Source: an optimization exercise on an open RTL-to-GDS flow (aim: small area and a short achievable clock period). Production flows keep margins and buffers that such runs may drop.
RTL that was checked went through simulation tests only; none was proved equivalent to the original.
The series may have gaps, and a smaller design here may also do less where the tests do not look.
Only the layout flow was run in runs 2, 3 and 11 to 13; the RTL was not checked for function there.

===== flow/config.mk =====
export PLATFORM = sky130hd
export DESIGN_NAME = FPA_final
export DESIGN_NICKNAME = FPA_final
export VERILOG_FILES = /design/flow/design.v
export SDC_FILE = /design/flow/constraint.sdc
export NUM_CORES = 4
export LEC_CHECK = 0
export CAP_MARGIN = 20
export CORE_MARGIN = 2
export CORE_UTILIZATION = 40
export SLEW_MARGIN = 20

===== flow/constraint.sdc =====
create_clock -name core_clock -period 22.0 [get_ports {clk}]
set_input_delay 4.4000 -clock core_clock [delete_from_list [all_inputs] [get_ports {clk}]]
set_output_delay 4.4000 -clock core_clock [all_outputs]
set_load 0.01 [all_outputs]

===== flow/design.v =====
module Registers  (
    input clk,
    input rst,
    input [31:0] in,
    output reg [31:0]  out
);
always @(posedge clk )
begin
    if(rst == 1'b1)
    begin
        out<=0;
    end
    else 
    begin
        out<=in;
    end
end
endmodule
module full_adder
(input i_bit1,input i_bit2, input i_carry,output o_sum,output o_carry);
wire g1,p1;
assign g1=i_bit1 & i_bit2;
assign p1=i_bit1 ^ i_bit2;
assign o_sum=p1 ^ i_carry;
assign o_carry = g1 | (p1&i_carry);
endmodule
module four_bit_adder(input [3:0] A,input [3:0]  B,input Cin,  output [3:0]  Sum,output   Cout);
    wire [3:0] C; 
    genvar i;
    generate
        for (i = 0; i < 4; i = i + 1) begin : loop
            full_adder FA(
                .i_bit1(A[i]),
                .i_bit2(B[i]),
                .i_carry(i == 0 ? Cin : C[i - 1]),
                .o_sum(Sum[i]),
                .o_carry(C[i])
            );
        end
    endgenerate
    assign Cout=C[3];
endmodule
module CSA  #(parameter N = 32)(input [N-1:0] A,input [N-1:0]  B,input Cin,  output [N-1:0]  Sum,output   Cout,output Overflow);
    wire [N-1:0] S0;
    wire [N-1:0] S1;
    wire [(N/4)-1:0] C0;
    wire [(N/4)-1:0] C1;
    wire [(N/4)-1:0] C;
    four_bit_adder A_inst(.A(A[3:0]),.B(B[3:0]),.Cin(Cin),.Sum(Sum[3:0]),.Cout(C[0])); 
    genvar i;
    generate
        for (i = 0; i < N/4-1; i = i + 1) begin : loop1
            four_bit_adder A0(
                .A(A[i*4+7:i*4+4]),
                .B(B[i*4+7:i*4+4]),
                .Cin(1'b0),
                .Sum(S0[i*4+7:i*4+4]),
                .Cout(C0[i+1])
            );
            four_bit_adder A1(
                .A(A[i*4+7:i*4+4]),
                .B(B[i*4+7:i*4+4]),
                .Cin(1'b1),
                .Sum(S1[i*4+7:i*4+4]),
                .Cout(C1[i+1])
            );
        end
    endgenerate
    genvar j;
    generate
    for (j = 0; j < N/4-1; j = j + 1) begin : loop2
        assign Sum[j*4+7:j*4+4] = C[j] ? S1[j*4+7:j*4+4] : S0[j*4+7:j*4+4];
        assign C[j+1] = C[j] ? C1[j+1] : C0[j+1];
    end
endgenerate
    assign Cout=C[(N/4)-1];
    assign Overflow=(A[N-1]==B[N-1]&&(A[N-1])!=Sum[N-1]);
endmodule
module normalizer
(input [23:0] A_mantissa,input [7:0] A_exponent, output  reg [22:0] O_mantissa ,output reg [7:0] O_exponent);
reg [23:0] temp_mantissa;
always @ (*)
begin 
    if(A_mantissa[23:0]==24'b000000000000000000000001)
    begin 
        temp_mantissa=A_mantissa<<23;
        O_exponent=A_exponent-23;
    end
    else if(A_mantissa[23:1]==23'b00000000000000000000001)
    begin 
        temp_mantissa=A_mantissa<<22;
        O_exponent=A_exponent-22;
    end
    else if(A_mantissa[23:2]==22'b0000000000000000000001)
    begin 
        temp_mantissa=A_mantissa<<21;
        O_exponent=A_exponent-21;
    end
    else if(A_mantissa[23:3]==21'b000000000000000000001)
    begin 
        temp_mantissa=A_mantissa<<20;
        O_exponent=A_exponent-20;
    end
    else if(A_mantissa[23:4]==20'b00000000000000000001)
    begin 
        temp_mantissa=A_mantissa<<19;
        O_exponent=A_exponent-19;
    end
    else if(A_mantissa[23:5]==19'b0000000000000000001)
    begin 
        temp_mantissa=A_mantissa<<18;
        O_exponent=A_exponent-18;
    end
    else if(A_mantissa[23:6]==18'b000000000000000001)
    begin 
        temp_mantissa=A_mantissa<<17;
        O_exponent=A_exponent-17;
    end
    else if(A_mantissa[23:7]==17'b00000000000000001)
    begin 
        temp_mantissa=A_mantissa<<16;
        O_exponent=A_exponent-16;
    end
    else if(A_mantissa[23:8]==16'b0000000000000001)
    begin 
        temp_mantissa=A_mantissa<<15;
        O_exponent=A_exponent-15;
    end
    else if(A_mantissa[23:9]==15'b000000000000001)
    begin 
        temp_mantissa=A_mantissa<<14;
        O_exponent=A_exponent-14;
    end
    else if(A_mantissa[23:10]==14'b00000000000001)
    begin 
        temp_mantissa=A_mantissa<<13;
        O_exponent=A_exponent-13;
    end
    else if(A_mantissa[23:11]==13'b0000000000001)
    begin 
        temp_mantissa=A_mantissa<<12;
        O_exponent=A_exponent-12;
    end
    else if(A_mantissa[23:12]==12'b000000000001)
    begin 
        temp_mantissa=A_mantissa<<11;
        O_exponent=A_exponent-11;
    end
    else if(A_mantissa[23:13]==11'b00000000001)
    begin 
        temp_mantissa=A_mantissa<<10;
        O_exponent=A_exponent-10;
    end
    else if(A_mantissa[23:14]==10'b0000000001)
    begin 
        temp_mantissa=A_mantissa<<9;
        O_exponent=A_exponent-9;
    end
    else if(A_mantissa[23:15]==9'b000000001)
    begin 
        temp_mantissa=A_mantissa<<8;
        O_exponent=A_exponent-8;
    end
    else if(A_mantissa[23:16]==8'b00000001)
    begin 
        temp_mantissa=A_mantissa<<7;
        O_exponent=A_exponent-7;
    end
    else if(A_mantissa[23:17]==7'b0000001)
    begin 
        temp_mantissa=A_mantissa<<6;
        O_exponent=A_exponent-6;
    end
    else if(A_mantissa[23:18]==6'b000001)
    begin 
        temp_mantissa=A_mantissa<<5;
        O_exponent=A_exponent-5;
    end
    else if(A_mantissa[23:19]==5'b00001)
    begin 
        temp_mantissa=A_mantissa<<4;
        O_exponent=A_exponent-4;
    end
    else if(A_mantissa[23:20]==4'b0001)
    begin 
        temp_mantissa=A_mantissa<<3;
        O_exponent=A_exponent-3;
    end
    else if(A_mantissa[23:21]==3'b001)
    begin 
        temp_mantissa=A_mantissa<<2;
        O_exponent=A_exponent-2;
    end
    else if(A_mantissa[23:22]==3'b01)
    begin 
        temp_mantissa=A_mantissa<<1;
        O_exponent=A_exponent-1;
    end
    else 
    begin
        temp_mantissa=A_mantissa;
        O_exponent=A_exponent;
    end 
O_mantissa=temp_mantissa[22:0];
end
endmodule
module FPA
(input [31:0] A, input [31:0] B, output [31:0] Sum,output Cout,output reg of);
reg  A_sign;
reg  B_sign;
reg  O_sign;
reg [7:0] A_exponent ;
reg [7:0] B_exponent ;
wire [7:0] O_exponent ;
reg [24:0] O_temp1_exponent ;
reg [24:0] O_temp2_exponent ;
reg [23:0] A_mantissa ;
reg [23:0] B_mantissa ;
reg [23:0] temp1_mantissa ;
reg [23:0] temp2_mantissa ;
reg [23:0] O_mantissa ;
reg [24:0] O_temp1_mantissa ;
reg [24:0] O_temp2_mantissa ;
reg [7:0] temp ;
wire [7:0] final_exponent ;
wire [22:0] final_mantissa ;
wire [7:0] pre_exponent ;
wire [22:0] pre_mantissa ;
reg [23:0] A_Adder ;
reg [23:0] B_Adder ;
wire [23:0] Sum_Adder ;
wire Cin ;
wire c ;
 CSA #(24) c1( A_Adder,B_Adder,Cin,Sum_Adder ,c ,overflow);
assign Cin=1'b0;
always @ (*)
begin
    A_sign=A[31];
    B_sign=B[31];
    A_exponent=A[30:23];
    B_exponent=B[30:23];
    A_mantissa = {1'b1,A[22:0]};
    B_mantissa ={1'b1,B[22:0]};
    if(A_exponent > B_exponent ) begin
        temp=A_exponent-B_exponent;
        O_temp1_exponent=A_exponent;
        B_mantissa=B_mantissa>>temp;
    end
    else if (A_exponent < B_exponent )begin
        temp=B_exponent-A_exponent;
        O_temp1_exponent=B_exponent;
        temp1_mantissa=A_mantissa>>temp;
        A_mantissa=temp1_mantissa;
    end
    else 
    begin
        O_temp1_exponent=A_exponent;
    end
    if(A_sign == B_sign )
    begin
        A_Adder=A_mantissa;
        B_Adder=B_mantissa;
        O_sign=A_sign;
        O_temp1_mantissa={c,Sum_Adder};
    end
     else 
    begin
        if(A_sign==1'b1)
        begin
            temp1_mantissa=~A_mantissa+1'b1;
            temp2_mantissa=B_mantissa;
            A_Adder=temp1_mantissa;
            B_Adder=temp2_mantissa;
            O_temp2_mantissa={c,Sum_Adder};
            if(A_mantissa>= B_mantissa)
            begin 
                O_temp1_mantissa=~O_temp2_mantissa+1;
                O_temp1_mantissa[24]=1'b0;
            end
            else
            begin 
                O_temp1_mantissa=O_temp2_mantissa;
                O_temp1_mantissa[24]=1'b0;
            end
        end
        else 
        begin
            temp1_mantissa=A_mantissa;
            temp2_mantissa=~B_mantissa+1'b1;
            A_Adder=temp1_mantissa;
            B_Adder=temp2_mantissa;
            O_temp2_mantissa={c,Sum_Adder};
            if(A_mantissa <= B_mantissa)
            begin 
                O_temp1_mantissa=~O_temp2_mantissa+1;
                O_temp1_mantissa[24]=1'b0;
            end
            else
            begin 
                O_temp1_mantissa=O_temp2_mantissa;
                O_temp1_mantissa[24]=1'b0;
            end
        end
        if(A_mantissa>B_mantissa)
            O_sign=A_sign;
        else if(A_mantissa<B_mantissa)
            O_sign=B_sign;
        else
        begin
            O_sign=1'b0;
        end
    end
    if(O_temp1_mantissa[24]==1'b1)
    begin
        O_temp2_exponent=O_temp1_exponent+25'd1;
        O_mantissa=O_temp1_mantissa[24:1];
        if(O_mantissa == 23'd0 &  O_temp1_exponent== A_exponent & O_temp1_exponent== B_exponent )
            begin
                O_temp1_exponent=23'd0;
            end
        else
            O_temp1_exponent=O_temp2_exponent;
    end else
    begin
        O_mantissa=O_temp1_mantissa[23:0];
        if(O_mantissa == 23'd0 &  O_temp1_exponent== A_exponent & O_temp1_exponent== B_exponent )
            begin
                O_temp1_exponent=23'd0;
            end
   end 
end
assign O_exponent=O_temp1_exponent;
normalizer N_instance( O_mantissa, O_exponent, pre_mantissa , pre_exponent);
always @ (*)
begin
    if(pre_exponent == 8'd255  || A[30:23] == 8'd255  || B[30:23] == 8'd255)
        of=1'b1;
    else
        of=1'b0;
end
assign final_exponent = of ? 8'd0 : pre_exponent;
assign final_mantissa = of ? 23'd0 : pre_mantissa;
assign Sum={O_sign & ~of,final_exponent,final_mantissa};
assign Cout=O_temp1_mantissa[24];
endmodule
module FPA_final (
input clk,
input rst,
input [31 : 0] in1,
input [31 : 0] in2,
output [31 : 0] OUT
);
wire [31 : 0]A;
wire [31 : 0]B;
wire [31 : 0]C;
Registers operand1_reg (clk,rst, in1, A);
Registers operand2_reg (clk, rst, in2, B);
FPA B1 ( .A(A), .B(B), .Sum(C), .Cout(), .of());
Registers output_reg (clk,rst, C, OUT);
endmodule

===== flow/run.sh =====
#!/bin/bash
# synth_recipe.tcl (not shown) runs the flow's synth.tcl, then flattens the netlist and writes it again
# the make line also repeats each setting of config.mk as NAME=value (left out here)
make -C /OpenROAD-flow-scripts/flow DESIGN_CONFIG=/design/flow/config.mk WORK_HOME=/design/flow/orfs CLKGATE_MAP_FILE= SYNTH_SCRIPT=/design/flow/synth_recipe.tcl finish

run_1/clock_wires.png
Drawn at 2 px/um.
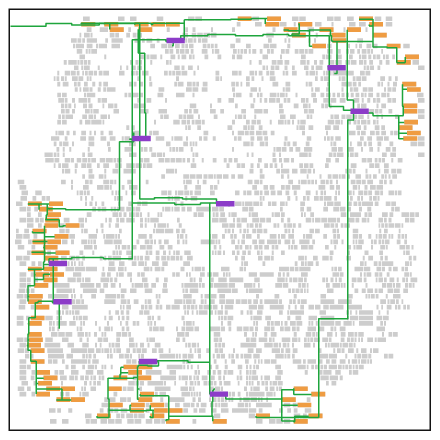
[clock wires] green | length: 1970 um
[flip-flops] orange | count: 96
[clock-net drivers] purple | count: 9
routed clock nets: 10
flops lie: all over the die
Setup Skew: 31.6 ps
clock insertion delay at the later pin of the skew report: 430 ps

run_1/class_map.png
Drawn at 3 px/um. Fill, decap, tap and diode cells in gray.
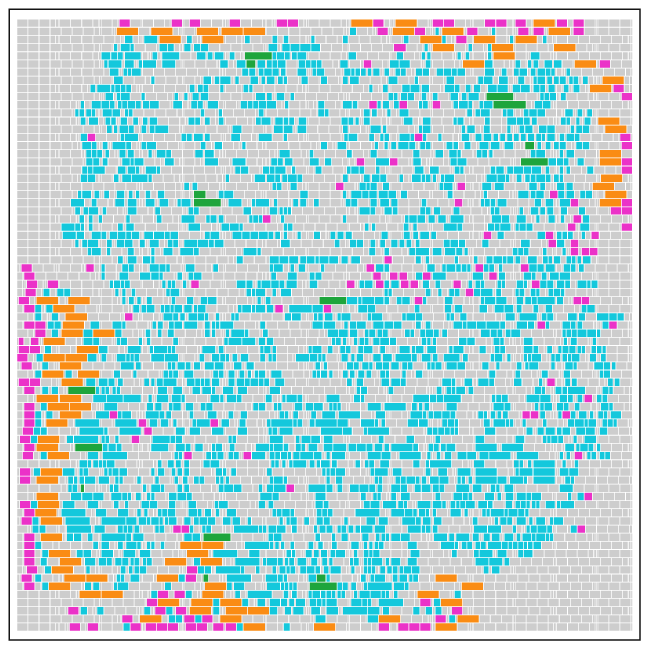
[clock drivers and dummy loads] green | cells: 16
[remaining logic cells] cyan | cells: 2184
[remaining buffers and delay cells] magenta | cells: 167
[registers] orange | cells: 96

==> run notes, run 1 <==
- The flow ran to the end and the layout has no timing, DRC or antenna violations.
- For this run, the total global-route usage over all layers was measured as 0.344.
- The post-synthesis cell count is 2468.
- In this run the worst path has a maximum fanout of 23.
- The element type at the critical path start is a flip-flop.
- The most critical setup path has its startpoint at operand1_reg.out[25].
- The met2 routed wirelength is 30.3 mm.
- The number of port buffers is 97.
- In the routed layout, each cell is associated on average with a via count of 6.94.
- The most congested layer reported by global routing is met1.
- In the global route stage, met1 resource usage came out at 0.499.
- Sorting the synthesized cells by how often they occur yields 257 x nand2_1, 217 x nor2_1, 200 x a21oi_1.
- The worst register-to-register path has a setup slack of 3630 ps.
- The peak per-stage delay on the critical path is 690 ps.
- After layout, the clock buffer instance count stands at 10.
- The number of diodes added for antenna fixing is 2.
- The count of yosys warnings during synthesis is 4.
- After clock tree synthesis, the repair step resized 0 gates.
- In this run the critical register-to-register path is launched from operand1_reg.out[25].
- The clock tree from TritonCTS is built.
- The longest clock path from root to sink contains 2 buffers.
- The number of max-slew violations in the final report is 0.
- The most common cell in the synthesized netlist is nand2_1.
- The routed design has 78.0 mm of wire.
- In this run the clock root is driven by a clkbuf_16.
- The area growth from synthesis to layout is 10.2%.
- The worst hold path passes through 4 cells.
- The initial utilization of the core area, before any placement, comes to 0.405.
- 2107 cells are multi-input combinational gates.
- The pin count of the biggest net entering global routing is 66.
- The async set-reset flop share out of synthesis is 0.
- The share of the final layout cell area in multi-input gates is 0.749.
- The final-layout setup total negative slack is 0 ps.
- The sum of overflow across all layers after global routing is 0.
- Clock-pin slew was measured on the worst setup and hold paths at 80 ps.
- The worst min-delay path category is reg -> reg.
- Summing over every cut layer, the via total after detailed routing is 20800.
- Among all stages on the critical path, the largest delay is contributed by or4_1.
- The via count of the first global-routing pass was 18900.
- In this run the most critical hold path is launched from operand1_reg.out[25].
- The initial antenna violation count was 1.
- Of all cell types, the one taking the most synthesized area is dfxtp_1.
- The detail route stage leaves a number of antenna-violating nets equal to 0.
- The first detailed-routing pass took 8 iterations.
- The die area is 0.0440 mm2.
- The count of routing violations after the opening detailed-route iteration is 3008.
- From left edge to right edge, the die measures 210 um.
- Registers take 0.00192 mm2.
- Of the post-synthesis cell area, the dominant cell type holds 0.113.
- The smallest clock period supported by the final layout is computed as 18370 ps.
- Measured in cells, the most critical reg-to-reg path has a length of 61.
- The library cells used most frequently in the layout, excluding fill and tap cells, are 257 x nand2_1, 217 x nor2_1, 200 x a21oi_1.
- The number of rows created at floorplan is 75.
- The maximum operating frequency is 54.4 MHz.
run_1/cts.png
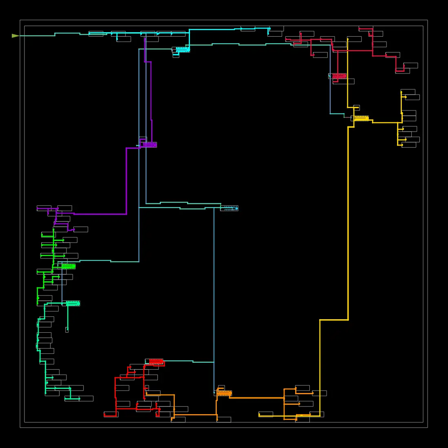
total number of sequential cells: 96
Clock Sink Count: 96
TritonCTS buffer count: 9
H-tree lvl count: 3

run_1/layers.png
Drawn at 2 px/um. Two of the layers only.
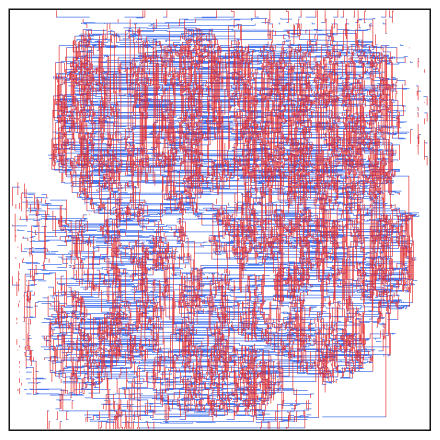
[M2] red | wire length: 30.3 mm
[M1] blue | wire length: 33.5 mm

## run 1: worst max-delay path, delay by kind of cell (launching register included)
kind / cells / cell delay, ps
mux: 2 / 280
xor+xnor: 1 / 190
fa+ha+maj: 18 / 7380
compound gates: 18 / 4180
buf+inv: 7 / 1220
simple gates: 15 / 4540
flops: 1 / 400
## run 1: flip-flops by register name (all words and copies together), names as in the netlist
name	count
operand1_reg.out	32
operand2_reg.out	32
output_reg.out	32
## run 1: kinds of logic (layout without fill, tap and decap cells)
kind of cell	count (synthesis)	count (layout)	share of synthesized area
adders and majority gates	94	94	0.0782
buffers and inverters	265	260	0.0639
muxes	75	75	0.0600
DFF	96	96	0.113
and+or+nand+nor	945	945	0.280
other	0	2	0
xor gates and xnor gates	111	111	0.0587
AOI/OAI and AO/OA	882	882	0.346
## run 1: metrics by stage
stage | hold WS [ps] | util | instances | area (um2)
after CTS | 926 | 0.445 | 3001 | 18600
after global routing | 978 | 0.446 | 3002 | 18700
after floorplan | 788 | - | 2468 | 16900
final | 921 | 0.446 | 3004 | 18700
after detailed placement | 897 | 0.438 | 2985 | 18300
after global placement | 892 | 0.438 | 2985 | 18300
run_1/top_view.png
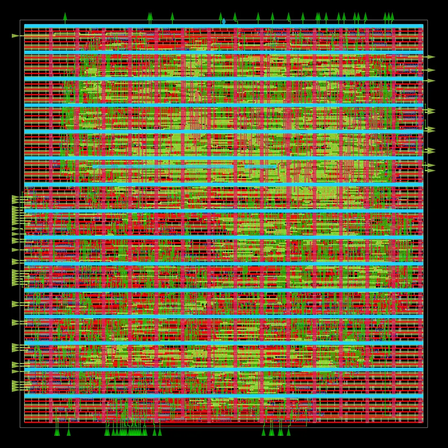

==> run 1 -> run 2 <==
==> flow/design.v (replaced) <==
module FPA (input [31:0] A, input [31:0] B, output [31:0] Sum);
  wire        sa = A[31], sb = B[31];
  wire [7:0]  ea = A[30:23], eb = B[30:23];
  wire [23:0] ma = {1'b1, A[22:0]}, mb = {1'b1, B[22:0]};
  wire        agb = A[30:0] >= B[30:0];
  wire        eq  = A[30:0] == B[30:0];
  wire [7:0]  eL  = agb ? ea : eb;
  wire [7:0]  d   = (ea >= eb) ? ea - eb : eb - ea;
  wire [23:0] mL  = agb ? ma : mb;
  wire [23:0] mS  = (agb ? mb : ma) >> d;
  wire        sub = sa ^ sb;
  wire [24:0] r   = sub ? {1'b0, mL} - {1'b0, mS} : {1'b0, mL} + {1'b0, mS};
  reg  [4:0]  lz;
  integer k;
  always @* begin
    lz = 5'd0;
    for (k = 0; k < 25; k = k + 1) if (r[k]) lz = 24 - k;
  end
  wire [24:0] rs = r << lz;
  wire        z  = sub & eq;
  wire [7:0]  pe = z ? 8'd0 : eL + 8'd1 - {3'b0, lz};
  wire        of = (&pe) | (&ea) | (&eb);
  wire        sign = sub ? (~eq & (agb ? sa : sb)) : sa;
  assign Sum = of ? 32'd0 : {sign, pe, rs[23:1]};
endmodule
module FPA_final (
  input         clk,
  input         rst,
  input  [31:0] in1,
  input  [31:0] in2,
  output reg [31:0] OUT
);
  reg  [31:0] A, B;
  wire [31:0] C;
  FPA B1 (.A(A), .B(B), .Sum(C));
  always @(posedge clk) begin
    if (rst) begin
      A <= 32'd0; B <= 32'd0; OUT <= 32'd0;
    end else begin
      A <= in1; B <= in2; OUT <= C;
    end
  end
endmodule
run_2/top_view.png
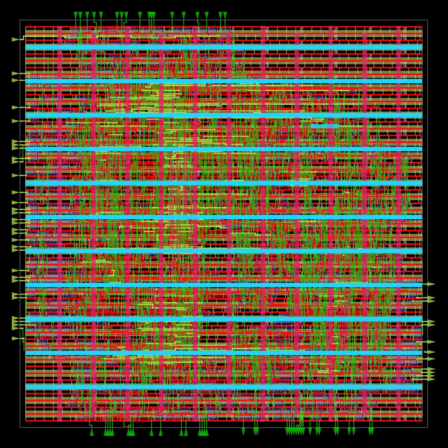
final WL: 32.1 mm
Die Span Y: 163 um
Die Width: 163 um

run_2/cts.png
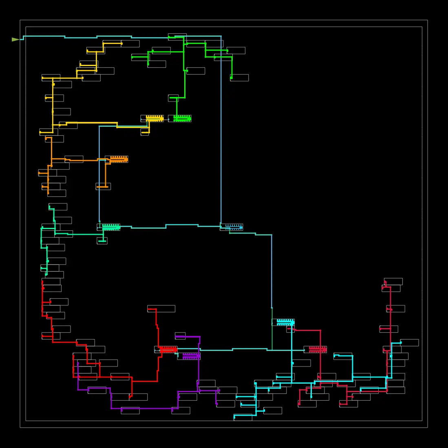
cell chosen for the clock root: clkbuf_16

run_2/floorplan.png
Drawn at 3 px/um. Pins as bars on the die edge. Tap cells in gray.
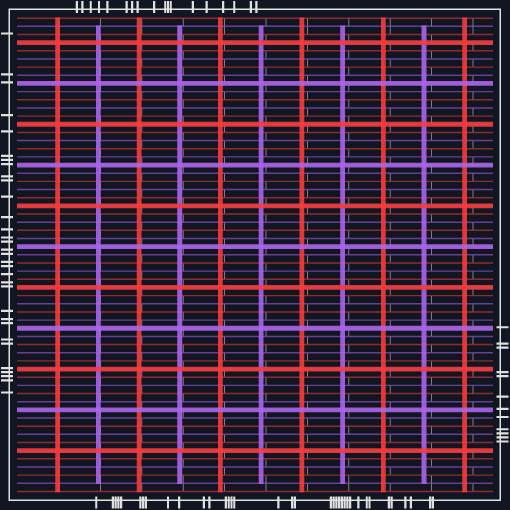
[VDD] purple
[VSS] red
met1 rails: 59
rows: 58
tap cells: 330
met5 straps: 11
placeable core region: 0.0250 mm2

==> run notes, run 2 <==
- The share of the synthesized area in compound gates (AO/OA/AOI/OAI) is 0.271 (-0.0748).
- The worst hold path begins at B[31].
- The final clock skew is 14.9 ps (-16.7 ps).
- The final non-filler cell area is 0.0117 mm2 (-38%).
- The effective utilization at floorplan was 0.405 (about the same).
- The count of placed standard cells including taps is 1704 (-43%).
- The largest driver fanout on the critical path was 65 (+180%).
- The adder-cell share of the synthesized area is 0.100 (+0.0223).
- Leaving out fill and tap cells, the most frequent cells in the layout are 114 x nand2_1, 105 x nor2_1, 96 x dfxtp_1, 96 x clkdlybuf4s50_1, 90 x o21ai_0.
- The number of search-and-repair iterations in the first detailed-routing pass is 6 (-2).
- The startpoint of the most critical setup path is A[23].
- The number of buffer and inverter stages on the critical path is 7 (unchanged).
- The initial antenna violation count is 1 (unchanged).
- Relative to the synthesized area, the layout overhead comes to 15.0%.
- The count of antenna-violating nets left after detailed routing is 0 (unchanged).
- The post-synthesis cell count is 1323 (-46%).
- The number of rows created at floorplan is 58 (-23%).
- The final design utilization is 0.466 (+0.0198).
- The number of port buffers is 97 (unchanged).
- The async set-reset flop share out of synthesis is 0 (unchanged).
- The count of yosys warnings during synthesis is 2 (-2).
- The global-route usage over all layers is 0.242 (-0.102).
- The clock sink total is 96 (unchanged).
- The worst-path cell with the longest stage delay is or4b_1.
- The worst hold path belongs to the class reg -> reg.
- The minimum clock period is 13250 ps (-5120 ps).
- The fraction of the mapped netlist area in simple logic gates is 0.230 (-0.0496).
- The number of max-slew violations in the final report is 0 (unchanged).
- The number of standard cells in the layout, taps in and fillers out is 1720 (-43%).
- The met1 demand-to-capacity share in global routing is 0.328 (-0.171).
- The multiplexer share of the synthesized area was 0.105 (+0.0453).
- The flow ran to the end and the layout has no timing, DRC or antenna violations.
- The total number of vias was 10200 (-51%).
- The total clock buffers created by CTS was 9 (unchanged).
- In the synthesized netlist, the cells that appear most often are 114 x nand2_1, 105 x nor2_1, 96 x dfxtp_1.
- By area, the combinational part of the netlist is dominated by compound AO/OA/AOI/OAI gates.
- The total cell area at the placement stage is 0.0113 mm2 (-38%).
- The most congested layer reported by global routing is met2.
- The peak per-stage delay on the critical path is 680 ps (about the same).
- The element type at the critical path start is a flip-flop.
- The number of cells on the worst reg-to-reg path is 48 (-21%).
- The pin count of the biggest net entering global routing came to 66 (unchanged).
- The post-cts sizing count is 0 (unchanged).
- The count of routing violations after the opening detailed-route iteration is 823 (-73%).
- The worst reg-to-reg setup slack is 8750 ps (+5120 ps).
- The cell type contributing the most total cell area after synthesis is dfxtp_1.
- The maximum operating frequency came to 75.5 MHz (+39%).
- The worst hold path stage count is 2 (-2).
## run 2: cell types whose count changed after synthesis, moves of 21 or more
cell      delta
o211ai_1    -29
a21oi_1    -116
nor2_1     -112
xnor2_1     -52
a31oi_1     -24
nor3_1      -45
a22oi_1     -21
mux2i_1     +39
o21ai_0     -97
o22ai_1     -38
a211oi_1    -40
clkbuf_1   -106
nand2_1    -143
nand3_1     -30
## run 2: logic make-up (layout without fill, tap and decap cells)
logic type                 after synthesis  in the layout
DFF                                     96             96
muxes                                  101            101
buffers and inverters                  142            209
AOI/OAI and AO/OA                      396            396
xor gates and xnor gates                48             48
adders and majority gates               79             79
and+or+nand+nor                        461            461
## run 2: layout make-up
class / instances / area (um2)
flip-flops and latches: 96 / 1920
clock inverters: 7 / 97.6
well taps: 330 / 413
inverters: 80 / 300
fillers: 2556 / 13400
repair buffers: 113 / 1090
clock buffers: 9 / 225
multi-input cells: 1085 / 7610
## run 2: worst max path at each step
stage,endpoint,slack [ps],depth (start not counted)
3_5_place_dp,OUT[18],9020,48
4_1_cts,OUT[18],8980,48
5_1_grt,OUT[18],7830,47
6_report,OUT[18],8750,48
3_3_place_gp,OUT[18],9100,48
2_1_floorplan,OUT[18],11510,52
run_2/class_map.png
Drawn at 4 px/um. Fill, decap, tap and diode cells in gray.
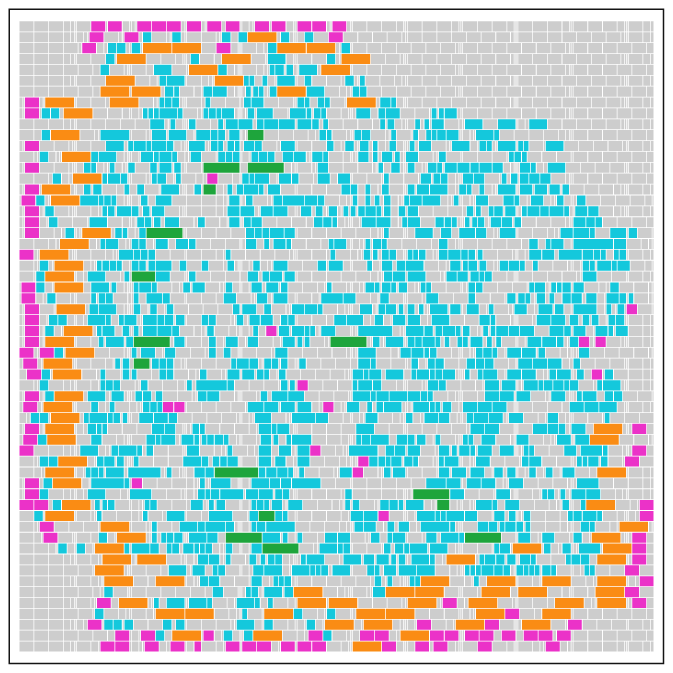

==> run 2 -> run 3 <==
--- a/flow/config.mk
+++ b/flow/config.mk
@@ -7,2 +7,3 @@
 export LEC_CHECK = 0
+export ABC_AREA = 1
 export CAP_MARGIN = 20
run_3/class_map.png
Drawn at 4 px/um. Fill, decap, tap and diode cells in gray.
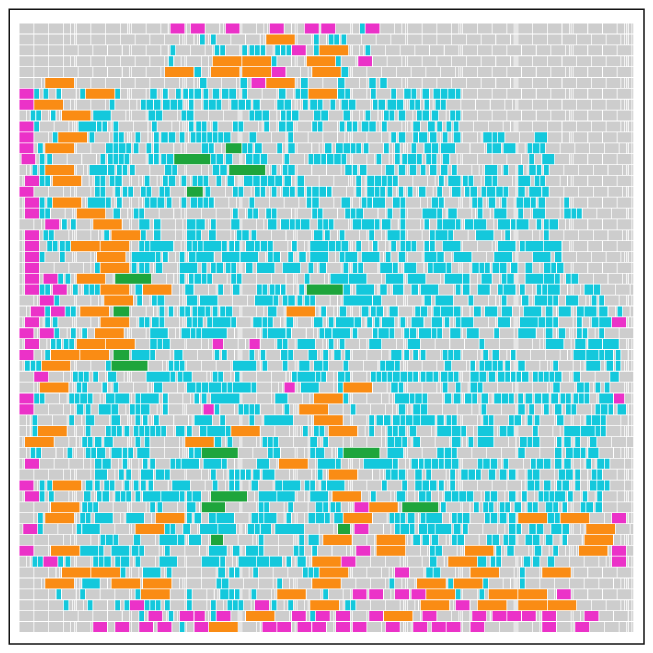
[registers] orange | cells: 96
[clock drivers and dummy loads] green | cells: 16
[remaining buffers and delay cells] magenta | cells: 102
[remaining logic cells] cyan | cells: 1438
Final Instance Area: 0.0109 mm2
placeable core region: 0.0234 mm2

run_3/clock_wires.png
Drawn at 3 px/um.
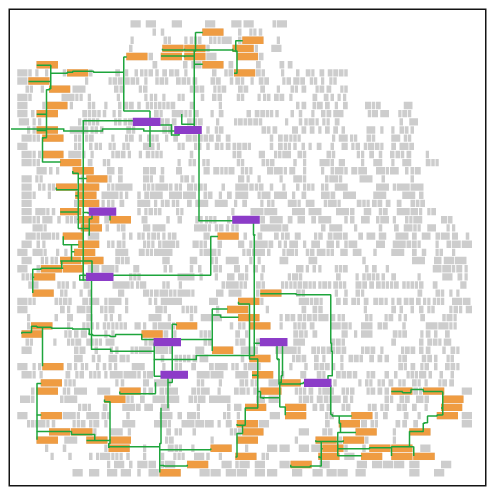
clock insertion delay at the later pin of the skew report: 370 ps
Setup Skew: 19.8 ps

run_3/layers.png
Drawn at 2 px/um. Two of the layers only.
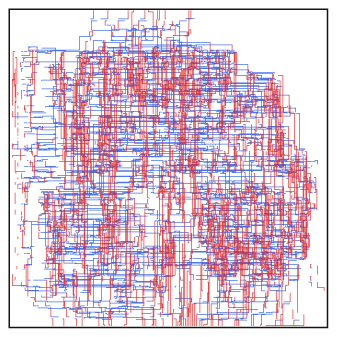
routed wire length per instance: 14.7 um
overall global routing resource usage: 0.233
final WL: 28.9 mm
via count of the routed design: 9955

==> run notes, run 3 <==
- The flow ran to the end and the layout has no timing, DRC or antenna violations.
- The number of standard cells in the layout, taps in and fillers out is 1971 (+15%).
- The number of rows created at floorplan is 56 (-3.4%).
- The cell type contributing the most total cell area after synthesis is dfxtp_1.
- The count of antenna-violating nets left after detailed routing is 0 (unchanged).
- On the critical path, the stage with the largest delay is an instance of nand3_4.
- The maximum operating frequency was 86.6 MHz (+15%).
- The die span in y was 158 um (-3.0%).
- The tree is rooted in a clkbuf_16.
- The count of placed standard cells including taps is 1955 (+15%).
- The number of max-slew violations in the final report is 0 (unchanged).
- The peak per-stage delay on the critical path is 750 ps (+70 ps).
- The worst hold path belongs to the class reg -> reg.
- Detailed routing placed a total of 1.44 mm of wire on met3.
- The post-synthesis cell count is 1587 (+20%).
- The number of buffer and inverter stages on the critical path is 9 (+2).
- The width of the die is 158 um (-3.0%).
- The final design utilization was 0.467 (+0.00107).
- The initial antenna violation count was 0 (-1).
- Compared with the post-synthesis result, the final layout area differs by 14.7%.
- The total cell area at the placement stage was 0.0106 mm2 (-6.3%).
- The library cells used most frequently in the layout, excluding fill and tap cells, are 453 x nand2_1, 227 x nand3_1, 225 x inv_1.
- The worst reg-to-reg setup slack is 10450 ps (+1700 ps).
- The number of port buffers came to 97 (unchanged).
- For this run, the leading register cell type out of synthesis is dfxtp_1.
- The count of routing violations after the opening detailed-route iteration was 904 (+9.8%).
- The total clock buffers created by CTS was 9 (unchanged).
- Setup repair after global routing left no endpoint under its margin.
- The met1 demand-to-capacity share in global routing is 0.334 (+0.00601).
- The H-tree generated during clock tree synthesis spans 3 levels.
- The post-cts sizing count is 0 (unchanged).
- The most congested layer reported by global routing is met2.
- The first global-routing pass estimated 45.8 mm of wire.
- Summed over all layers, the global routing overflow is 0.
- The largest driver fanout on the critical path is 86 (+32%).
- The effective utilization at floorplan is 0.407 (+0.00208).
- The largest delay contributor family on the critical path is simple AND/OR/NAND/NOR gates.
- STA classifies the critical path startpoint as a flip-flop.
- By count the netlist is led by 453 x nand2_1, 227 x nand3_1, 225 x inv_1.
- The pin count of the biggest net entering global routing is 87 (+32%).
- The minimum clock period is 11550 ps (-1700 ps).
- The number of filler instances in the final layout is 2589 (+1.3%).
- The clock sink total is 96 (unchanged).
- The worst setup path is captured at a flip-flop.
- The async set-reset flop share out of synthesis is 0 (unchanged).
- The number of search-and-repair iterations in the first detailed-routing pass was 8 (+2).
- The final-layout setup total negative slack is 0 ps.
- The count of yosys warnings during synthesis is 2 (unchanged).
- The mapped netlist covers 0.00953 mm2.
[run 3: worst paths after layout]
| kind | from | end | depth (start not counted) |
|---|---|---|---|
| worst max-delay path | A[28] | OUT[14] | 60 |
| worst min-delay path | A[31] | OUT[31] | 2 |
| worst max register to register | A[28] | OUT[14] | 60 |
| worst min register to register | A[31] | OUT[31] | 2 |
[run 3: kinds of logic after synthesis]
logic type	share of synthesized area
DFF	0.202
AOI/OAI and AO/OA	0.0925
and+or+nand+nor	0.426
xor gates and xnor gates	0.0468
adders and majority gates	0.107
buffers and inverters	0.126
[run 3: area by class of cell]
type / instances / area (um2) / share of cell area
Clock buffer: 9 / 225 / 0.0206
Clock inverter: 7 / 78.8 / 0.00722
Inverter: 237 / 892 / 0.0817
Multi-Input combinational cell: 1201 / 6400 / 0.586
Sequential cell: 96 / 1920 / 0.176
Tap cell: 319 / 399 / 0.0365
Timing Repair Buffer: 102 / 1010 / 0.0921
run_3/floorplan.png
Drawn at 3 px/um. Pins as bars on the die edge. Tap cells in gray.
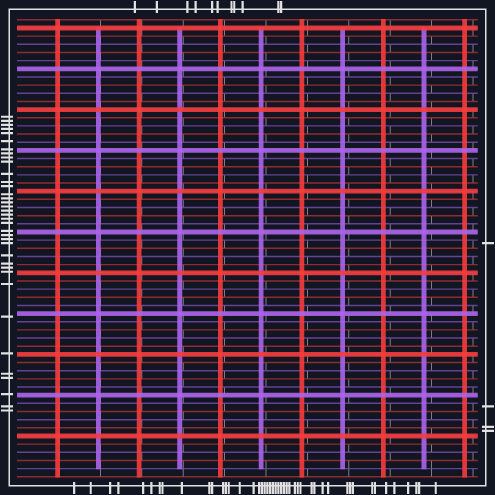

## Run 4: files that changed since run 3, shown whole
removed: flow/run.sh
==> flow/design.v <==
module Registers (
  input  [22:0] fa,
  input  [22:0] fb,
  input         sa,
  input         sb,
  input  [7:0]  s0,
  input         gt_e,
  input         eq_e,
  input         fge,
  input  [7:0]  eL,
  input         of_in,
  output [31:0] Sum
);
  wire        agb = gt_e | (eq_e & fge);    
  wire [7:0]  dd  = s0 ^ {8{~gt_e}};
  wire        sub = sa ^ sb;
  wire [23:0] ma = {1'b1, fa}, mb = {1'b1, fb};
  wire [23:0] mL = agb ? ma : mb;
  wire [23:0] mP = agb ? (gt_e ? {1'b0, mb[23:1]} : mb) : ma;
  wire [23:0] mS = (|dd[7:5]) ? 24'd0 : mP >> dd[4:0];
  wire [23:0] s;
  wire        c;
  CSA #(24) add (.a(mL), .b(mS ^ {24{sub}}), .cin(sub), .s(s), .cout(c));
  wire [24:0] r = {c ^ sub, s};
  wire [4:0]  lz;
  wire [24:0] rs;
  normalizer n (.r(r), .lz(lz), .o(rs));
  wire        z  = ~|r;
  wire [7:0]  e1 = eL + 8'd1;
  wire [7:0]  e2 = eL + 8'd2;
  wire [7:0]  pe = z ? 8'd0 : e1 - {3'd0, lz};
  wire        of = of_in | (~z & (e2 == {3'd0, lz}));
  wire        sign = (agb ? sa : sb) & ~z;
  assign Sum = of ? 32'd0 : {sign, pe, rs[23:1]};
endmodule
module four_bit_adder #(parameter N = 23) (input [N-1:0] a, input [N-1:0] b, output ge);
  wire [N-1:0] s;
  CSA #(N) c (.a(a), .b(~b), .cin(1'b1), .s(s), .cout(ge));
endmodule
module CSA #(parameter N = 24) (input [N-1:0] a, input [N-1:0] b, input cin,
                                output [N-1:0] s, output cout);
  wire [N-1:0] g0 = a & b;
  wire [N-1:0] p0 = a ^ b;
  reg  [N-1:0] g, p;
  integer i, l;
  always @* begin
    g = g0;
    p = p0;
    g[0] = g0[0] | (p0[0] & cin);
    for (l = 0; (1 << l) < N; l = l + 1)
      for (i = 0; i < N; i = i + 1)
        if (i & (1 << l)) begin
          g[i] = g[i] | (p[i] & g[((i >> l) << l) - 1]);
          p[i] = p[i] & p[((i >> l) << l) - 1];
        end
  end
  assign s    = p0 ^ {g[N-2:0], cin};
  assign cout = g[N-1];
endmodule
module normalizer (input [24:0] r, output [4:0] lz, output [24:0] o);
  wire [31:0] x0 = {r, 7'd0};
  wire        z4 = ~|x0[31:16];
  wire [31:0] x1 = z4 ? {x0[15:0], 16'd0} : x0;
  wire        z3 = ~|x1[31:24];
  wire [31:0] x2 = z3 ? {x1[23:0], 8'd0} : x1;
  wire        z2 = ~|x2[31:28];
  wire [31:0] x3 = z2 ? {x2[27:0], 4'd0} : x2;
  wire        z1 = ~|x3[31:30];
  wire [31:0] x4 = z1 ? {x3[29:0], 2'd0} : x3;
  wire        z0 = ~x4[31];
  wire [31:0] x5 = z0 ? {x4[30:0], 1'd0} : x4;
  assign lz = {z4, z3, z2, z1, z0};
  assign o  = x5[31:7];
endmodule
module FPA (
  input  [31:0] A,
  input  [31:0] B,
  output [7:0]  s0,       
  output        gt_e,     
  output        eq_e,     
  output        fge,      
  output [7:0]  eL,       
  output        of_in     
);
  wire [7:0] ea = A[30:23], eb = B[30:23];
  CSA #(8) c (.a(ea), .b(~eb), .cin(1'b0), .s(s0), .cout(gt_e));
  assign eq_e = ea == eb;
  four_bit_adder #(23) cmp (.a(A[22:0]), .b(B[22:0]), .ge(fge));
  assign eL    = gt_e ? ea : eb;
  assign of_in = (&ea) | (&eb);
endmodule
module FPA_final (
  input         clk,
  input         rst,
  input  [31:0] in1,
  input  [31:0] in2,
  output reg [31:0] OUT
);
  wire       gt_n, eq_n, fge_n, of_n;
  wire [7:0] s0_n, eL_n;
  FPA B1 (.A(in1), .B(in2), .s0(s0_n), .gt_e(gt_n), .eq_e(eq_n), .fge(fge_n),
          .eL(eL_n), .of_in(of_n));
  reg [22:0] fa, fb;
  reg        sa, sb, gt_e, eq_e, fge, of_in, rst_d;
  reg [7:0]  s0, eL;
  always @(posedge clk) begin
    fa    <= in1[22:0];
    fb    <= in2[22:0];
    sa    <= in1[31];
    sb    <= in2[31];
    s0    <= s0_n;
    gt_e  <= gt_n;
    eq_e  <= eq_n;
    fge   <= fge_n;
    eL    <= eL_n;
    of_in <= of_n;
    rst_d <= rst;
  end
  wire [31:0] C;
  Registers M (.fa(fa), .fb(fb), .sa(sa), .sb(sb), .s0(s0), .gt_e(gt_e),
               .eq_e(eq_e), .fge(fge), .eL(eL), .of_in(of_in), .Sum(C));
  always @(posedge clk) begin
    if (rst)
      OUT <= 32'd0;
    else if (rst_d)
      OUT <= 32'h00800000;
    else
      OUT <= C;
  end
endmodule
==> flow/flow/run.sh <==
#!/bin/bash
# Standard layout with three changes: the full/half-adder extraction pass is
# skipped in synthesis (ABC maps the prefix adders directly), the ports get
# sky130 buf_1 buffers, and the repair passes aim below the design's period.
cp config.mk config_orig.log
cat >> config.mk <<'EOC'
export ADDER_MAP_FILE =
export SETUP_SLACK_MARGIN = 16
export SETUP_MOVE_SEQUENCE = unbuffer,sizeup,swap,clone
export BUFFER_PORTS_ARGS = -buffer_cell sky130_fd_sc_hd__buf_1
EOC
bash standard.sh > standard_run.log 2>&1
==> flow/standard.sh <==
#!/bin/bash
# synth_recipe.tcl (not shown) runs the flow's synth.tcl, then flattens the netlist and writes it again
# the make line also repeats each setting of config.mk as NAME=value (left out here)
make -C /OpenROAD-flow-scripts/flow DESIGN_CONFIG=/design/flow/config.mk WORK_HOME=/design/flow/orfs CLKGATE_MAP_FILE= SYNTH_SCRIPT=/design/flow/synth_recipe.tcl "${@:-finish}"
==> flow/config.mk <==
export PLATFORM = sky130hd
export DESIGN_NAME = FPA_final
export DESIGN_NICKNAME = FPA_final
export VERILOG_FILES = /design/flow/design.v
export SDC_FILE = /design/flow/constraint.sdc
export NUM_CORES = 4
export LEC_CHECK = 0
export ABC_AREA = 1
export CAP_MARGIN = 20
export CORE_MARGIN = 2
export CORE_UTILIZATION = 40
export SLEW_MARGIN = 20
export ADDER_MAP_FILE =
export SETUP_SLACK_MARGIN = 16
export SETUP_MOVE_SEQUENCE = unbuffer,sizeup,swap,clone
export BUFFER_PORTS_ARGS = -buffer_cell sky130_fd_sc_hd__buf_1
run_4/floorplan.png
Drawn at 3 px/um. Pins as bars on the die edge. Tap cells in gray.
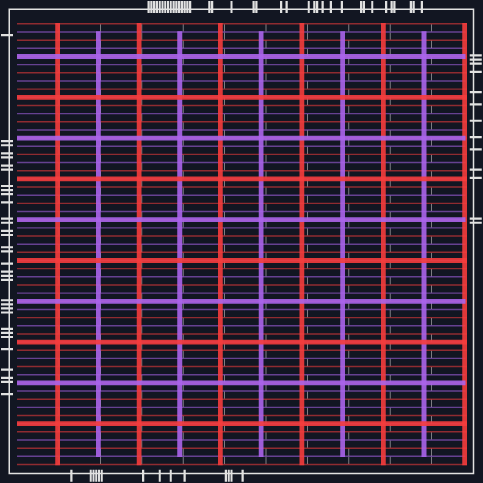
placeable core region: 0.0220 mm2

run_4/layers.png
Drawn at 2 px/um. Two of the layers only.
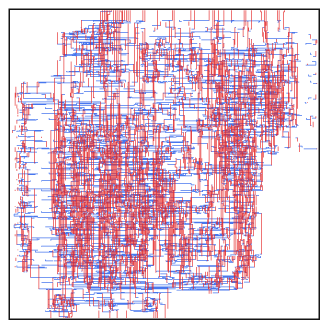
[M1] blue | wire length: 12900 um
[M2] red | wire length: 14000 um
via count of the routed design: 10300
routed wire length per instance: 15.6 um
overall global routing resource usage: 0.222

==> run notes, run 4 <==
- The maximum operating frequency came to 171 MHz (+97%).
- The effective utilization at floorplan is 0.411 (+0.00403).
- The number of buffer and inverter stages on the critical path came to 2 (-7).
- The cell count along the critical path came to 12 (-80%).
- The number of port buffers is 97 (unchanged).
- The total cell area at the placement stage was 0.00948 mm2 (-11%).
- The number of cells on the worst reg-to-reg path is 39 (-35%).
- The number of rows created at floorplan is 54 (-3.6%).
- The final non-filler cell area is 0.0113 mm2 (+3.3%).
- The worst min-delay path category is reg -> reg.
- Relative to the synthesized area, the layout overhead comes to 25.0%.
- The worst hold path stage count is 2 (unchanged).
- Among cell families on the critical path, the largest total delay comes from compound AO/OA/AOI/OAI gates.
- The number of search-and-repair iterations in the first detailed-routing pass was 6 (-2).
- The width of the die was 154 um (-2.6%).
- The total routed wirelength is 30.0 mm (+3.7%).
- The peak per-stage delay on the critical path is 430 ps (-320 ps).
- By count the netlist is led by 506 x nand2_1, 250 x nand3_1, 161 x inv_1.
- The global-route wire length before repair is 43.4 mm (-5.2%).
- The async set-reset flop share out of synthesis is 0 (unchanged).
- The post-synthesis cell count is 1536 (-3.2%).
- The run finished with no timing, DRC or antenna violations.
- The sum of overflow across all layers after global routing came to 0 (unchanged).
- The minimum clock period came to 5850 ps (-5700 ps).
- The count of placed standard cells including taps is 1861 (-4.8%).
- The category of the worst setup path capture point is a flip-flop.
- The number of standard cells in the layout, taps in and fillers out was 1916 (-2.8%).
- Setup repair after global routing could not meet its margin everywhere.
- The die span in y came to 154 um (-2.6%).
- The H-tree level count is 3 (unchanged).
- The number of max-slew violations in the final report is 0 (unchanged).
- The cell type contributing the most total cell area after synthesis is dfxtp_1.
- The mapped cell area is 0.00903 mm2 (-5.2%).
- The count of yosys warnings during synthesis was 4 (+2).
- The worst-path cell with the longest stage delay is o31ai_4.
- The leading register cell type out of synthesis is dfxtp_1.
- The largest driver fanout on the critical path is 8 (-91%).
run_4/clock_wires.png
Drawn at 3 px/um.
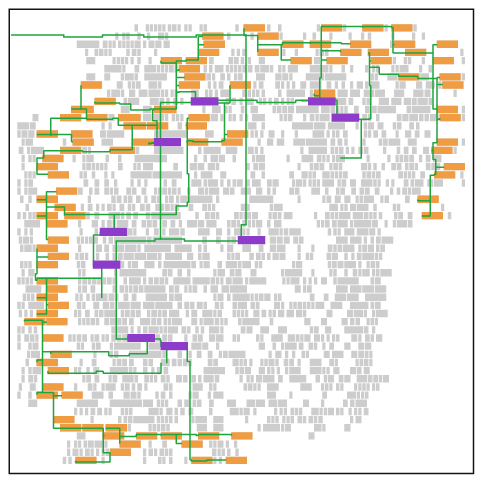
[clock wires] green | length: 1460 um
[clock-net drivers] purple | count: 9
[flip-flops] orange | count: 101
routed clock nets: 10
clock insertion delay at the later pin of the skew report: 360 ps
Setup Skew: 10.3 ps

-- run 4: layout make-up --
type	count	area (um2)
Clock buffer	10	229
Clock inverter	6	77.6
Fill cell	2239	10700
Inverter	186	821
Multi-Input combinational cell	1221	7170
Sequential cell	101	2030
Tap cell	280	350
Timing Repair Buffer	103	505
Timing Repair inverter	9	106
-- run 4: timing repair --
| item | in CTS | in global routing |
|---|---|---|
| hold endpoints to repair | 0 | 0 |
| pin swaps | 8 | 65 |
| setup endpoints to repair | 40 | 38 |
| gates cloned | 11 | 28 |
| gates resized for setup | 23 | 246 |
| hold buffers | 0 | 0 |
-- run 4: cells by family after synthesis --
logic type	share of synthesized area
and+or+nand+nor	0.494
muxes	0.0177
xor gates and xnor gates	0.0444
AOI/OAI and AO/OA	0.105
DFF	0.224
buffers and inverters	0.114
adders and majority gates	0.00111
-- run 4: final timing paths --
check / from / to
max: in1[23] / eL[3]
min: rst_d / OUT[23]
max reg2reg: gt_e / OUT[28]
min reg2reg: rst_d / OUT[23]
-- run 4: layer usage --
layer / track usage / wire (um)
met5: 0 / 0
met4: 0.0676 / 1130
met3: 0.0272 / 2040
met2: 0.369 / 14000
met1: 0.300 / 12900
run_4/top_view.png
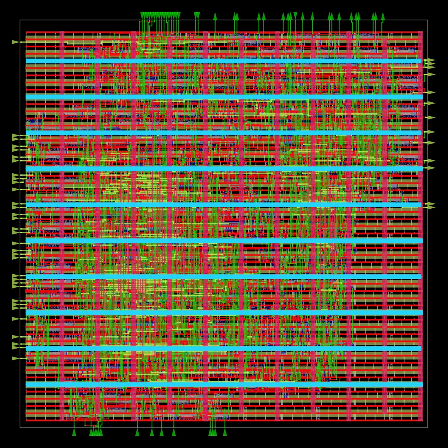

==> run 4 -> run 5 <==
--- a/flow/flow/run.sh
+++ b/flow/flow/run.sh
@@ -8,3 +8,2 @@
 export SETUP_SLACK_MARGIN = 16
-export SETUP_MOVE_SEQUENCE = unbuffer,sizeup,swap,clone
 export BUFFER_PORTS_ARGS = -buffer_cell sky130_fd_sc_hd__buf_1
--- a/flow/config.mk
+++ b/flow/config.mk
@@ -14,3 +14,2 @@
 export SETUP_SLACK_MARGIN = 16
-export SETUP_MOVE_SEQUENCE = unbuffer,sizeup,swap,clone
 export BUFFER_PORTS_ARGS = -buffer_cell sky130_fd_sc_hd__buf_1
run_5/top_view.png
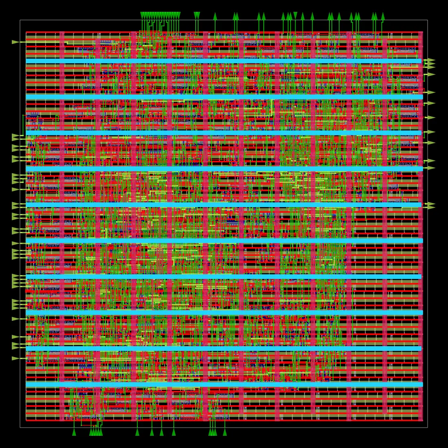
Final Instance Area: 0.0109 mm2
Die Area: 0.0238 mm2
fin cells: 1948
utilization of the core after routing: 0.496

run_5/class_map.png
Drawn at 4 px/um. Fill, decap, tap and diode cells in gray.
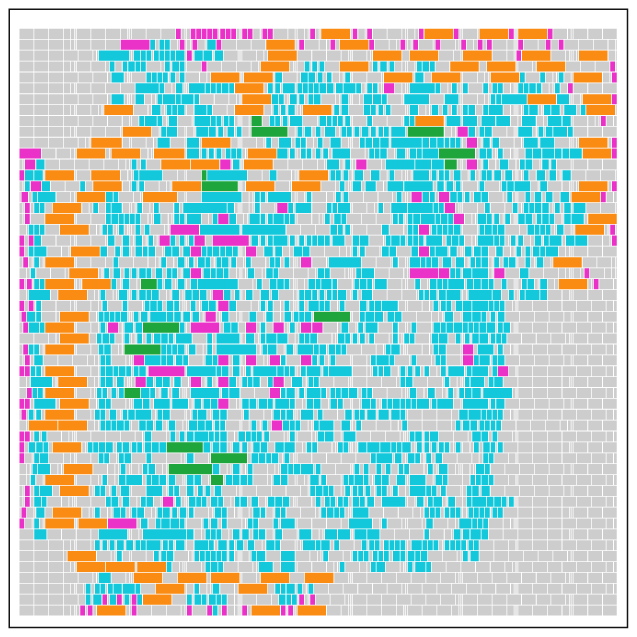
number of rows in the core area: 54
sequential share of cell area: 0.186

run_5/cts.png
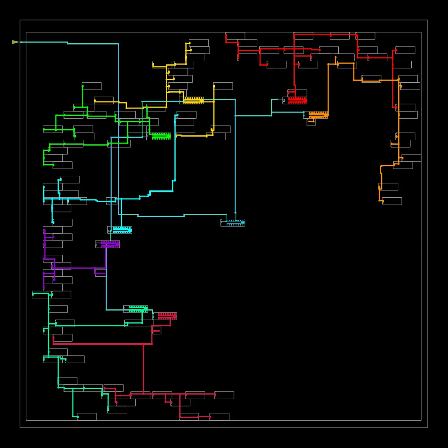
Clock Sink Count: 101
total number of sequential cells: 101

==> run notes, run 5 <==
- The highest metal layer carrying signal wires in the routed design is met4.
- The met1 demand-to-capacity share in global routing came to 0.298 (-0.00207).
- The largest driver fanout on the critical path is 15 (+7).
- The async set-reset flop share out of synthesis is 0 (unchanged).
- Setup repair after global routing could not meet its margin everywhere.
- The number of multi-input combinational cells in the layout is 1210 (-0.90%).
- The number of port buffers is 97 (unchanged).
- The total routed wirelength is 28.6 mm (-4.8%).
- From synthesis to final layout, the design area changed by 20.7%.
- The post-synthesis cell count was 1536 (unchanged).
- The flow ran to the end and the layout has no timing, DRC or antenna violations.
- The number of filler instances in the final layout is 2274 (+1.6%).
- The effective utilization at floorplan was 0.411 (unchanged).
- The total area of sequential cells is 0.00203 mm2 (-0.12%).
- The number of max-slew violations in the final report is 0 (unchanged).
- The wire length on met1 is 12.8 mm (-0.46%).
- The well-tap cell count came to 280 (unchanged).
- The worst-path cell with the longest stage delay is maj3_2.
- The number of signal-net buffers in the layout is 151 (+47%).
- The mapped cell area came to 0.00903 mm2 (unchanged).
- The clock tree buffer count of the final layout came to 10 (unchanged).
- The number of search-and-repair iterations in the first detailed-routing pass is 5 (-1).
- The global-route wire length before repair is 43.3 mm (-0.25%).
- The cell type contributing the most total cell area after synthesis is dfxtp_1.
- The minimum clock period is 5860 ps (+6.80 ps).
- The count of placed standard cells including taps is 1861 (unchanged).
- The met2 routed wirelength is 13.3 mm (-4.8%).
- The worst setup path is captured at a flip-flop.
- The clock latency reported for the late side of the worst-skew pair is 360 ps (about the same).
- The total number of vias is 10200 (-0.75%).
- In the synthesized netlist, the cells that appear most often are 506 x nand2_1, 250 x nand3_1, 161 x inv_1.
- The die span in y was 154 um (unchanged).
- Among all flip-flop cells after synthesis, the most frequent one is dfxtp_1.
- The share of the final layout cell area in multi-input gates is 0.596 (-0.0394).
- The peak per-stage delay on the critical path was 240 ps (-190 ps).
- The area occupied by multi-input gates is 0.00649 mm2 (-9.5%).
- The clock network contribution to total cell area is 0.0281 (+0.000980).
-- run 5: worst paths after layout --
path / startpoint / endpoint / slack, ps / cells past startpoint
worst max-delay path: in1[23] / eL[3] / 16140 / 13
worst min-delay path: rst_d / OUT[23] / 460 / 2
worst max register to register: gt_e / OUT[25] / 16280 / 45
worst min register to register: rst_d / OUT[23] / 460 / 2
-- run 5: cells by family (layout without fill, tap and decap cells) --
logic type | Yosys count | count (layout) | synth area share
buffers and inverters | 240 | 357 | 0.114
AOI/OAI and AO/OA | 161 | 161 | 0.105
adders and majority gates | 1 | 1 | 0.00111
xor gates and xnor gates | 36 | 39 | 0.0444
DFF | 101 | 101 | 0.224
and+or+nand+nor | 981 | 993 | 0.494
muxes | 16 | 16 | 0.0177
-- run 5: what timing repair did --
action                     CTS  global route
pin swaps                    8            31
hold buffers                 0             0
gates cloned                 8            13
gates resized for setup     22            94
buffers inserted             3            47
setup endpoints to repair   40            33
run_5/clock_wires.png
Drawn at 3 px/um.
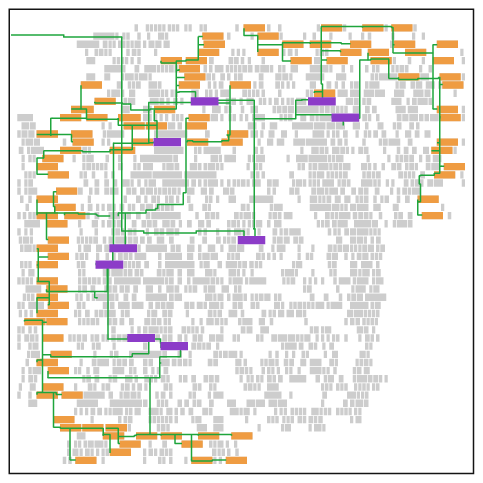

==> run 5 -> run 6 <==
--- a/flow/config.mk
+++ b/flow/config.mk
@@ -10,3 +10,3 @@
 export CORE_MARGIN = 2
-export CORE_UTILIZATION = 40
+export CORE_UTILIZATION = 55
 export SLEW_MARGIN = 20
run_6/clock_wires.png
Drawn at 4 px/um.
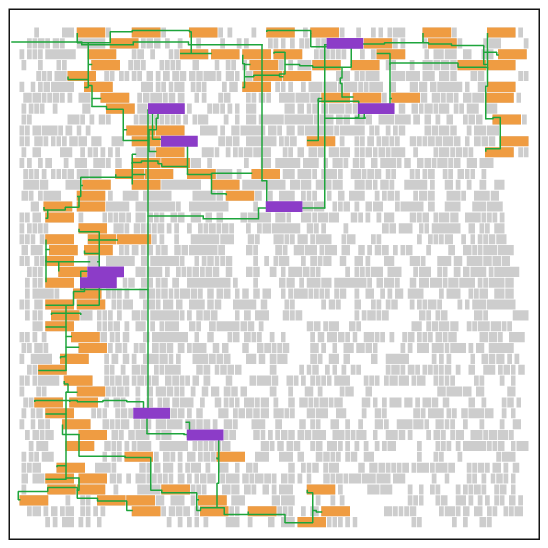
Setup Skew: 9.62 ps

run_6/top_view.png
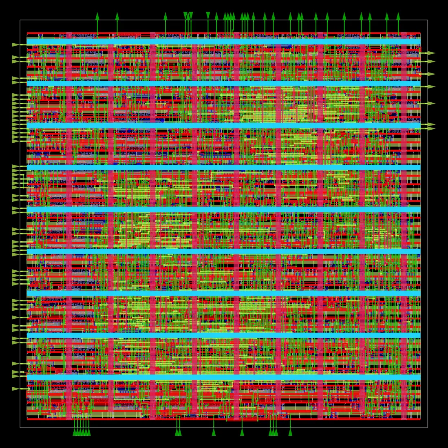
final WL: 29.0 mm
number of rows in the core area: 46
fin cells: 1902

run_6/layers.png
Drawn at 3 px/um. Two of the layers only.
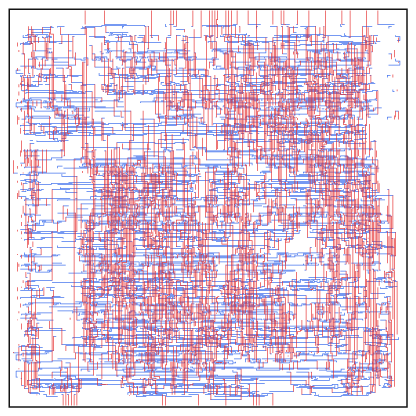
[M2] red | wire length: 12700 um
[M1] blue | wire length: 12900 um
routed wire length per instance: 15.2 um
via count of the routed design: 10500
overall global routing resource usage: 0.298

==> run notes, run 6 <==
- The post-synthesis cell count is 1536 (unchanged).
- The worst reg-to-reg setup slack is 16180 ps (-100 ps).
- For this run, the leading register cell type out of synthesis is dfxtp_1.
- The clock latency reported for the late side of the worst-skew pair is 350 ps (about the same).
- STA classifies the critical path endpoint as a flip-flop.
- The launch point of the worst reg-to-reg path is gt_e.
- dfxtp_1 takes more of the synthesized area than any other cell.
- The die area is 0.0175 mm2 (-27%).
- The wire length on met1 is 12.9 mm (+0.88%).
- Setup violations remaining at the end of the flow were counted as 0.
- The peak per-stage delay on the critical path came to 240 ps (about the same).
- The highest metal layer with signal wires is met4.
- The number of hold violations in the final report is 0.
- Ranked by instance count, the synthesized netlist is headed by 506 x nand2_1, 250 x nand3_1, 161 x inv_1.
- The number of max-slew violations in the final report is 0 (unchanged).
- The run finished with no timing, DRC or antenna violations.
- After synthesis, the cell types taking the most area are dfxtp_1 22%, nand2_1 21%, nand3_1 14%, inv_1 6.7%, nor2_1 4.5%.
- The most numerous cell in the Yosys netlist is nand2_1.
- The number of cells on the worst reg-to-reg path is 44 (-2.2%).
- The share of the synthesized area in compound gates (AO/OA/AOI/OAI) was 0.105 (unchanged).
- The worst hold path stage count is 2 (unchanged).
- The multiplexer share of the synthesized area is 0.0177 (unchanged).
- The number of port buffers is 97 (unchanged).
- The effective utilization at floorplan was 0.566 (+0.155).
- The worst hold path begins at rst_d.
- The largest family of logic cells by synthesized area is simple AND/OR/NAND/NOR gates.
- The mapped cell area is 0.00903 mm2 (unchanged).
- The met2 routed wirelength is 12.7 mm (-4.4%).
- The initial antenna violation count was 0.
- Relative to the synthesized area, the layout overhead comes to 22.7%.
- The largest driver fanout on the critical path was 15 (unchanged).
- The async set-reset flop share out of synthesis is 0 (unchanged).
- The minimum clock period is 5860 ps (+6.90 ps).
- The adder-cell share of the synthesized area is 0.00111 (unchanged).
- The final non-filler cell area was 0.0111 mm2 (+1.7%).
- The worst-path cell with the longest stage delay is maj3_2.
- The endpoint identified for the worst register-to-register timing path is OUT[5].
- The number of search-and-repair iterations in the first detailed-routing pass is 7 (+2).
- The global-route wire length before repair is 43.0 mm (-0.88%).
- The fraction of synthesized cell area in xor and xnor cells is 0.0444 (unchanged).
- The count of placed standard cells including taps is 1798 (-3.4%).
- The final design utilization is 0.695 (+0.199).
- The fraction of the mapped netlist area in simple logic gates is 0.494 (unchanged).
- The library cell appearing most often on the critical path is nand2_1.
- For hold timing, the worst endpoint is OUT[23].
- The die span in y came to 132 um (-14%).
- The met1 demand-to-capacity share in global routing is 0.432 (+0.134).
- Setup repair after global routing could not meet its margin everywhere.
- The clock sink total is 101 (unchanged).
[run 6: cell counts after synthesis]
Identical to the previous run, type by type.
[run 6: layout make-up]
class                           count  area (um2)
Tap cell                          216         270
Inverter                          186         787
Timing Repair Buffer              173        1060
Multi-Input combinational cell   1208        6630
Clock buffer                       11         243
Sequential cell                   101        2030
Fill cell                        1501        4860
Timing Repair inverter              3        30.0
Clock inverter                      4        32.5
[run 6: critical path: cells and delay by family]
family	cells	cell delay (ps)
fa+ha+maj	1	240
compound gates	5	690
simple gates	4	400
buf+inv	3	400
[run 6: how the worst max path moves through the flow]
| stage | start | endpoint | cells past startpoint |
|---|---|---|---|
| floorplan | in1[23] | eL[1] | 11 |
| global placement | gt_e | OUT[15] | 43 |
| global route | gt_e | OUT[28] | 46 |
| CTS | gt_e | OUT[3] | 42 |
| detailed placement | gt_e | OUT[5] | 43 |
| finish | in1[23] | eL[1] | 13 |
[run 6: what timing repair did]
action,in CTS,in global routing
setup buffers,6,66
gates resized for setup,17,141
pin swaps,6,49
endpoints found under the setup margin,39,33
hold buffers,0,0
cloned,6,11
run_6/floorplan.png
Drawn at 4 px/um. Pins as bars on the die edge. Tap cells in gray.
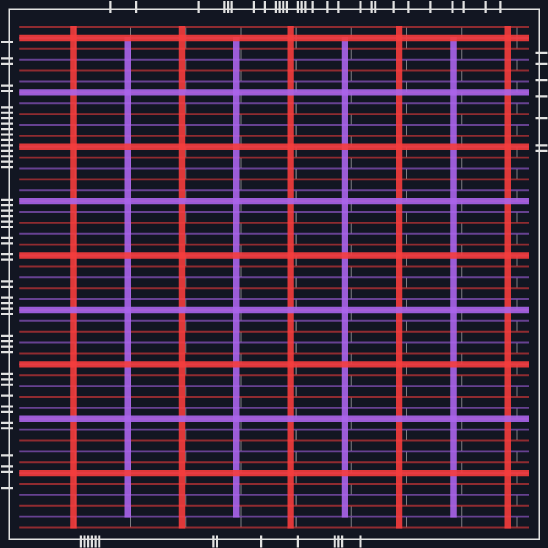

==> run 6 -> run 7 <==
--- a/flow/flow/run.sh
+++ b/flow/flow/run.sh
@@ -7,3 +7,3 @@
 export ADDER_MAP_FILE =
-export SETUP_SLACK_MARGIN = 16
+export SETUP_SLACK_MARGIN = 15.3
 export BUFFER_PORTS_ARGS = -buffer_cell sky130_fd_sc_hd__buf_1
--- a/flow/config.mk
+++ b/flow/config.mk
@@ -10,6 +10,6 @@
 export CORE_MARGIN = 2
-export CORE_UTILIZATION = 55
+export CORE_UTILIZATION = 40
 export SLEW_MARGIN = 20
 export ADDER_MAP_FILE =
-export SETUP_SLACK_MARGIN = 16
+export SETUP_SLACK_MARGIN = 15.3
 export BUFFER_PORTS_ARGS = -buffer_cell sky130_fd_sc_hd__buf_1
run_7/floorplan.png
Drawn at 3 px/um. Pins as bars on the die edge. Tap cells in gray.
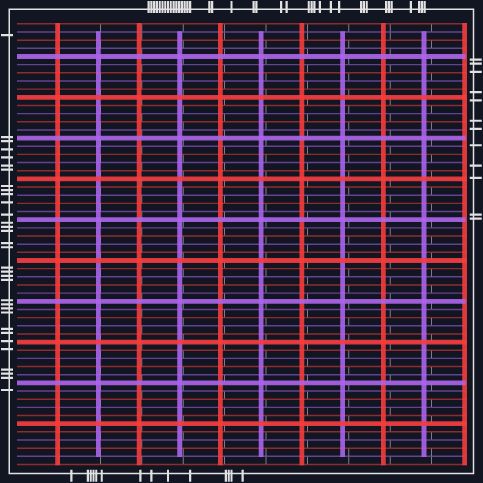
Die Span Y: 154 um
Die Width: 154 um

run_7/clock_wires.png
Drawn at 3 px/um.
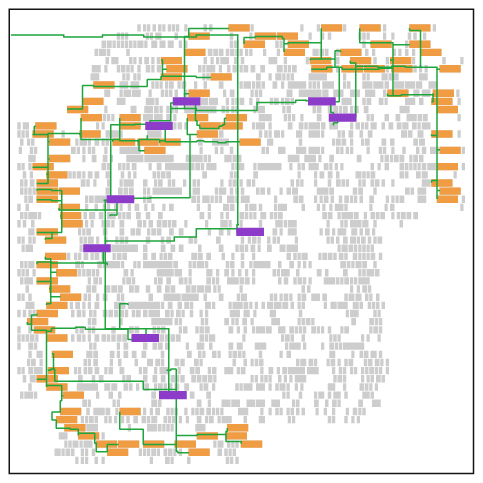
[clock wires] green | length: 1450 um
[flip-flops] orange | count: 101
[clock-net drivers] purple | count: 9
routed clock nets: 10
flops lie: all over the die

run_7/layers.png
Drawn at 2 px/um. Two of the layers only.
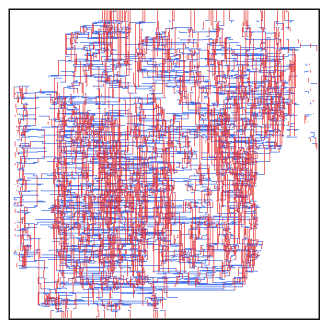
[M1] blue | wire length: 12200 um
[M2] red | wire length: 12300 um
via count of the routed design: 9819
routed wire length per instance: 14.0 um
overall global routing resource usage: 0.212
final WL: 26.5 mm

==> run notes, run 7 <==
- The post-synthesis cell count is 1536 (unchanged).
- The flow ran to the end and the layout has no timing, DRC or antenna violations.
- The minimum clock period is 6090 ps (+225 ps).
- The fraction of the mapped netlist area in simple logic gates is 0.494 (unchanged).
- The library cell appearing most often on the critical path is nand2_1.
- The global-route wire length before repair is 41.6 mm (-3.2%).
- The final design utilization is 0.456 (-0.239).
- Compared with the post-synthesis result, the final layout area differs by 11.0%.
- The area occupied by multi-input gates is 0.00613 mm2 (-7.5%).
- The mapped cell area is 0.00903 mm2 (unchanged).
- The final clock skew came to 13.3 ps (+3.72 ps).
- The number of max-slew violations in the final report is 0 (unchanged).
- The number of buffers inserted for hold repair after clock tree synthesis is 0 (unchanged).
- The peak per-stage delay on the critical path is 490 ps (+250 ps).
- The clock latency reported for the late side of the worst-skew pair is 370 ps (+20 ps).
- The fraction of synthesized cell area in xor and xnor cells was 0.0444 (unchanged).
- The number of filler instances in the final layout is 2380 (+59%).
- The total area of sequential cells was 0.00202 mm2 (-0.12%).
- The share of the synthesized area in compound gates (AO/OA/AOI/OAI) was 0.105 (unchanged).
- The number of standard cells in the layout, taps in and fillers out is 1889 (-0.68%).
- The largest delay contributor family on the critical path is simple AND/OR/NAND/NOR gates.
- The multiplexer share of the synthesized area is 0.0177 (unchanged).
- The total setup buffers inserted after CTS is 0 (-6).
- The count of placed standard cells including taps is 1862 (+3.6%).
- The post-cts sizing count is 7 (-10).
-- run 7: worst register-to-register path, delay by kind of cell (launching register included) --
| kind | cells | cell delay (ps) |
|---|---|---|
| buffers and inverters | 5 | 770 |
| muxes | 1 | 180 |
| DFF | 1 | 390 |
| AOI/OAI and AO/OA | 1 | 240 |
| and+or+nand+nor | 34 | 4410 |
-- run 7: layer usage --
metal  vias up  part of all wire  global-route usage
met4         0             0.016              0.0601
met5         -                 0                   0
met1      4371              0.46               0.287
met3        36             0.059              0.0238
met2       320              0.46               0.356
li1       5092                 -                   -
-- run 7: layout make-up --
type / count / area share
Timing Repair inverter: 1 / 0.000500
Clock buffer: 10 / 0.0239
Tap cell: 280 / 0.0350
Multi-Input combinational cell: 1203 / 0.612
Sequential cell: 101 / 0.202
Inverter: 186 / 0.0733
Clock inverter: 6 / 0.0102
Timing Repair Buffer: 102 / 0.0431
-- run 7: path summary, 6_finish.rpt --
check	from	to	slack, ps	cells after the start
max	gt_e	OUT[2]	15910	41
min reg2reg	rst_d	OUT[23]	470	2
max reg2reg	gt_e	OUT[2]	15910	41
min	rst_d	OUT[23]	470	2
run_7/top_view.png
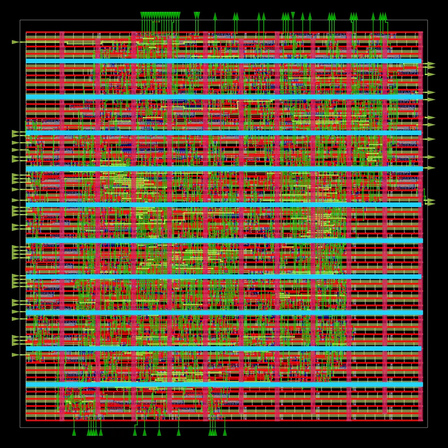

==> run 7 -> run 8 <==
--- a/flow/config.mk
+++ b/flow/config.mk
@@ -11,2 +11,3 @@
 export CORE_UTILIZATION = 40
+export CTS_BUF_LIST = sky130_fd_sc_hd__clkbuf_4 sky130_fd_sc_hd__clkbuf_8
 export SLEW_MARGIN = 20
run_8/top_view.png
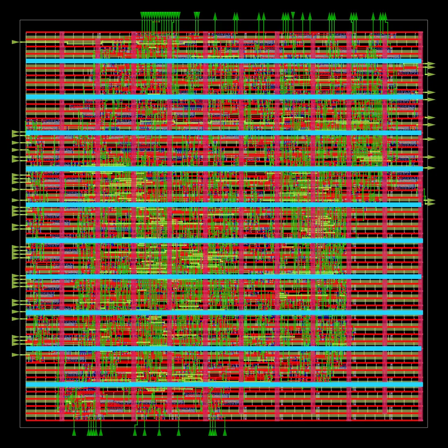
utilization of the core after routing: 0.452
fin cells: 1889
Final Instance Area: 0.00992 mm2
I/O pin total: 98

run_8/layers.png
Drawn at 2 px/um. Two of the layers only.
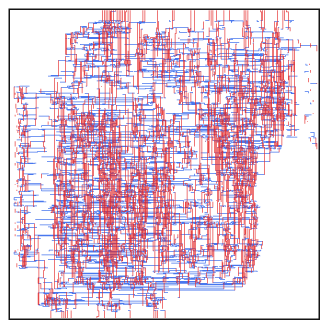
[M1] blue | wire length: 12300 um
[M2] red | wire length: 12200 um

run_8/class_map.png
Drawn at 4 px/um. Fill, decap, tap and diode cells in gray.
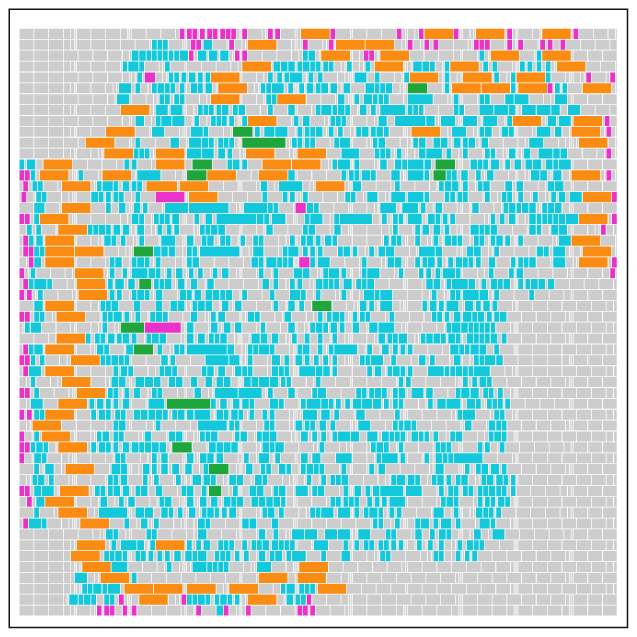
sequential share of cell area: 0.204
number of rows in the core area: 54

==> run notes, run 8 <==
- The peak per-stage delay on the critical path came to 410 ps (-80 ps).
- The width of the die is 154 um (unchanged).
- The total number of sequential cells is 101 (unchanged).
- The mapped cell area is 0.00903 mm2 (unchanged).
- The met2 routed wirelength is 12.2 mm (-0.20%).
- The post-synthesis cell count was 1536 (unchanged).
- The number of multi-input combinational cells in the layout was 1203 (unchanged).
- The number of buffers inserted for hold repair after clock tree synthesis is 0 (unchanged).
- The clock latency reported for the late side of the worst-skew pair is 400 ps (+30 ps).
- The wire length on met1 is 12.3 mm (+1.0%).
- The per-cell routed wire length is 14.0 um (+0.26%).
- The global-route track usage on met3 is 0.0280 (+0.00420).
- The number of max-slew violations in the final report is 0 (unchanged).
- The number of filler instances in the final layout came to 2388 (+0.34%).
- The largest cell class by area is multi-input gates.
- The clock network contribution to total cell area is 0.0242 (-0.00987).
- The global-route wire length before repair is 41.6 mm (about the same).
- The final clock skew came to 14.3 ps (+0.997 ps).
- The run finished with no timing, DRC or antenna violations.
- The met2 usage is 0.354 (-0.00192).
- The count of placed standard cells including taps is 1862 (unchanged).
- In this run the most used layer during global routing was met2.
- The highest metal layer carrying signal wires in the routed design is met4.
- The area occupied by multi-input gates came to 0.00613 mm2 (unchanged).
- The number of signal-net buffers in the layout is 102 (unchanged).
- The die span in y is 154 um (unchanged).
==> run 8: cell types whose count changed in the layout (fill, tap and decap cells not counted) <==
| cell | delta |
|---|---|
| clkbuf_16 | -9 |
| clkbuf_8 | +9 |
==> run 8: cells by family after synthesis <==
family | share of synthesized area
flip-flops | 0.224
XOR/XNOR | 0.0444
buffers and inverters | 0.114
AO/OA/AOI/OAI | 0.105
adder cells (fa/ha/maj) | 0.00111
AND/OR/NAND/NOR | 0.494
multiplexers | 0.0177
==> run 8: repair_timing <==
action,4_1_cts,5_1_grt
gates cloned,0,10
buffers inserted,0,1
endpoints found under the setup margin,32,32
gates resized for setup,7,18
pin swaps,0,7
==> run 8: final timing paths <==
| path | from | endpoint | slack, ps | cells after the start |
|---|---|---|---|---|
| max | gt_e | OUT[5] | 15870 | 42 |
| min | rst_d | OUT[23] | 470 | 2 |
| max reg2reg | gt_e | OUT[5] | 15870 | 42 |
| min reg2reg | rst_d | OUT[23] | 470 | 2 |
run_8/cts.png
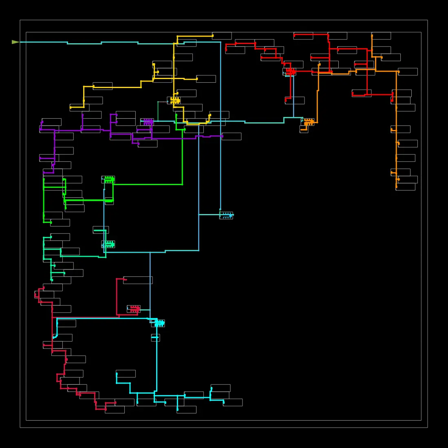

==> run 8 -> run 9 <==
--- a/flow/flow/run.sh
+++ b/flow/flow/run.sh
@@ -7,3 +7,3 @@
 export ADDER_MAP_FILE =
-export SETUP_SLACK_MARGIN = 15.3
+export SETUP_SLACK_MARGIN = 14.5
 export BUFFER_PORTS_ARGS = -buffer_cell sky130_fd_sc_hd__buf_1
--- a/flow/config.mk
+++ b/flow/config.mk
@@ -11,6 +11,5 @@
 export CORE_UTILIZATION = 40
-export CTS_BUF_LIST = sky130_fd_sc_hd__clkbuf_4 sky130_fd_sc_hd__clkbuf_8
 export SLEW_MARGIN = 20
 export ADDER_MAP_FILE =
-export SETUP_SLACK_MARGIN = 15.3
+export SETUP_SLACK_MARGIN = 14.5
 export BUFFER_PORTS_ARGS = -buffer_cell sky130_fd_sc_hd__buf_1
run_9/cts.png
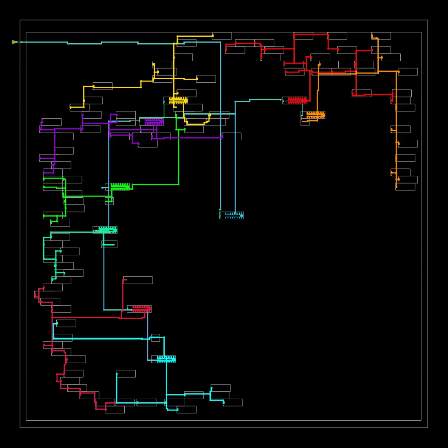

run_9/top_view.png
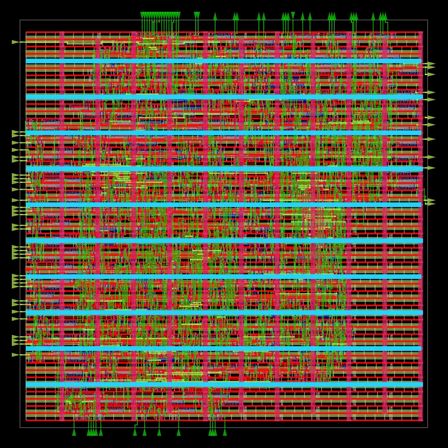
utilization of the core after routing: 0.447
fin cells: 1878
final WL: 25.1 mm
Final Instance Area: 0.00982 mm2

run_9/class_map.png
Drawn at 4 px/um. Fill, decap, tap and diode cells in gray.
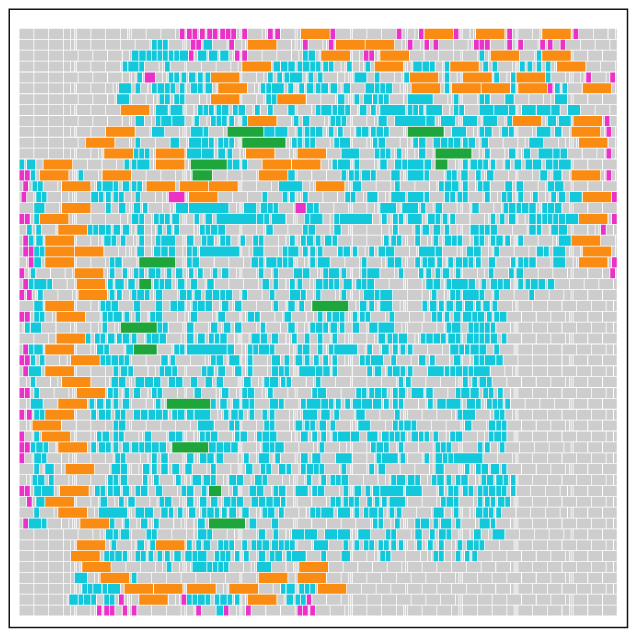
sequential share of cell area: 0.206

==> run notes, run 9 <==
- The initial antenna violation count came to 0.
- The mapped cell area is 0.00903 mm2 (unchanged).
- The clock tree synthesis step divided the H-tree into 3 levels.
- The count of placed standard cells including taps was 1862 (unchanged).
- After synthesis the netlist holds a flip-flop and latch count of 101.
- The post-synthesis cell count was 1536 (unchanged).
- The most numerous cell in the Yosys netlist is nand2_1.
- The peak per-stage delay on the critical path came to 340 ps (-70 ps).
- The final clock skew is 8.80 ps (-5.53 ps).
- The multiplexer share of the synthesized area came to 0.0177 (unchanged).
- The adder-cell share of the synthesized area was 0.00111 (unchanged).
- The sum of met3 wire segment lengths after detailed routing is 1.03 mm.
- STA puts the critical path data required time at 22280 ps.
- Signal routing reaches up to met4.
- The flow ran to the end and the layout has no timing, DRC or antenna violations.
- The die span in y came to 154 um (unchanged).
- The largest cell class by area is multi-input gates.
- The global-route wire length before repair is 41.5 mm (about the same).
- At the pin with the least slew margin, the transition time is 810 ps.
- The number of buffers inserted for hold repair after clock tree synthesis was 0 (unchanged).
- The width of the die is 154 um (unchanged).
- The post-cts sizing count is 0 (-7).
- The number of flip-flops in the largest register is 32.
- The number of max-slew violations in the final report was 0 (unchanged).
- The number of multi-input combinational cells in the layout is 1195 (-0.67%).
- The number of rows created at floorplan was 54 (unchanged).
- The element type at the critical path start is a flip-flop.
- On the critical path, the stage with the largest delay is an instance of o21ai_1.
- In the final layout, the share of cells above drive strength 1 is 0.0795.
- The fraction of synthesized cell area in xor and xnor cells was 0.0444 (unchanged).
- The wire length on met1 is 12.1 mm (-2.3%).
- The clock transition time at the flip-flop clock pins of the worst setup and hold paths is 80 ps.
- The HPWL reported at the end of detailed placement is 20.1 mm.
- The share of the synthesized area in compound gates (AO/OA/AOI/OAI) is 0.105 (unchanged).
- Of the post-synthesis cell area, the dominant cell type holds 0.224.
- The clock network contribution to total cell area is 0.0348 (+0.0106).
- The per-cell routed wire length is 13.4 um (-4.7%).
- The clock latency reported for the late side of the worst-skew pair was 360 ps (-40 ps).
- The last weighted congestion value of the routability-driven placer is 0.924.
- The area growth from synthesis to layout is 8.80%.
- The met2 routed wirelength is 11.6 mm (-5.0%).
- The total setup buffers inserted after CTS is 0 (unchanged).
- The number of filler instances in the final layout came to 2415 (+1.1%).
- The fraction of the mapped netlist area in simple logic gates came to 0.494 (unchanged).
- The post-layout worst setup margin is 15300 ps.
- The number of nets at the end of the flow is 1659.
- The number of signal-net buffers in the layout is 100 (-2.0%).
- The area occupied by multi-input gates is 0.00601 mm2 (-2.1%).
- The I/O pin count is 98 (unchanged).
- The total number of sequential cells is 101 (unchanged).
- The routed layout has 9562 vias.
- The largest family of logic cells by synthesized area is simple AND/OR/NAND/NOR gates.
-- run 9: cell count changes in the layout (fill, tap and decap cells not counted), moves of 2 or more --
cell / previous run / this run
nand2_1: 504 / 506
nand2_2: 24 / 22
clkbuf_16: 1 / 9
xor2_2: 3 / 1
inv_6: 2 / 4
o21ai_1: 14 / 16
nand2_4: 12 / 10
clkbuf_8: 10 / 1
-- run 9: path summary, 6_finish.rpt --
kind / from / to / slack [ps] / cells past startpoint
max reg2reg: gt_e / OUT[0] / 15300 / 42
min: rst_d / OUT[23] / 470 / 2
min reg2reg: rst_d / OUT[23] / 470 / 2
max: gt_e / OUT[0] / 15300 / 42
-- run 9: cell families (layout without fill, tap and decap cells) --
| kind of cell | Yosys count | after routing |
|---|---|---|
| compound gates | 161 | 161 |
| xor+xnor | 36 | 36 |
| fa+ha+maj | 1 | 1 |
| buf+inv | 240 | 302 |
| flops | 101 | 101 |
| mux | 16 | 16 |
| simple gates | 981 | 981 |
-- run 9: layer usage --
layer,vias up,track usage
met5,-,0
met4,0,0.0601
met3,32,0.0238
met2,229,0.356
met1,4241,0.286
li1,5060,-
run_9/layers.png
Drawn at 2 px/um. Two of the layers only.
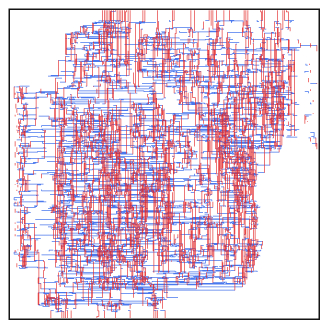

==> run 9 -> run 10 <==
--- a/flow/flow/run.sh
+++ b/flow/flow/run.sh
@@ -7,3 +7,3 @@
 export ADDER_MAP_FILE =
-export SETUP_SLACK_MARGIN = 14.5
+export SETUP_SLACK_MARGIN = 15.0
 export BUFFER_PORTS_ARGS = -buffer_cell sky130_fd_sc_hd__buf_1
--- a/flow/config.mk
+++ b/flow/config.mk
@@ -13,3 +13,3 @@
 export ADDER_MAP_FILE =
-export SETUP_SLACK_MARGIN = 14.5
+export SETUP_SLACK_MARGIN = 15.0
 export BUFFER_PORTS_ARGS = -buffer_cell sky130_fd_sc_hd__buf_1
run_10/layers.png
Drawn at 2 px/um. Two of the layers only.
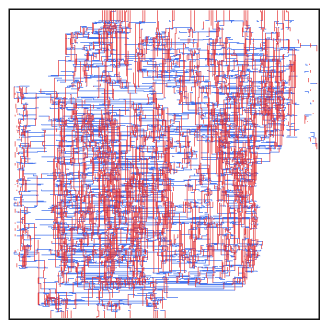
final WL: 26.0 mm
via count of the routed design: 9730
overall global routing resource usage: 0.211
routed wire length per instance: 13.8 um

run_10/top_view.png
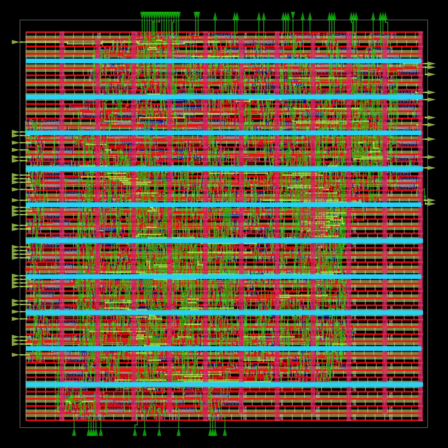
fin cells: 1884
Final Instance Area: 0.00992 mm2
utilization of the core after routing: 0.452

==> run notes, run 10 <==
- The number of flip-flops in the largest register is 32 (unchanged).
- In this run the top signal layer used is met4.
- The met2 routed wirelength is 12.1 mm (+3.7%).
- The peak per-stage delay on the critical path was 490 ps (+150 ps).
- The I/O pin count is 98 (unchanged).
- The number of nets at the end of the flow came to 1665 (+0.36%).
- The adder-cell share of the synthesized area is 0.00111 (unchanged).
- The multiplexer share of the synthesized area is 0.0177 (unchanged).
- The width of the die is 154 um (unchanged).
- The post-layout worst setup margin was 15620 ps (+321 ps).
- The fraction of synthesized cell area in xor and xnor cells is 0.0444 (unchanged).
- The worst-path cell with the longest stage delay is nor3_1.
- The area occupied by multi-input gates is 0.00609 mm2 (+1.4%).
- The number of buffers inserted for hold repair after clock tree synthesis is 0 (unchanged).
- The initial antenna violation count is 0 (unchanged).
- The total setup buffers inserted after CTS is 0 (unchanged).
- The wire length on met1 is 12.2 mm (+1.3%).
- The startpoint identified for the worst hold timing path is rst_d.
- The clock net in this run drives a total of 101 sinks.
- The mapped cell area is 0.00903 mm2 (unchanged).
- The most congested layer reported by global routing is met2.
- The number of storage elements in the synthesis netlist is 101 (unchanged).
- The clock transition time at the flip-flop clock pins of the worst setup and hold paths is 80 ps (about the same).
- The sum of met3 wire segment lengths after detailed routing is 1.29 mm (+25%).
- After synthesis, the largest family of logic cells by area is simple AND/OR/NAND/NOR gates.
- The class of the most critical setup path is reg -> reg.
- The number of filler instances in the final layout is 2401 (-0.58%).
- The post-synthesis cell count came to 1536 (unchanged).
- The flow ran to the end and the layout has no timing, DRC or antenna violations.
- The number of rows created at floorplan is 54 (unchanged).
- The fraction of the mapped netlist area in simple logic gates is 0.494 (unchanged).
- The last weighted congestion value of the routability-driven placer was 0.924 (unchanged).
- The startpoint of the most critical setup path is eq_e.
- The critical path data required time is 22290 ps (about the same).
- Entering global routing, the biggest net connects 61 pins.
- The post-cts sizing count is 3 (+3).
- The element type at the critical path start is a flip-flop.
- The layout-stage area growth over the synthesis result is 9.95%.
- The count of placed standard cells including taps is 1862 (unchanged).
- Of all cell types, the one taking the most synthesized area is dfxtp_1.
- In this run the critical register-to-register path is launched from eq_e.
- The worst reg-to-reg setup slack is 15620 ps (+320 ps).
- The share of the synthesized area in compound gates (AO/OA/AOI/OAI) came to 0.105 (unchanged).
- The global-route track usage on met3 was 0.0238 (unchanged).
- The share of post-route cells with drive strength above 1 was 0.0848 (+0.00531).
- The number of max-slew violations in the final report came to 0 (unchanged).
- The die span in y came to 154 um (unchanged).
- The clock latency reported for the late side of the worst-skew pair is 360 ps (about the same).
run_10/clock_wires.png
Drawn at 3 px/um.
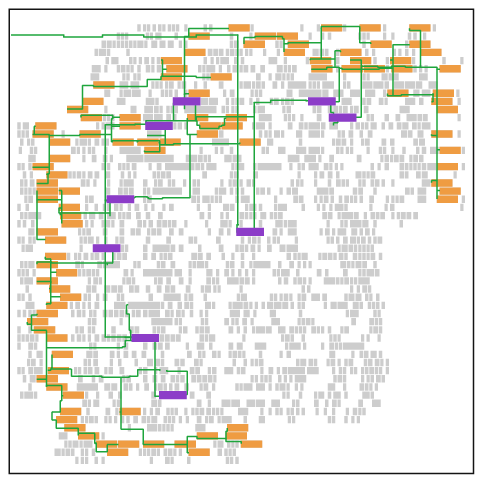
[clock wires] green | length: 1440 um
[clock-net drivers] purple | count: 9
[flip-flops] orange | count: 101
routed clock nets: 10
flops lie: all over the die
Setup Skew: 9.43 ps

[run 10: cell types whose count changed in the layout (fill, tap and decap cells not counted), sizes merged]
cell,previous run,this run
nand2,539,541
nand3,256,257
inv,186,185
clkinv,4,5
xnor2,7,8
nor2,122,123
xor2,28,29
[run 10: logic make-up after synthesis]
family                     count (synthesis)
and+or+nand+nor                          981
buffers and inverters                    240
AOI/OAI and AO/OA                        161
DFF                                      101
xor gates and xnor gates                  36
muxes                                     16
adders and majority gates                  1
[run 10: final cells by class]
cell class | count | share of cell area
Clock inverter | 6 | 0.0103
Inverter | 186 | 0.0726
Timing Repair Buffer | 100 | 0.0402
Multi-Input combinational cell | 1201 | 0.614
Tap cell | 280 | 0.0353
Clock buffer | 10 | 0.0241
Sequential cell | 101 | 0.204
[run 10: path summary, 6_finish.rpt]
check	to	cells past startpoint
setup / recovery	OUT[2]	39
hold / removal	OUT[23]	2
setup reg to reg	OUT[2]	39
hold reg to reg	OUT[23]	2
[run 10: through the flow]
stage               area [um2]
CTS                       9800
global route              9920
floorplan                 9030
global placement          9450
finish                    9920
detailed placement        9450
run_10/class_map.png
Drawn at 4 px/um. Fill, decap, tap and diode cells in gray.
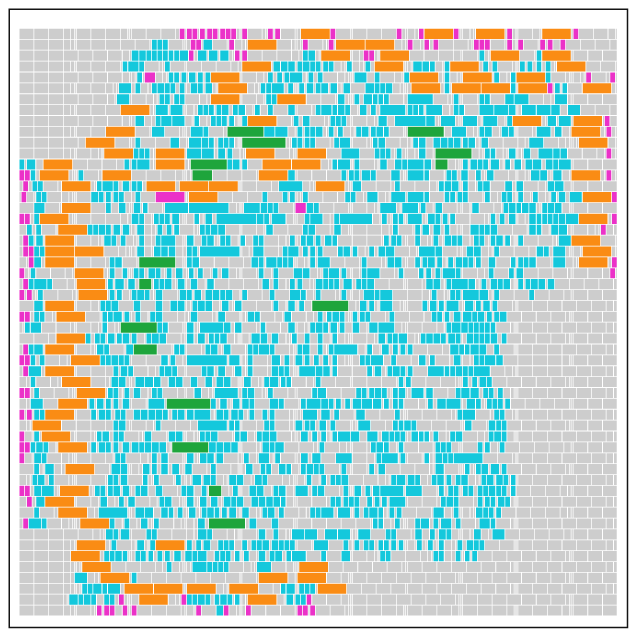

==> run 10 -> run 11 <==
--- a/flow/design.v
+++ b/flow/design.v
@@ -1,7 +1,4 @@
 module Registers (
-  input  [22:0] fa,
-  input  [22:0] fb,
-  input         sa,
-  input         sb,
-  input  [7:0]  s0,
+  input  [31:0] A,
+  input  [31:0] B,
   input         gt_e,
@@ -9,3 +6,2 @@
   input         fge,
-  input  [7:0]  eL,
   input         of_in,
@@ -13,6 +9,12 @@
 );
+  wire        sa = A[31], sb = B[31];
+  wire [7:0]  ea = A[30:23], eb = B[30:23];
   wire        agb = gt_e | (eq_e & fge);    
+  wire [7:0]  s0;
+  wire        unused_c;
+  CSA #(8) ediff (.a(ea), .b(~eb), .cin(1'b0), .s(s0), .cout(unused_c));
   wire [7:0]  dd  = s0 ^ {8{~gt_e}};
+  wire [7:0]  eL  = gt_e ? ea : eb;
   wire        sub = sa ^ sb;
-  wire [23:0] ma = {1'b1, fa}, mb = {1'b1, fb};
+  wire [23:0] ma = {1'b1, A[22:0]}, mb = {1'b1, B[22:0]};
   wire [23:0] mL = agb ? ma : mb;
@@ -77,3 +79,2 @@
   input  [31:0] B,
-  output [7:0]  s0,       
   output        gt_e,     
@@ -81,3 +82,2 @@
   output        fge,      
-  output [7:0]  eL,       
   output        of_in     
@@ -85,6 +85,6 @@
   wire [7:0] ea = A[30:23], eb = B[30:23];
+  wire [7:0] s0;
   CSA #(8) c (.a(ea), .b(~eb), .cin(1'b0), .s(s0), .cout(gt_e));
-  assign eq_e = ea == eb;
+  assign eq_e  = ea == eb;
   four_bit_adder #(23) cmp (.a(A[22:0]), .b(B[22:0]), .ge(fge));
-  assign eL    = gt_e ? ea : eb;
   assign of_in = (&ea) | (&eb);
@@ -98,15 +98,9 @@
 );
-  wire       gt_n, eq_n, fge_n, of_n;
-  wire [7:0] s0_n, eL_n;
-  FPA B1 (.A(in1), .B(in2), .s0(s0_n), .gt_e(gt_n), .eq_e(eq_n), .fge(fge_n),
-          .eL(eL_n), .of_in(of_n));
-  reg [22:0] fa, fb;
-  reg        sa, sb, gt_e, eq_e, fge, of_in, rst_d;
-  reg [7:0]  s0, eL;
+  wire gt_n, eq_n, fge_n, of_n;
+  FPA B1 (.A(in1), .B(in2), .gt_e(gt_n), .eq_e(eq_n), .fge(fge_n), .of_in(of_n));
+  reg [31:0] A, B;
+  reg        gt_e, eq_e, fge, of_in, rst_d;
   always @(posedge clk) begin
-    fa    <= in1[22:0];
-    fb    <= in2[22:0];
-    sa    <= in1[31];
-    sb    <= in2[31];
-    s0    <= s0_n;
+    A     <= in1;
+    B     <= in2;
     gt_e  <= gt_n;
@@ -114,3 +108,2 @@
     fge   <= fge_n;
-    eL    <= eL_n;
     of_in <= of_n;
@@ -119,4 +112,3 @@
   wire [31:0] C;
-  Registers M (.fa(fa), .fb(fb), .sa(sa), .sb(sb), .s0(s0), .gt_e(gt_e),
-               .eq_e(eq_e), .fge(fge), .eL(eL), .of_in(of_in), .Sum(C));
+  Registers M (.A(A), .B(B), .gt_e(gt_e), .eq_e(eq_e), .fge(fge), .of_in(of_in), .Sum(C));
   always @(posedge clk) begin
--- a/flow/flow/run.sh
+++ b/flow/flow/run.sh
@@ -7,3 +7,3 @@
 export ADDER_MAP_FILE =
-export SETUP_SLACK_MARGIN = 15.0
+export SETUP_SLACK_MARGIN = 16
 export BUFFER_PORTS_ARGS = -buffer_cell sky130_fd_sc_hd__buf_1
--- a/flow/config.mk
+++ b/flow/config.mk
@@ -13,3 +13,3 @@
 export ADDER_MAP_FILE =
-export SETUP_SLACK_MARGIN = 15.0
+export SETUP_SLACK_MARGIN = 16
 export BUFFER_PORTS_ARGS = -buffer_cell sky130_fd_sc_hd__buf_1
run_11/class_map.png
Drawn at 4 px/um. Fill, decap, tap and diode cells in gray.
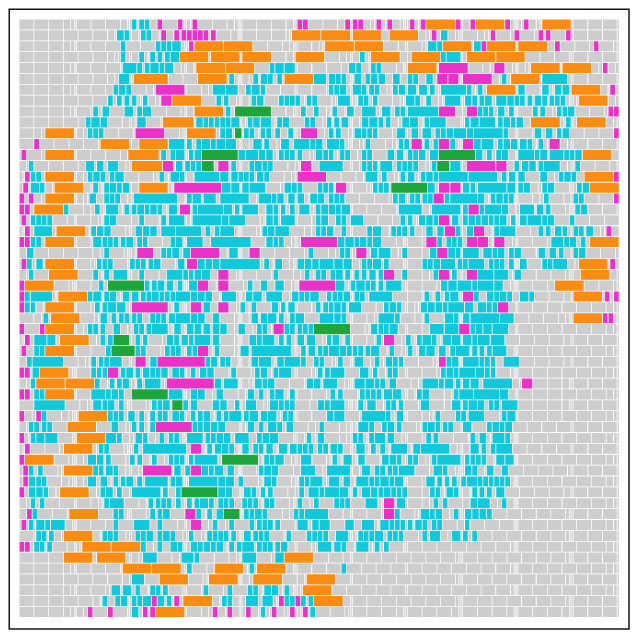
[registers] orange | cells: 101
[remaining buffers and delay cells] magenta | cells: 169
[clock drivers and dummy loads] green | cells: 16
[remaining logic cells] cyan | cells: 1499
placeable core region: 0.0224 mm2
Final Instance Area: 0.0116 mm2

run_11/layers.png
Drawn at 2 px/um. Two of the layers only.
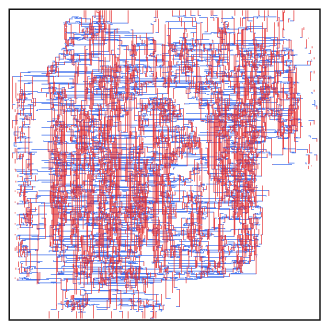
[M2] red | wire length: 14100 um
[M1] blue | wire length: 12800 um

run_11/clock_wires.png
Drawn at 3 px/um.
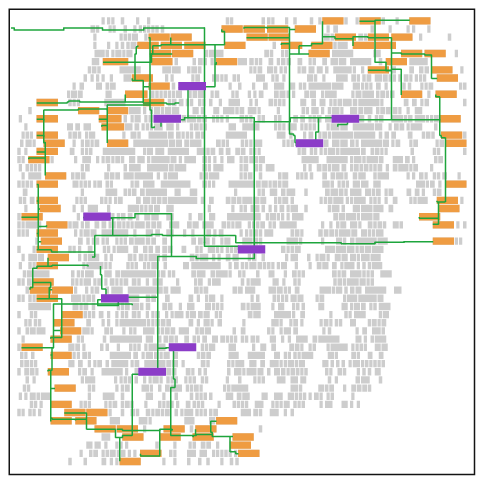
Setup Skew: 14.0 ps

==> run notes, run 11 <==
- STA classifies the critical path startpoint as an input port.
- The share of post-route cells with drive strength above 1 was 0.192 (+0.107).
- The last weighted congestion value of the routability-driven placer is 0.940 (+1.7%).
- The fraction of synthesized cell area in xor and xnor cells came to 0.0243 (-0.0201).
- The number of buffers inserted for hold repair after clock tree synthesis is 0 (unchanged).
- The flow ran to the end and the layout has no timing, DRC or antenna violations.
- The post-synthesis cell count is 1644 (+7.0%).
- The total setup buffers inserted after CTS was 6 (+6).
- The number of filler instances in the final layout was 2254 (-6.1%).
- The layout-stage area growth over the synthesis result is 28.3%.
- The clock latency reported for the late side of the worst-skew pair is 380 ps (+20 ps).
- The total number of vias is 10900 (+12%).
- The die span in y was 155 um (+0.24%).
- The clock sink total came to 101 (unchanged).
- The adder-cell share of the synthesized area is 0 (-0.00111).
- The global-route usage over all layers is 0.230 (+0.0186).
- The fraction of the mapped netlist area in simple logic gates is 0.521 (+0.0276).
- The per-cell routed wire length was 14.3 um (+4.0%).
- The pin count of the biggest net entering global routing came to 39 (-36%).
- The clock transition time at the flip-flop clock pins of the worst setup and hold paths is 80 ps (about the same).
- The number of max-slew violations in the final report is 0 (unchanged).
- The largest family of logic cells by synthesized area is simple AND/OR/NAND/NOR gates.
- The critical path data required time is 22320 ps (+30 ps).
- The mapped cell area is 0.00907 mm2 (+0.49%).
## run 11: layout make-up
type / instances / area [um2] / area share
multi-input combinational: 1315 / 6980 / 0.600
clock buffer: 9 / 225 / 0.0194
timing repair buffer: 169 / 1160 / 0.0996
tap: 285 / 357 / 0.0307
sequential: 101 / 2030 / 0.174
clock inverter: 7 / 68.8 / 0.00592
inverter: 181 / 786 / 0.0675
timing repair inverter: 3 / 27.5 / 0.00237
## run 11: through the flow
stage / instances / area, um2 / hold WS (ps)
after CTS: 2002 / 10200 / 456
final: 2070 / 11600 / 454
after detailed placement: 1972 / 9510 / 442
after global routing: 2070 / 11600 / 482
after global placement: 1972 / 9510 / 443
after floorplan: 1644 / 9070 / 424
## run 11: final timing paths
| path | cells after the start | startpoint | to | slack [ps] |
|---|---|---|---|---|
| worst max-delay path | 15 | in2[1] | fge | 16160 |
| worst min-delay path | 2 | rst_d | OUT[23] | 450 |
| worst max register to register | 44 | A[24] | OUT[27] | 16220 |
| worst min register to register | 2 | rst_d | OUT[23] | 450 |
## run 11: metal layers
layer	part of all wire	GRT usage	vias to the layer above
li1	-	-	5534
met1	0.43	0.294	4927
met2	0.48	0.393	391
met3	0.057	0.0333	75
met4	0.034	0.0855	0
met5	0	0	-
run_11/cts.png
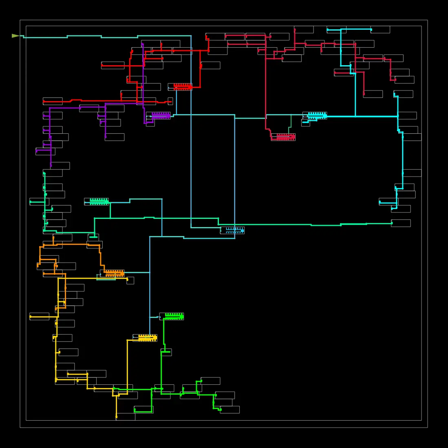

==> run 11 -> run 12 <==
--- a/flow/flow/run.sh
+++ b/flow/flow/run.sh
@@ -7,3 +7,3 @@
 export ADDER_MAP_FILE =
-export SETUP_SLACK_MARGIN = 16
+export SETUP_SLACK_MARGIN = 16.7
 export BUFFER_PORTS_ARGS = -buffer_cell sky130_fd_sc_hd__buf_1
--- a/flow/config.mk
+++ b/flow/config.mk
@@ -13,3 +13,3 @@
 export ADDER_MAP_FILE =
-export SETUP_SLACK_MARGIN = 16
+export SETUP_SLACK_MARGIN = 16.7
 export BUFFER_PORTS_ARGS = -buffer_cell sky130_fd_sc_hd__buf_1
run_12/cts.png
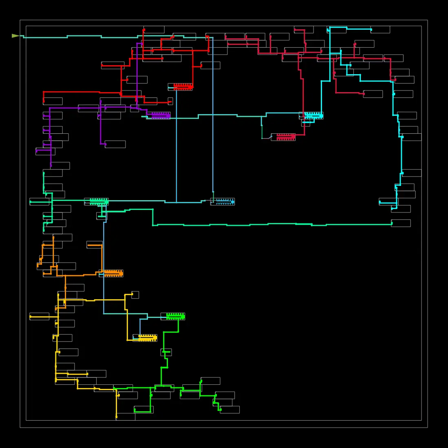

run_12/floorplan.png
Drawn at 3 px/um. Pins as bars on the die edge. Tap cells in gray.
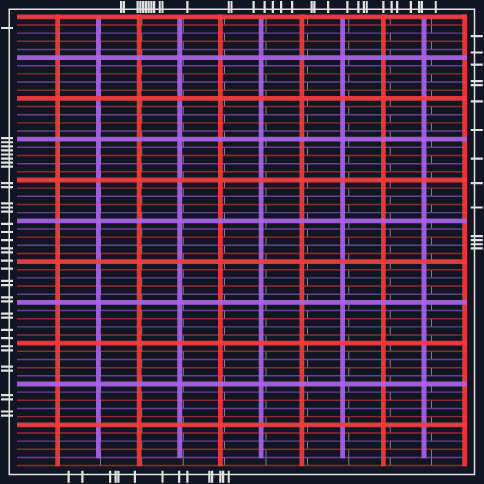
Die Width: 155 um
Die Span Y: 155 um

==> run notes, run 12 <==
- The clock transition time at the flip-flop clock pins of the worst setup and hold paths came to 80 ps (about the same).
- The HPWL reported at the end of detailed placement is 20.2 mm.
- The post-synthesis cell count was 1644 (unchanged).
- The number of standard cells in the layout, taps in and fillers out is 2177 (+5.2%).
- The worst slack on hold paths is 473 ps (+19.1 ps).
- The global-route track usage on met3 came to 0.0443 (+0.0109).
- The wire length on met1 is 13.9 mm (+8.1%).
- The pin count of the biggest net entering global routing is 35 (-10%).
- The highest layer touched by signal routing is met4.
- The last weighted congestion value of the routability-driven placer was 0.940 (unchanged).
- The sum of met3 wire segment lengths after detailed routing is 2.39 mm (+42%).
- The fraction of the mapped netlist area in simple logic gates is 0.521 (unchanged).
- The met1 demand-to-capacity share in global routing was 0.314 (+0.0206).
- The total number of vias was 12100 (+11%).
- The number of buffer and inverter stages on the critical path is 6.
- The met2 usage is 0.471 (+0.0774).
- The fraction of synthesized cell area in xor and xnor cells is 0.0243 (unchanged).
- The largest registers in the layout are A: 32 flops, B: 32 flops, OUT: 32 flops.
- The share of post-route cells with drive strength above 1 is 0.365 (+0.173).
- The total cell area at the placement stage is 0.00951 mm2 (unchanged).
- The final clock skew is 14.8 ps (+0.790 ps).
- The most congested layer reported by global routing is met2.
- The worst setup path is launched from a flip-flop.
- The clock sink total was 101 (unchanged).
- Relative to the synthesized area, the layout overhead comes to 53.3%.
- The number of max-slew violations in the final report was 0 (unchanged).
- The multiplexer share of the synthesized area is 0.0110.
- By area the synthesized netlist is led by nand2_1 28%, dfxtp_1 22%, nand3_1 12%, inv_1 6.2%, nor2_1 4.4%.
- After synthesis, the largest family of logic cells by area is simple AND/OR/NAND/NOR gates.
- The final non-filler cell area came to 0.0139 mm2 (+19%).
- The global-route usage over all layers is 0.267 (+0.0375).
- The clock latency reported for the late side of the worst-skew pair is 380 ps (about the same).
- The clock tree from TritonCTS is built.
- The met2 routed wirelength was 17.3 mm (+22%).
- The mapped cell area is 0.00907 mm2 (unchanged).
- The critical path data required time is 22310 ps (about the same).
- The adder-cell share of the synthesized area is 0 (unchanged).
- The library cell used most frequently in the layout, excluding fill and tap cells, is nand2_1.
- The run finished with no timing, DRC or antenna violations.
- By startpoint and endpoint, the worst setup path is classified as reg -> reg.
run_12/clock_wires.png
Drawn at 3 px/um.
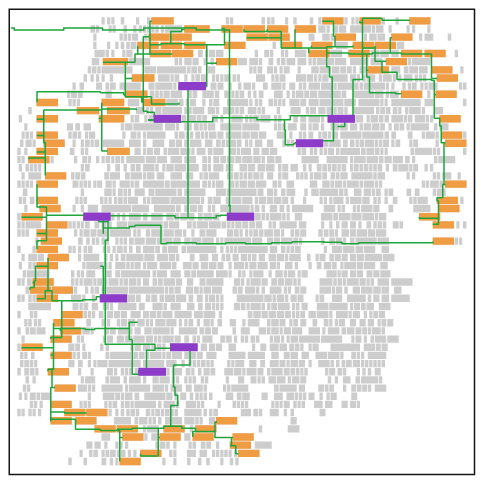
[clock wires] green | length: 1610 um
[flip-flops] orange | count: 101
[clock-net drivers] purple | count: 9
routed clock nets: 10

## run 12: cell counts after synthesis
No cell type changed its count.
## run 12: cell type report
cell class | count | area (um2)
fillers | 1894 | 8530
well taps | 285 | 357
clock buffers | 9 | 225
inverters | 181 | 795
multi-input cells | 1319 | 8200
repair buffers | 270 | 2150
flip-flops and latches | 101 | 2040
repair inverters | 5 | 55.1
clock inverters | 7 | 68.8
## run 12: path summary, 6_finish.rpt
kind / start / end / slack (ps) / depth (start not counted)
worst min-delay path: rst_d / OUT[23] / 470 / 2
worst min register to register: rst_d / OUT[23] / 470 / 2
worst max register to register: B[23] / OUT[13] / 16080 / 47
worst max-delay path: B[23] / OUT[13] / 16080 / 47
## run 12: what timing repair did
action | 4_1_cts | 5_1_grt
buffers inserted | 104 | 52
setup endpoints to repair | 33 | 35
cloned | 28 | 5
pin swaps | 118 | 137
gates resized for setup | 285 | 317
hold buffers | 0 | 0
run_12/layers.png
Drawn at 2 px/um. Two of the layers only.
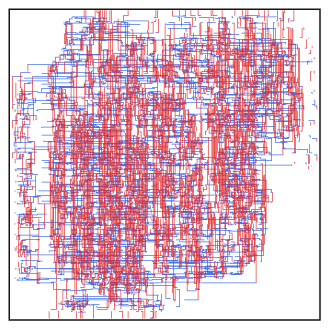

==> run 12 -> run 13 <==
--- a/flow/design.v
+++ b/flow/design.v
@@ -1,4 +1,7 @@
 module Registers (
-  input  [31:0] A,
-  input  [31:0] B,
+  input  [22:0] fa,
+  input  [22:0] fb,
+  input         sa,
+  input         sb,
+  input  [7:0]  s0,
   input         gt_e,
@@ -6,15 +9,9 @@
   input         fge,
-  input         of_in,
+  input  [7:0]  eL,
   output [31:0] Sum
 );
-  wire        sa = A[31], sb = B[31];
-  wire [7:0]  ea = A[30:23], eb = B[30:23];
   wire        agb = gt_e | (eq_e & fge);    
-  wire [7:0]  s0;
-  wire        unused_c;
-  CSA #(8) ediff (.a(ea), .b(~eb), .cin(1'b0), .s(s0), .cout(unused_c));
   wire [7:0]  dd  = s0 ^ {8{~gt_e}};
-  wire [7:0]  eL  = gt_e ? ea : eb;
   wire        sub = sa ^ sb;
-  wire [23:0] ma = {1'b1, A[22:0]}, mb = {1'b1, B[22:0]};
+  wire [23:0] ma = {1'b1, fa}, mb = {1'b1, fb};
   wire [23:0] mL = agb ? ma : mb;
@@ -33,3 +30,3 @@
   wire [7:0]  pe = z ? 8'd0 : e1 - {3'd0, lz};
-  wire        of = of_in | (~z & (e2 == {3'd0, lz}));
+  wire        of = (&eL) | (~z & (e2 == {3'd0, lz}));
   wire        sign = (agb ? sa : sb) & ~z;
@@ -79,2 +76,3 @@
   input  [31:0] B,
+  output [7:0]  s0,       
   output        gt_e,     
@@ -82,10 +80,9 @@
   output        fge,      
-  output        of_in     
+  output [7:0]  eL        
 );
   wire [7:0] ea = A[30:23], eb = B[30:23];
-  wire [7:0] s0;
   CSA #(8) c (.a(ea), .b(~eb), .cin(1'b0), .s(s0), .cout(gt_e));
-  assign eq_e  = ea == eb;
+  assign eq_e = ea == eb;
   four_bit_adder #(23) cmp (.a(A[22:0]), .b(B[22:0]), .ge(fge));
-  assign of_in = (&ea) | (&eb);
+  assign eL    = gt_e ? ea : eb;
 endmodule
@@ -98,9 +95,15 @@
 );
-  wire gt_n, eq_n, fge_n, of_n;
-  FPA B1 (.A(in1), .B(in2), .gt_e(gt_n), .eq_e(eq_n), .fge(fge_n), .of_in(of_n));
-  reg [31:0] A, B;
-  reg        gt_e, eq_e, fge, of_in, rst_d;
+  wire       gt_n, eq_n, fge_n;
+  wire [7:0] s0_n, eL_n;
+  FPA B1 (.A(in1), .B(in2), .s0(s0_n), .gt_e(gt_n), .eq_e(eq_n), .fge(fge_n),
+          .eL(eL_n));
+  reg [22:0] fa, fb;
+  reg        sa, sb, gt_e, eq_e, fge, rst_d;
+  reg [7:0]  s0, eL;
   always @(posedge clk) begin
-    A     <= in1;
-    B     <= in2;
+    fa    <= in1[22:0];
+    fb    <= in2[22:0];
+    sa    <= in1[31];
+    sb    <= in2[31];
+    s0    <= s0_n;
     gt_e  <= gt_n;
@@ -108,3 +111,3 @@
     fge   <= fge_n;
-    of_in <= of_n;
+    eL    <= eL_n;
     rst_d <= rst;
@@ -112,3 +115,4 @@
   wire [31:0] C;
-  Registers M (.A(A), .B(B), .gt_e(gt_e), .eq_e(eq_e), .fge(fge), .of_in(of_in), .Sum(C));
+  Registers M (.fa(fa), .fb(fb), .sa(sa), .sb(sb), .s0(s0), .gt_e(gt_e),
+               .eq_e(eq_e), .fge(fge), .eL(eL), .Sum(C));
   always @(posedge clk) begin
--- a/flow/flow/run.sh
+++ b/flow/flow/run.sh
@@ -7,3 +7,3 @@
 export ADDER_MAP_FILE =
-export SETUP_SLACK_MARGIN = 16.7
+export SETUP_SLACK_MARGIN = 15.3
 export BUFFER_PORTS_ARGS = -buffer_cell sky130_fd_sc_hd__buf_1
--- a/flow/config.mk
+++ b/flow/config.mk
@@ -13,3 +13,3 @@
 export ADDER_MAP_FILE =
-export SETUP_SLACK_MARGIN = 16.7
+export SETUP_SLACK_MARGIN = 15.3
 export BUFFER_PORTS_ARGS = -buffer_cell sky130_fd_sc_hd__buf_1
run_13/layers.png
Drawn at 2 px/um. Two of the layers only.
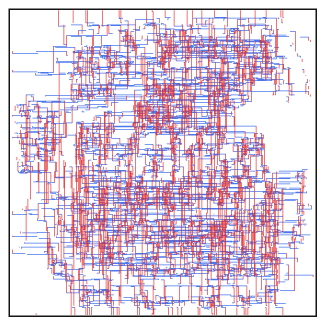
overall global routing resource usage: 0.210
final WL: 24.6 mm

run_13/class_map.png
Drawn at 4 px/um. Fill, decap, tap and diode cells in gray.
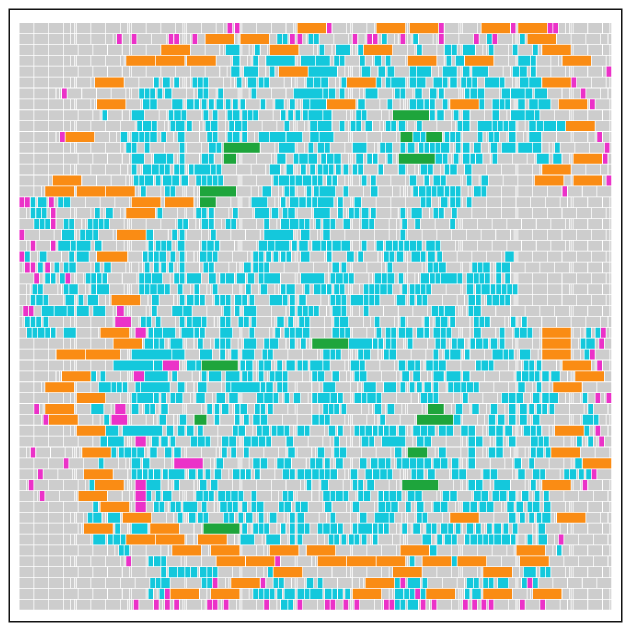
[remaining logic cells] cyan | cells: 1369
[clock drivers and dummy loads] green | cells: 16
[remaining buffers and delay cells] magenta | cells: 109
[registers] orange | cells: 100

run_13/top_view.png
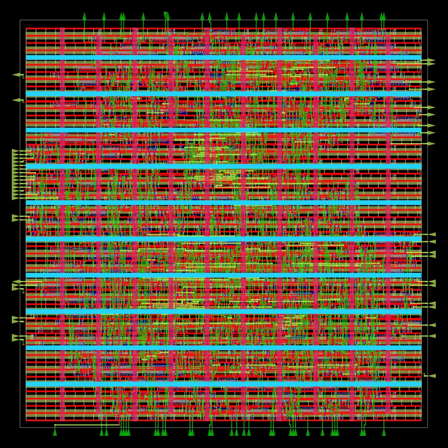
Die Area: 0.0233 mm2
Die Span Y: 153 um
Final Instance Area: 0.00978 mm2
Die Width: 153 um

==> run notes, run 13 <==
- The clock transition time at the flip-flop clock pins of the worst setup and hold paths is 70 ps (about the same).
- The number of non-clock inverters in the layout is 172 (-7.5%).
- The met2 routed wirelength is 10.9 mm (-37%).
- The clock sink total is 100 (-0.99%).
- The global routing stage identified its most utilized layer as met2.
- The adder-cell share of the synthesized area came to 0.00113 (+0.00113).
- The total number of vias is 9531 (-21%).
- The total setup buffers inserted after CTS is 1 (-99%).
- The total cell area at the placement stage is 0.00925 mm2 (-2.7%).
- The flow ran to the end and the layout has no timing, DRC or antenna violations.
- The HPWL reported at the end of detailed placement is 19.2 mm (-5.0%).
- The fraction of synthesized cell area in xor and xnor cells is 0.0387 (+0.0144).
- The pin count of the biggest net entering global routing is 39 (+11%).
- The share of post-route cells with drive strength above 1 was 0.0853 (-0.279).
- The post-cts sizing count was 6 (-98%).
- The sum of met3 wire segment lengths after detailed routing was 1.38 mm (-42%).
- The well-tap cell count was 280 (-1.8%).
- Yosys attributes the largest share of cell area to dfxtp_1 23%, nand2_1 21%, nand3_1 15%, inv_1 6.6%, nor2_1 5.1%.
- The largest cell class by area is multi-input gates.
- The post-synthesis cell count is 1518 (-7.7%).
- The worst hold path begins at rst_d.
- The startpoint of the most critical setup path is in2[23].
- The area occupied by multi-input gates is 0.00598 mm2 (-27%).
- The mapped cell area is 0.00885 mm2 (-2.4%).
- The multiplexer share of the synthesized area is 0.0215 (+0.0104).
- The share of the final layout cell area in multi-input gates is 0.612 (+0.0216).
- The number of signal-net buffers in the layout came to 109 (-60%).
- The number of max-slew violations in the final report is 0 (unchanged).
- The clock tree buffer count of the final layout came to 10 (+1).
- The critical path data required time is 22260 ps (-50 ps).
- The total area of sequential cells is 0.00201 mm2 (-1.8%).
- The worst slack on hold paths is 492 ps (+19.2 ps).
- The number of filler instances in the final layout is 2411 (+27%).
- The clock tree from TritonCTS is built.
- The largest family of logic cells by synthesized area is simple AND/OR/NAND/NOR gates.
- The class of the most critical setup path is in -> reg.
- The clock latency reported for the late side of the worst-skew pair came to 370 ps (about the same).
- The clock network contribution to total cell area is 0.0306 (+0.00942).
- The number of buffers inserted for hold repair after clock tree synthesis is 0 (unchanged).
- The worst reg-to-reg setup slack is 15870 ps (-210 ps).
- The wire length on met1 was 11.9 mm (-14%).
- The number of multi-input combinational cells in the layout is 1197 (-9.2%).
- The met1 demand-to-capacity share in global routing is 0.292 (-0.0224).
- The sequential share of cell area is 0.205 (+0.0582).
- The number of buffer and inverter stages on the critical path is 1 (-5).
==> run 13: changes by cell type in the layout (fill, tap and decap cells not counted), sizes merged, moves of 6 or more <==
cell | previous run | this run
o21ai | 92 | 82
a21oi | 61 | 48
or2 | 18 | 24
nand2 | 701 | 515
nand3 | 219 | 271
mux2i | 10 | 19
clkinv | 8 | 1
nor2 | 123 | 136
buf | 265 | 109
xor2 | 17 | 23
==> run 13: cell families after synthesis <==
family	Yosys count
AND/OR/NAND/NOR	990
buffers and inverters	225
AO/OA/AOI/OAI	152
flip-flops	100
XOR/XNOR	31
multiplexers	19
adder cells (fa/ha/maj)	1
==> run 13: path summary, 6_finish.rpt <==
path              cells after the start       to
setup / recovery                     12    eL[5]
hold / removal                        2  OUT[23]
setup reg to reg                     40  OUT[27]
hold reg to reg                       2  OUT[23]
run_13/clock_wires.png
Drawn at 3 px/um.
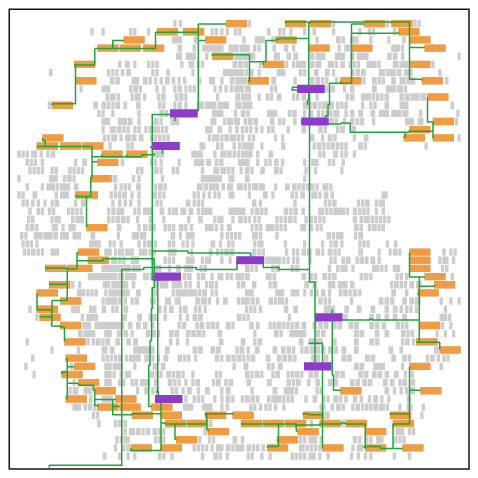

==> run 13 -> run 14 <==
--- a/flow/design.v
+++ b/flow/design.v
@@ -60,13 +60,34 @@
   wire [31:0] x0 = {r, 7'd0};
-  wire        z4 = ~|x0[31:16];
-  wire [31:0] x1 = z4 ? {x0[15:0], 16'd0} : x0;
-  wire        z3 = ~|x1[31:24];
-  wire [31:0] x2 = z3 ? {x1[23:0], 8'd0} : x1;
-  wire        z2 = ~|x2[31:28];
-  wire [31:0] x3 = z2 ? {x2[27:0], 4'd0} : x2;
-  wire        z1 = ~|x3[31:30];
-  wire [31:0] x4 = z1 ? {x3[29:0], 2'd0} : x3;
-  wire        z0 = ~x4[31];
-  wire [31:0] x5 = z0 ? {x4[30:0], 1'd0} : x4;
-  assign lz = {z4, z3, z2, z1, z0};
+  reg  [15:0] a1, c1;    
+  reg  [7:0]  a2;
+  reg  [15:0] c2;
+  reg  [3:0]  a3;
+  reg  [11:0] c3;
+  reg  [1:0]  a4;
+  reg  [7:0]  c4;
+  integer g;
+  always @* begin
+    for (g = 0; g < 16; g = g + 1) begin
+      a1[g] = ~(x0[2*g+1] | x0[2*g]);
+      c1[g] = ~x0[2*g+1];
+    end
+    for (g = 0; g < 8; g = g + 1) begin
+      a2[g] = a1[2*g+1] & a1[2*g];
+      c2[2*g +: 2] = a1[2*g+1] ? {1'b1, c1[2*g]} : {1'b0, c1[2*g+1]};
+    end
+    for (g = 0; g < 4; g = g + 1) begin
+      a3[g] = a2[2*g+1] & a2[2*g];
+      c3[3*g +: 3] = a2[2*g+1] ? {1'b1, c2[4*g +: 2]} : {1'b0, c2[4*g+2 +: 2]};
+    end
+    for (g = 0; g < 2; g = g + 1) begin
+      a4[g] = a3[2*g+1] & a3[2*g];
+      c4[4*g +: 4] = a3[2*g+1] ? {1'b1, c3[6*g +: 3]} : {1'b0, c3[6*g+3 +: 3]};
+    end
+  end
+  assign lz = a4[1] ? {1'b1, c4[3:0]} : {1'b0, c4[7:4]};
+  wire [31:0] x1 = lz[4] ? {x0[15:0], 16'd0} : x0;
+  wire [31:0] x2 = lz[3] ? {x1[23:0], 8'd0} : x1;
+  wire [31:0] x3 = lz[2] ? {x2[27:0], 4'd0} : x2;
+  wire [31:0] x4 = lz[1] ? {x3[29:0], 2'd0} : x3;
+  wire [31:0] x5 = lz[0] ? {x4[30:0], 1'd0} : x4;
   assign o  = x5[31:7];
run_14/clock_wires.png
Drawn at 3 px/um.
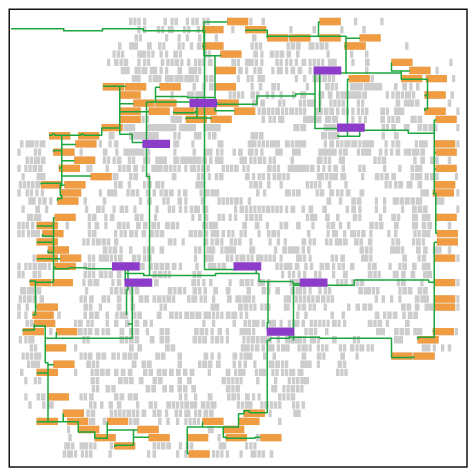
[clock wires] green | length: 1400 um
[clock-net drivers] purple | count: 9
[flip-flops] orange | count: 100
flops lie: all over the die
Setup Skew: 9.35 ps

run_14/layers.png
Drawn at 2 px/um. Two of the layers only.
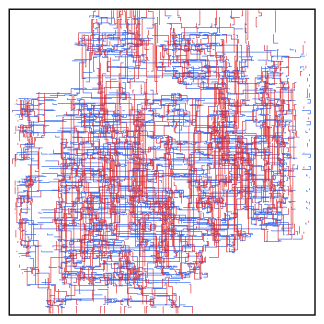
[M1] blue | wire length: 11200 um
[M2] red | wire length: 10700 um
final WL: 23.3 mm
via count of the routed design: 9280
overall global routing resource usage: 0.201

run_14/floorplan.png
Drawn at 3 px/um. Pins as bars on the die edge. Tap cells in gray.
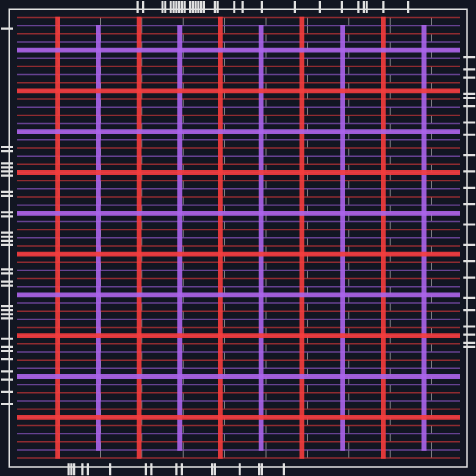
[VSS] red
[VDD] purple
met4 straps: 10
met1 rails: 55
signal pins: 98
rows: 54
Die Span Y: 152 um
Die Width: 152 um
placeable core region: 0.0217 mm2

==> run notes, run 14 <==
- The flow ran to the end and the layout has no timing, DRC or antenna violations.
- Ranked by total cell area, the synthesized netlist is headed by dfxtp_1 23%, nand2_1 22%, nand3_1 16%, inv_1 6.1%, nor2_1 4.3%.
- The number of non-clock inverters in the layout was 165 (-4.1%).
- The share of the final layout cell area in multi-input gates was 0.616 (+0.00419).
- The number of cells on the worst reg-to-reg path is 35 (-13%).
- The mapped cell area is 0.00877 mm2 (-0.93%).
- The largest cell class by area is multi-input gates.
- The capture point of the worst reg-to-reg path is OUT[0].
- The clock latency reported for the late side of the worst-skew pair is 360 ps (about the same).
- The number of signal-net buffers in the layout is 100 (-8.3%).
- The critical path data required time was 22260 ps (about the same).
- The worst hold path begins at rst_d.
- The total setup buffers inserted after CTS came to 0 (-1).
- The worst slack on hold paths is 451 ps (-41.4 ps).
- The HPWL reported at the end of detailed placement is 19.0 mm (-0.81%).
- The worst hold path stage count is 2 (unchanged).
- The clock tree buffer count of the final layout is 9 (-1).
- The post-synthesis cell count is 1515 (-0.20%).
- The clock tree from TritonCTS is built.
- The final non-filler cell area is 0.00955 mm2 (-2.4%).
- The number of buffers inserted for hold repair after clock tree synthesis was 0 (unchanged).
- The total cell area at the placement stage is 0.00921 mm2 (-0.37%).
run 14: worst max-delay path, cell delays in order:
cell and delay (ps):
buf_1 150, nor2_1 100, maj3_1 370, a21oi_1 230
o21bai_1 140, a21oi_1 220, nor2_1 60, nor2_1 150
a21oi_1 120, nand2_1 70, nand2_1 260, o21ai_0 320
run 14: logic make-up after synthesis:
group,Yosys count,synth area share
multiplexers,5,0.00571
flip-flops,100,0.228
adder cells (fa/ha/maj),1,0.00114
XOR/XNOR,28,0.0331
AND/OR/NAND/NOR,993,0.509
buffers and inverters,219,0.106
AO/OA/AOI/OAI,169,0.117
run 14: per-layer routing:
layer | track usage | vias up | share of wire
met5 | 0 | - | 0
met4 | 0.0547 | 0 | 0.017
met3 | 0.0288 | 24 | 0.044
met2 | 0.336 | 172 | 0.46
met1 | 0.272 | 4057 | 0.48
li1 | - | 5027 | -
run 14: worst max path at each step:
stage,slack [ps],to,cells past startpoint,from
floorplan,15760,eL[5],14,in1[23]
global placement,14910,OUT[0],34,gt_e
detailed placement,14710,OUT[0],36,gt_e
CTS,15410,OUT[0],36,gt_e
global route,15310,OUT[5],38,gt_e
finish,15680,eL[3],12,in2[23]

[static timing again, ports no longer ideal]
In the flow no input, the clock included, has a driving cell. The finished layouts below were timed again as built, in two steps.
Step 1 sets driving cells, clkbuf_16 on the clock port and buf_2 on the other inputs (assumed; they add their load-dependent delay and slew).
Step 2, shift: input delay + t, output delay - t, t = (earliest + latest rising clock arrival at the registers) / 2. This alone moves slack from input paths to output paths.
Slacks: no drivers / after step 1 / after step 2; pairs: no drivers / after step 1.
run	t, ns	setup WS [ns]	hold WS [ns]	cell pins on the clock port's net
run 1	0.467	3.634 / 3.634 / 3.634	0.921 / 0.921 / 0.921	1
run 2	0.411	8.753 / 8.753 / 8.753	0.564 / 0.564 / 0.564	1
run 3	0.404	10.449 / 10.449 / 10.449	0.572 / 0.572 / 0.572	1
run 4	0.402	16.151 / 16.170 / 15.768	0.461 / 0.461 / 0.461	1
run 5	0.404	16.144 / 16.166 / 15.761	0.460 / 0.460 / 0.460	1
run 6	0.389	16.138 / 16.156 / 15.768	0.465 / 0.465 / 0.465	1
run 7	0.406	15.912 / 15.912 / 15.534	0.466 / 0.466 / 0.466	1
run 8	0.442	15.874 / 15.874 / 15.541	0.468 / 0.468 / 0.468	1
run 9	0.403	15.300 / 15.300 / 15.300	0.466 / 0.466 / 0.466	1
run 10	0.404	15.621 / 15.621 / 15.535	0.466 / 0.466 / 0.466	1
run 11	0.419	16.162 / 16.190 / 15.771	0.454 / 0.454 / 0.454	1
run 12	0.415	16.077 / 16.077 / 15.772	0.473 / 0.473 / 0.473	1
run 13	0.409	15.609 / 15.623 / 15.214	0.492 / 0.492 / 0.492	1
run 14	0.407	15.677 / 15.700 / 15.293	0.451 / 0.451 / 0.451	1
After both steps every run listed still meets setup and hold. The setup slack of run 13, which loses most, moves by +0.014 ns with the drivers and by -0.395 ns with both steps.
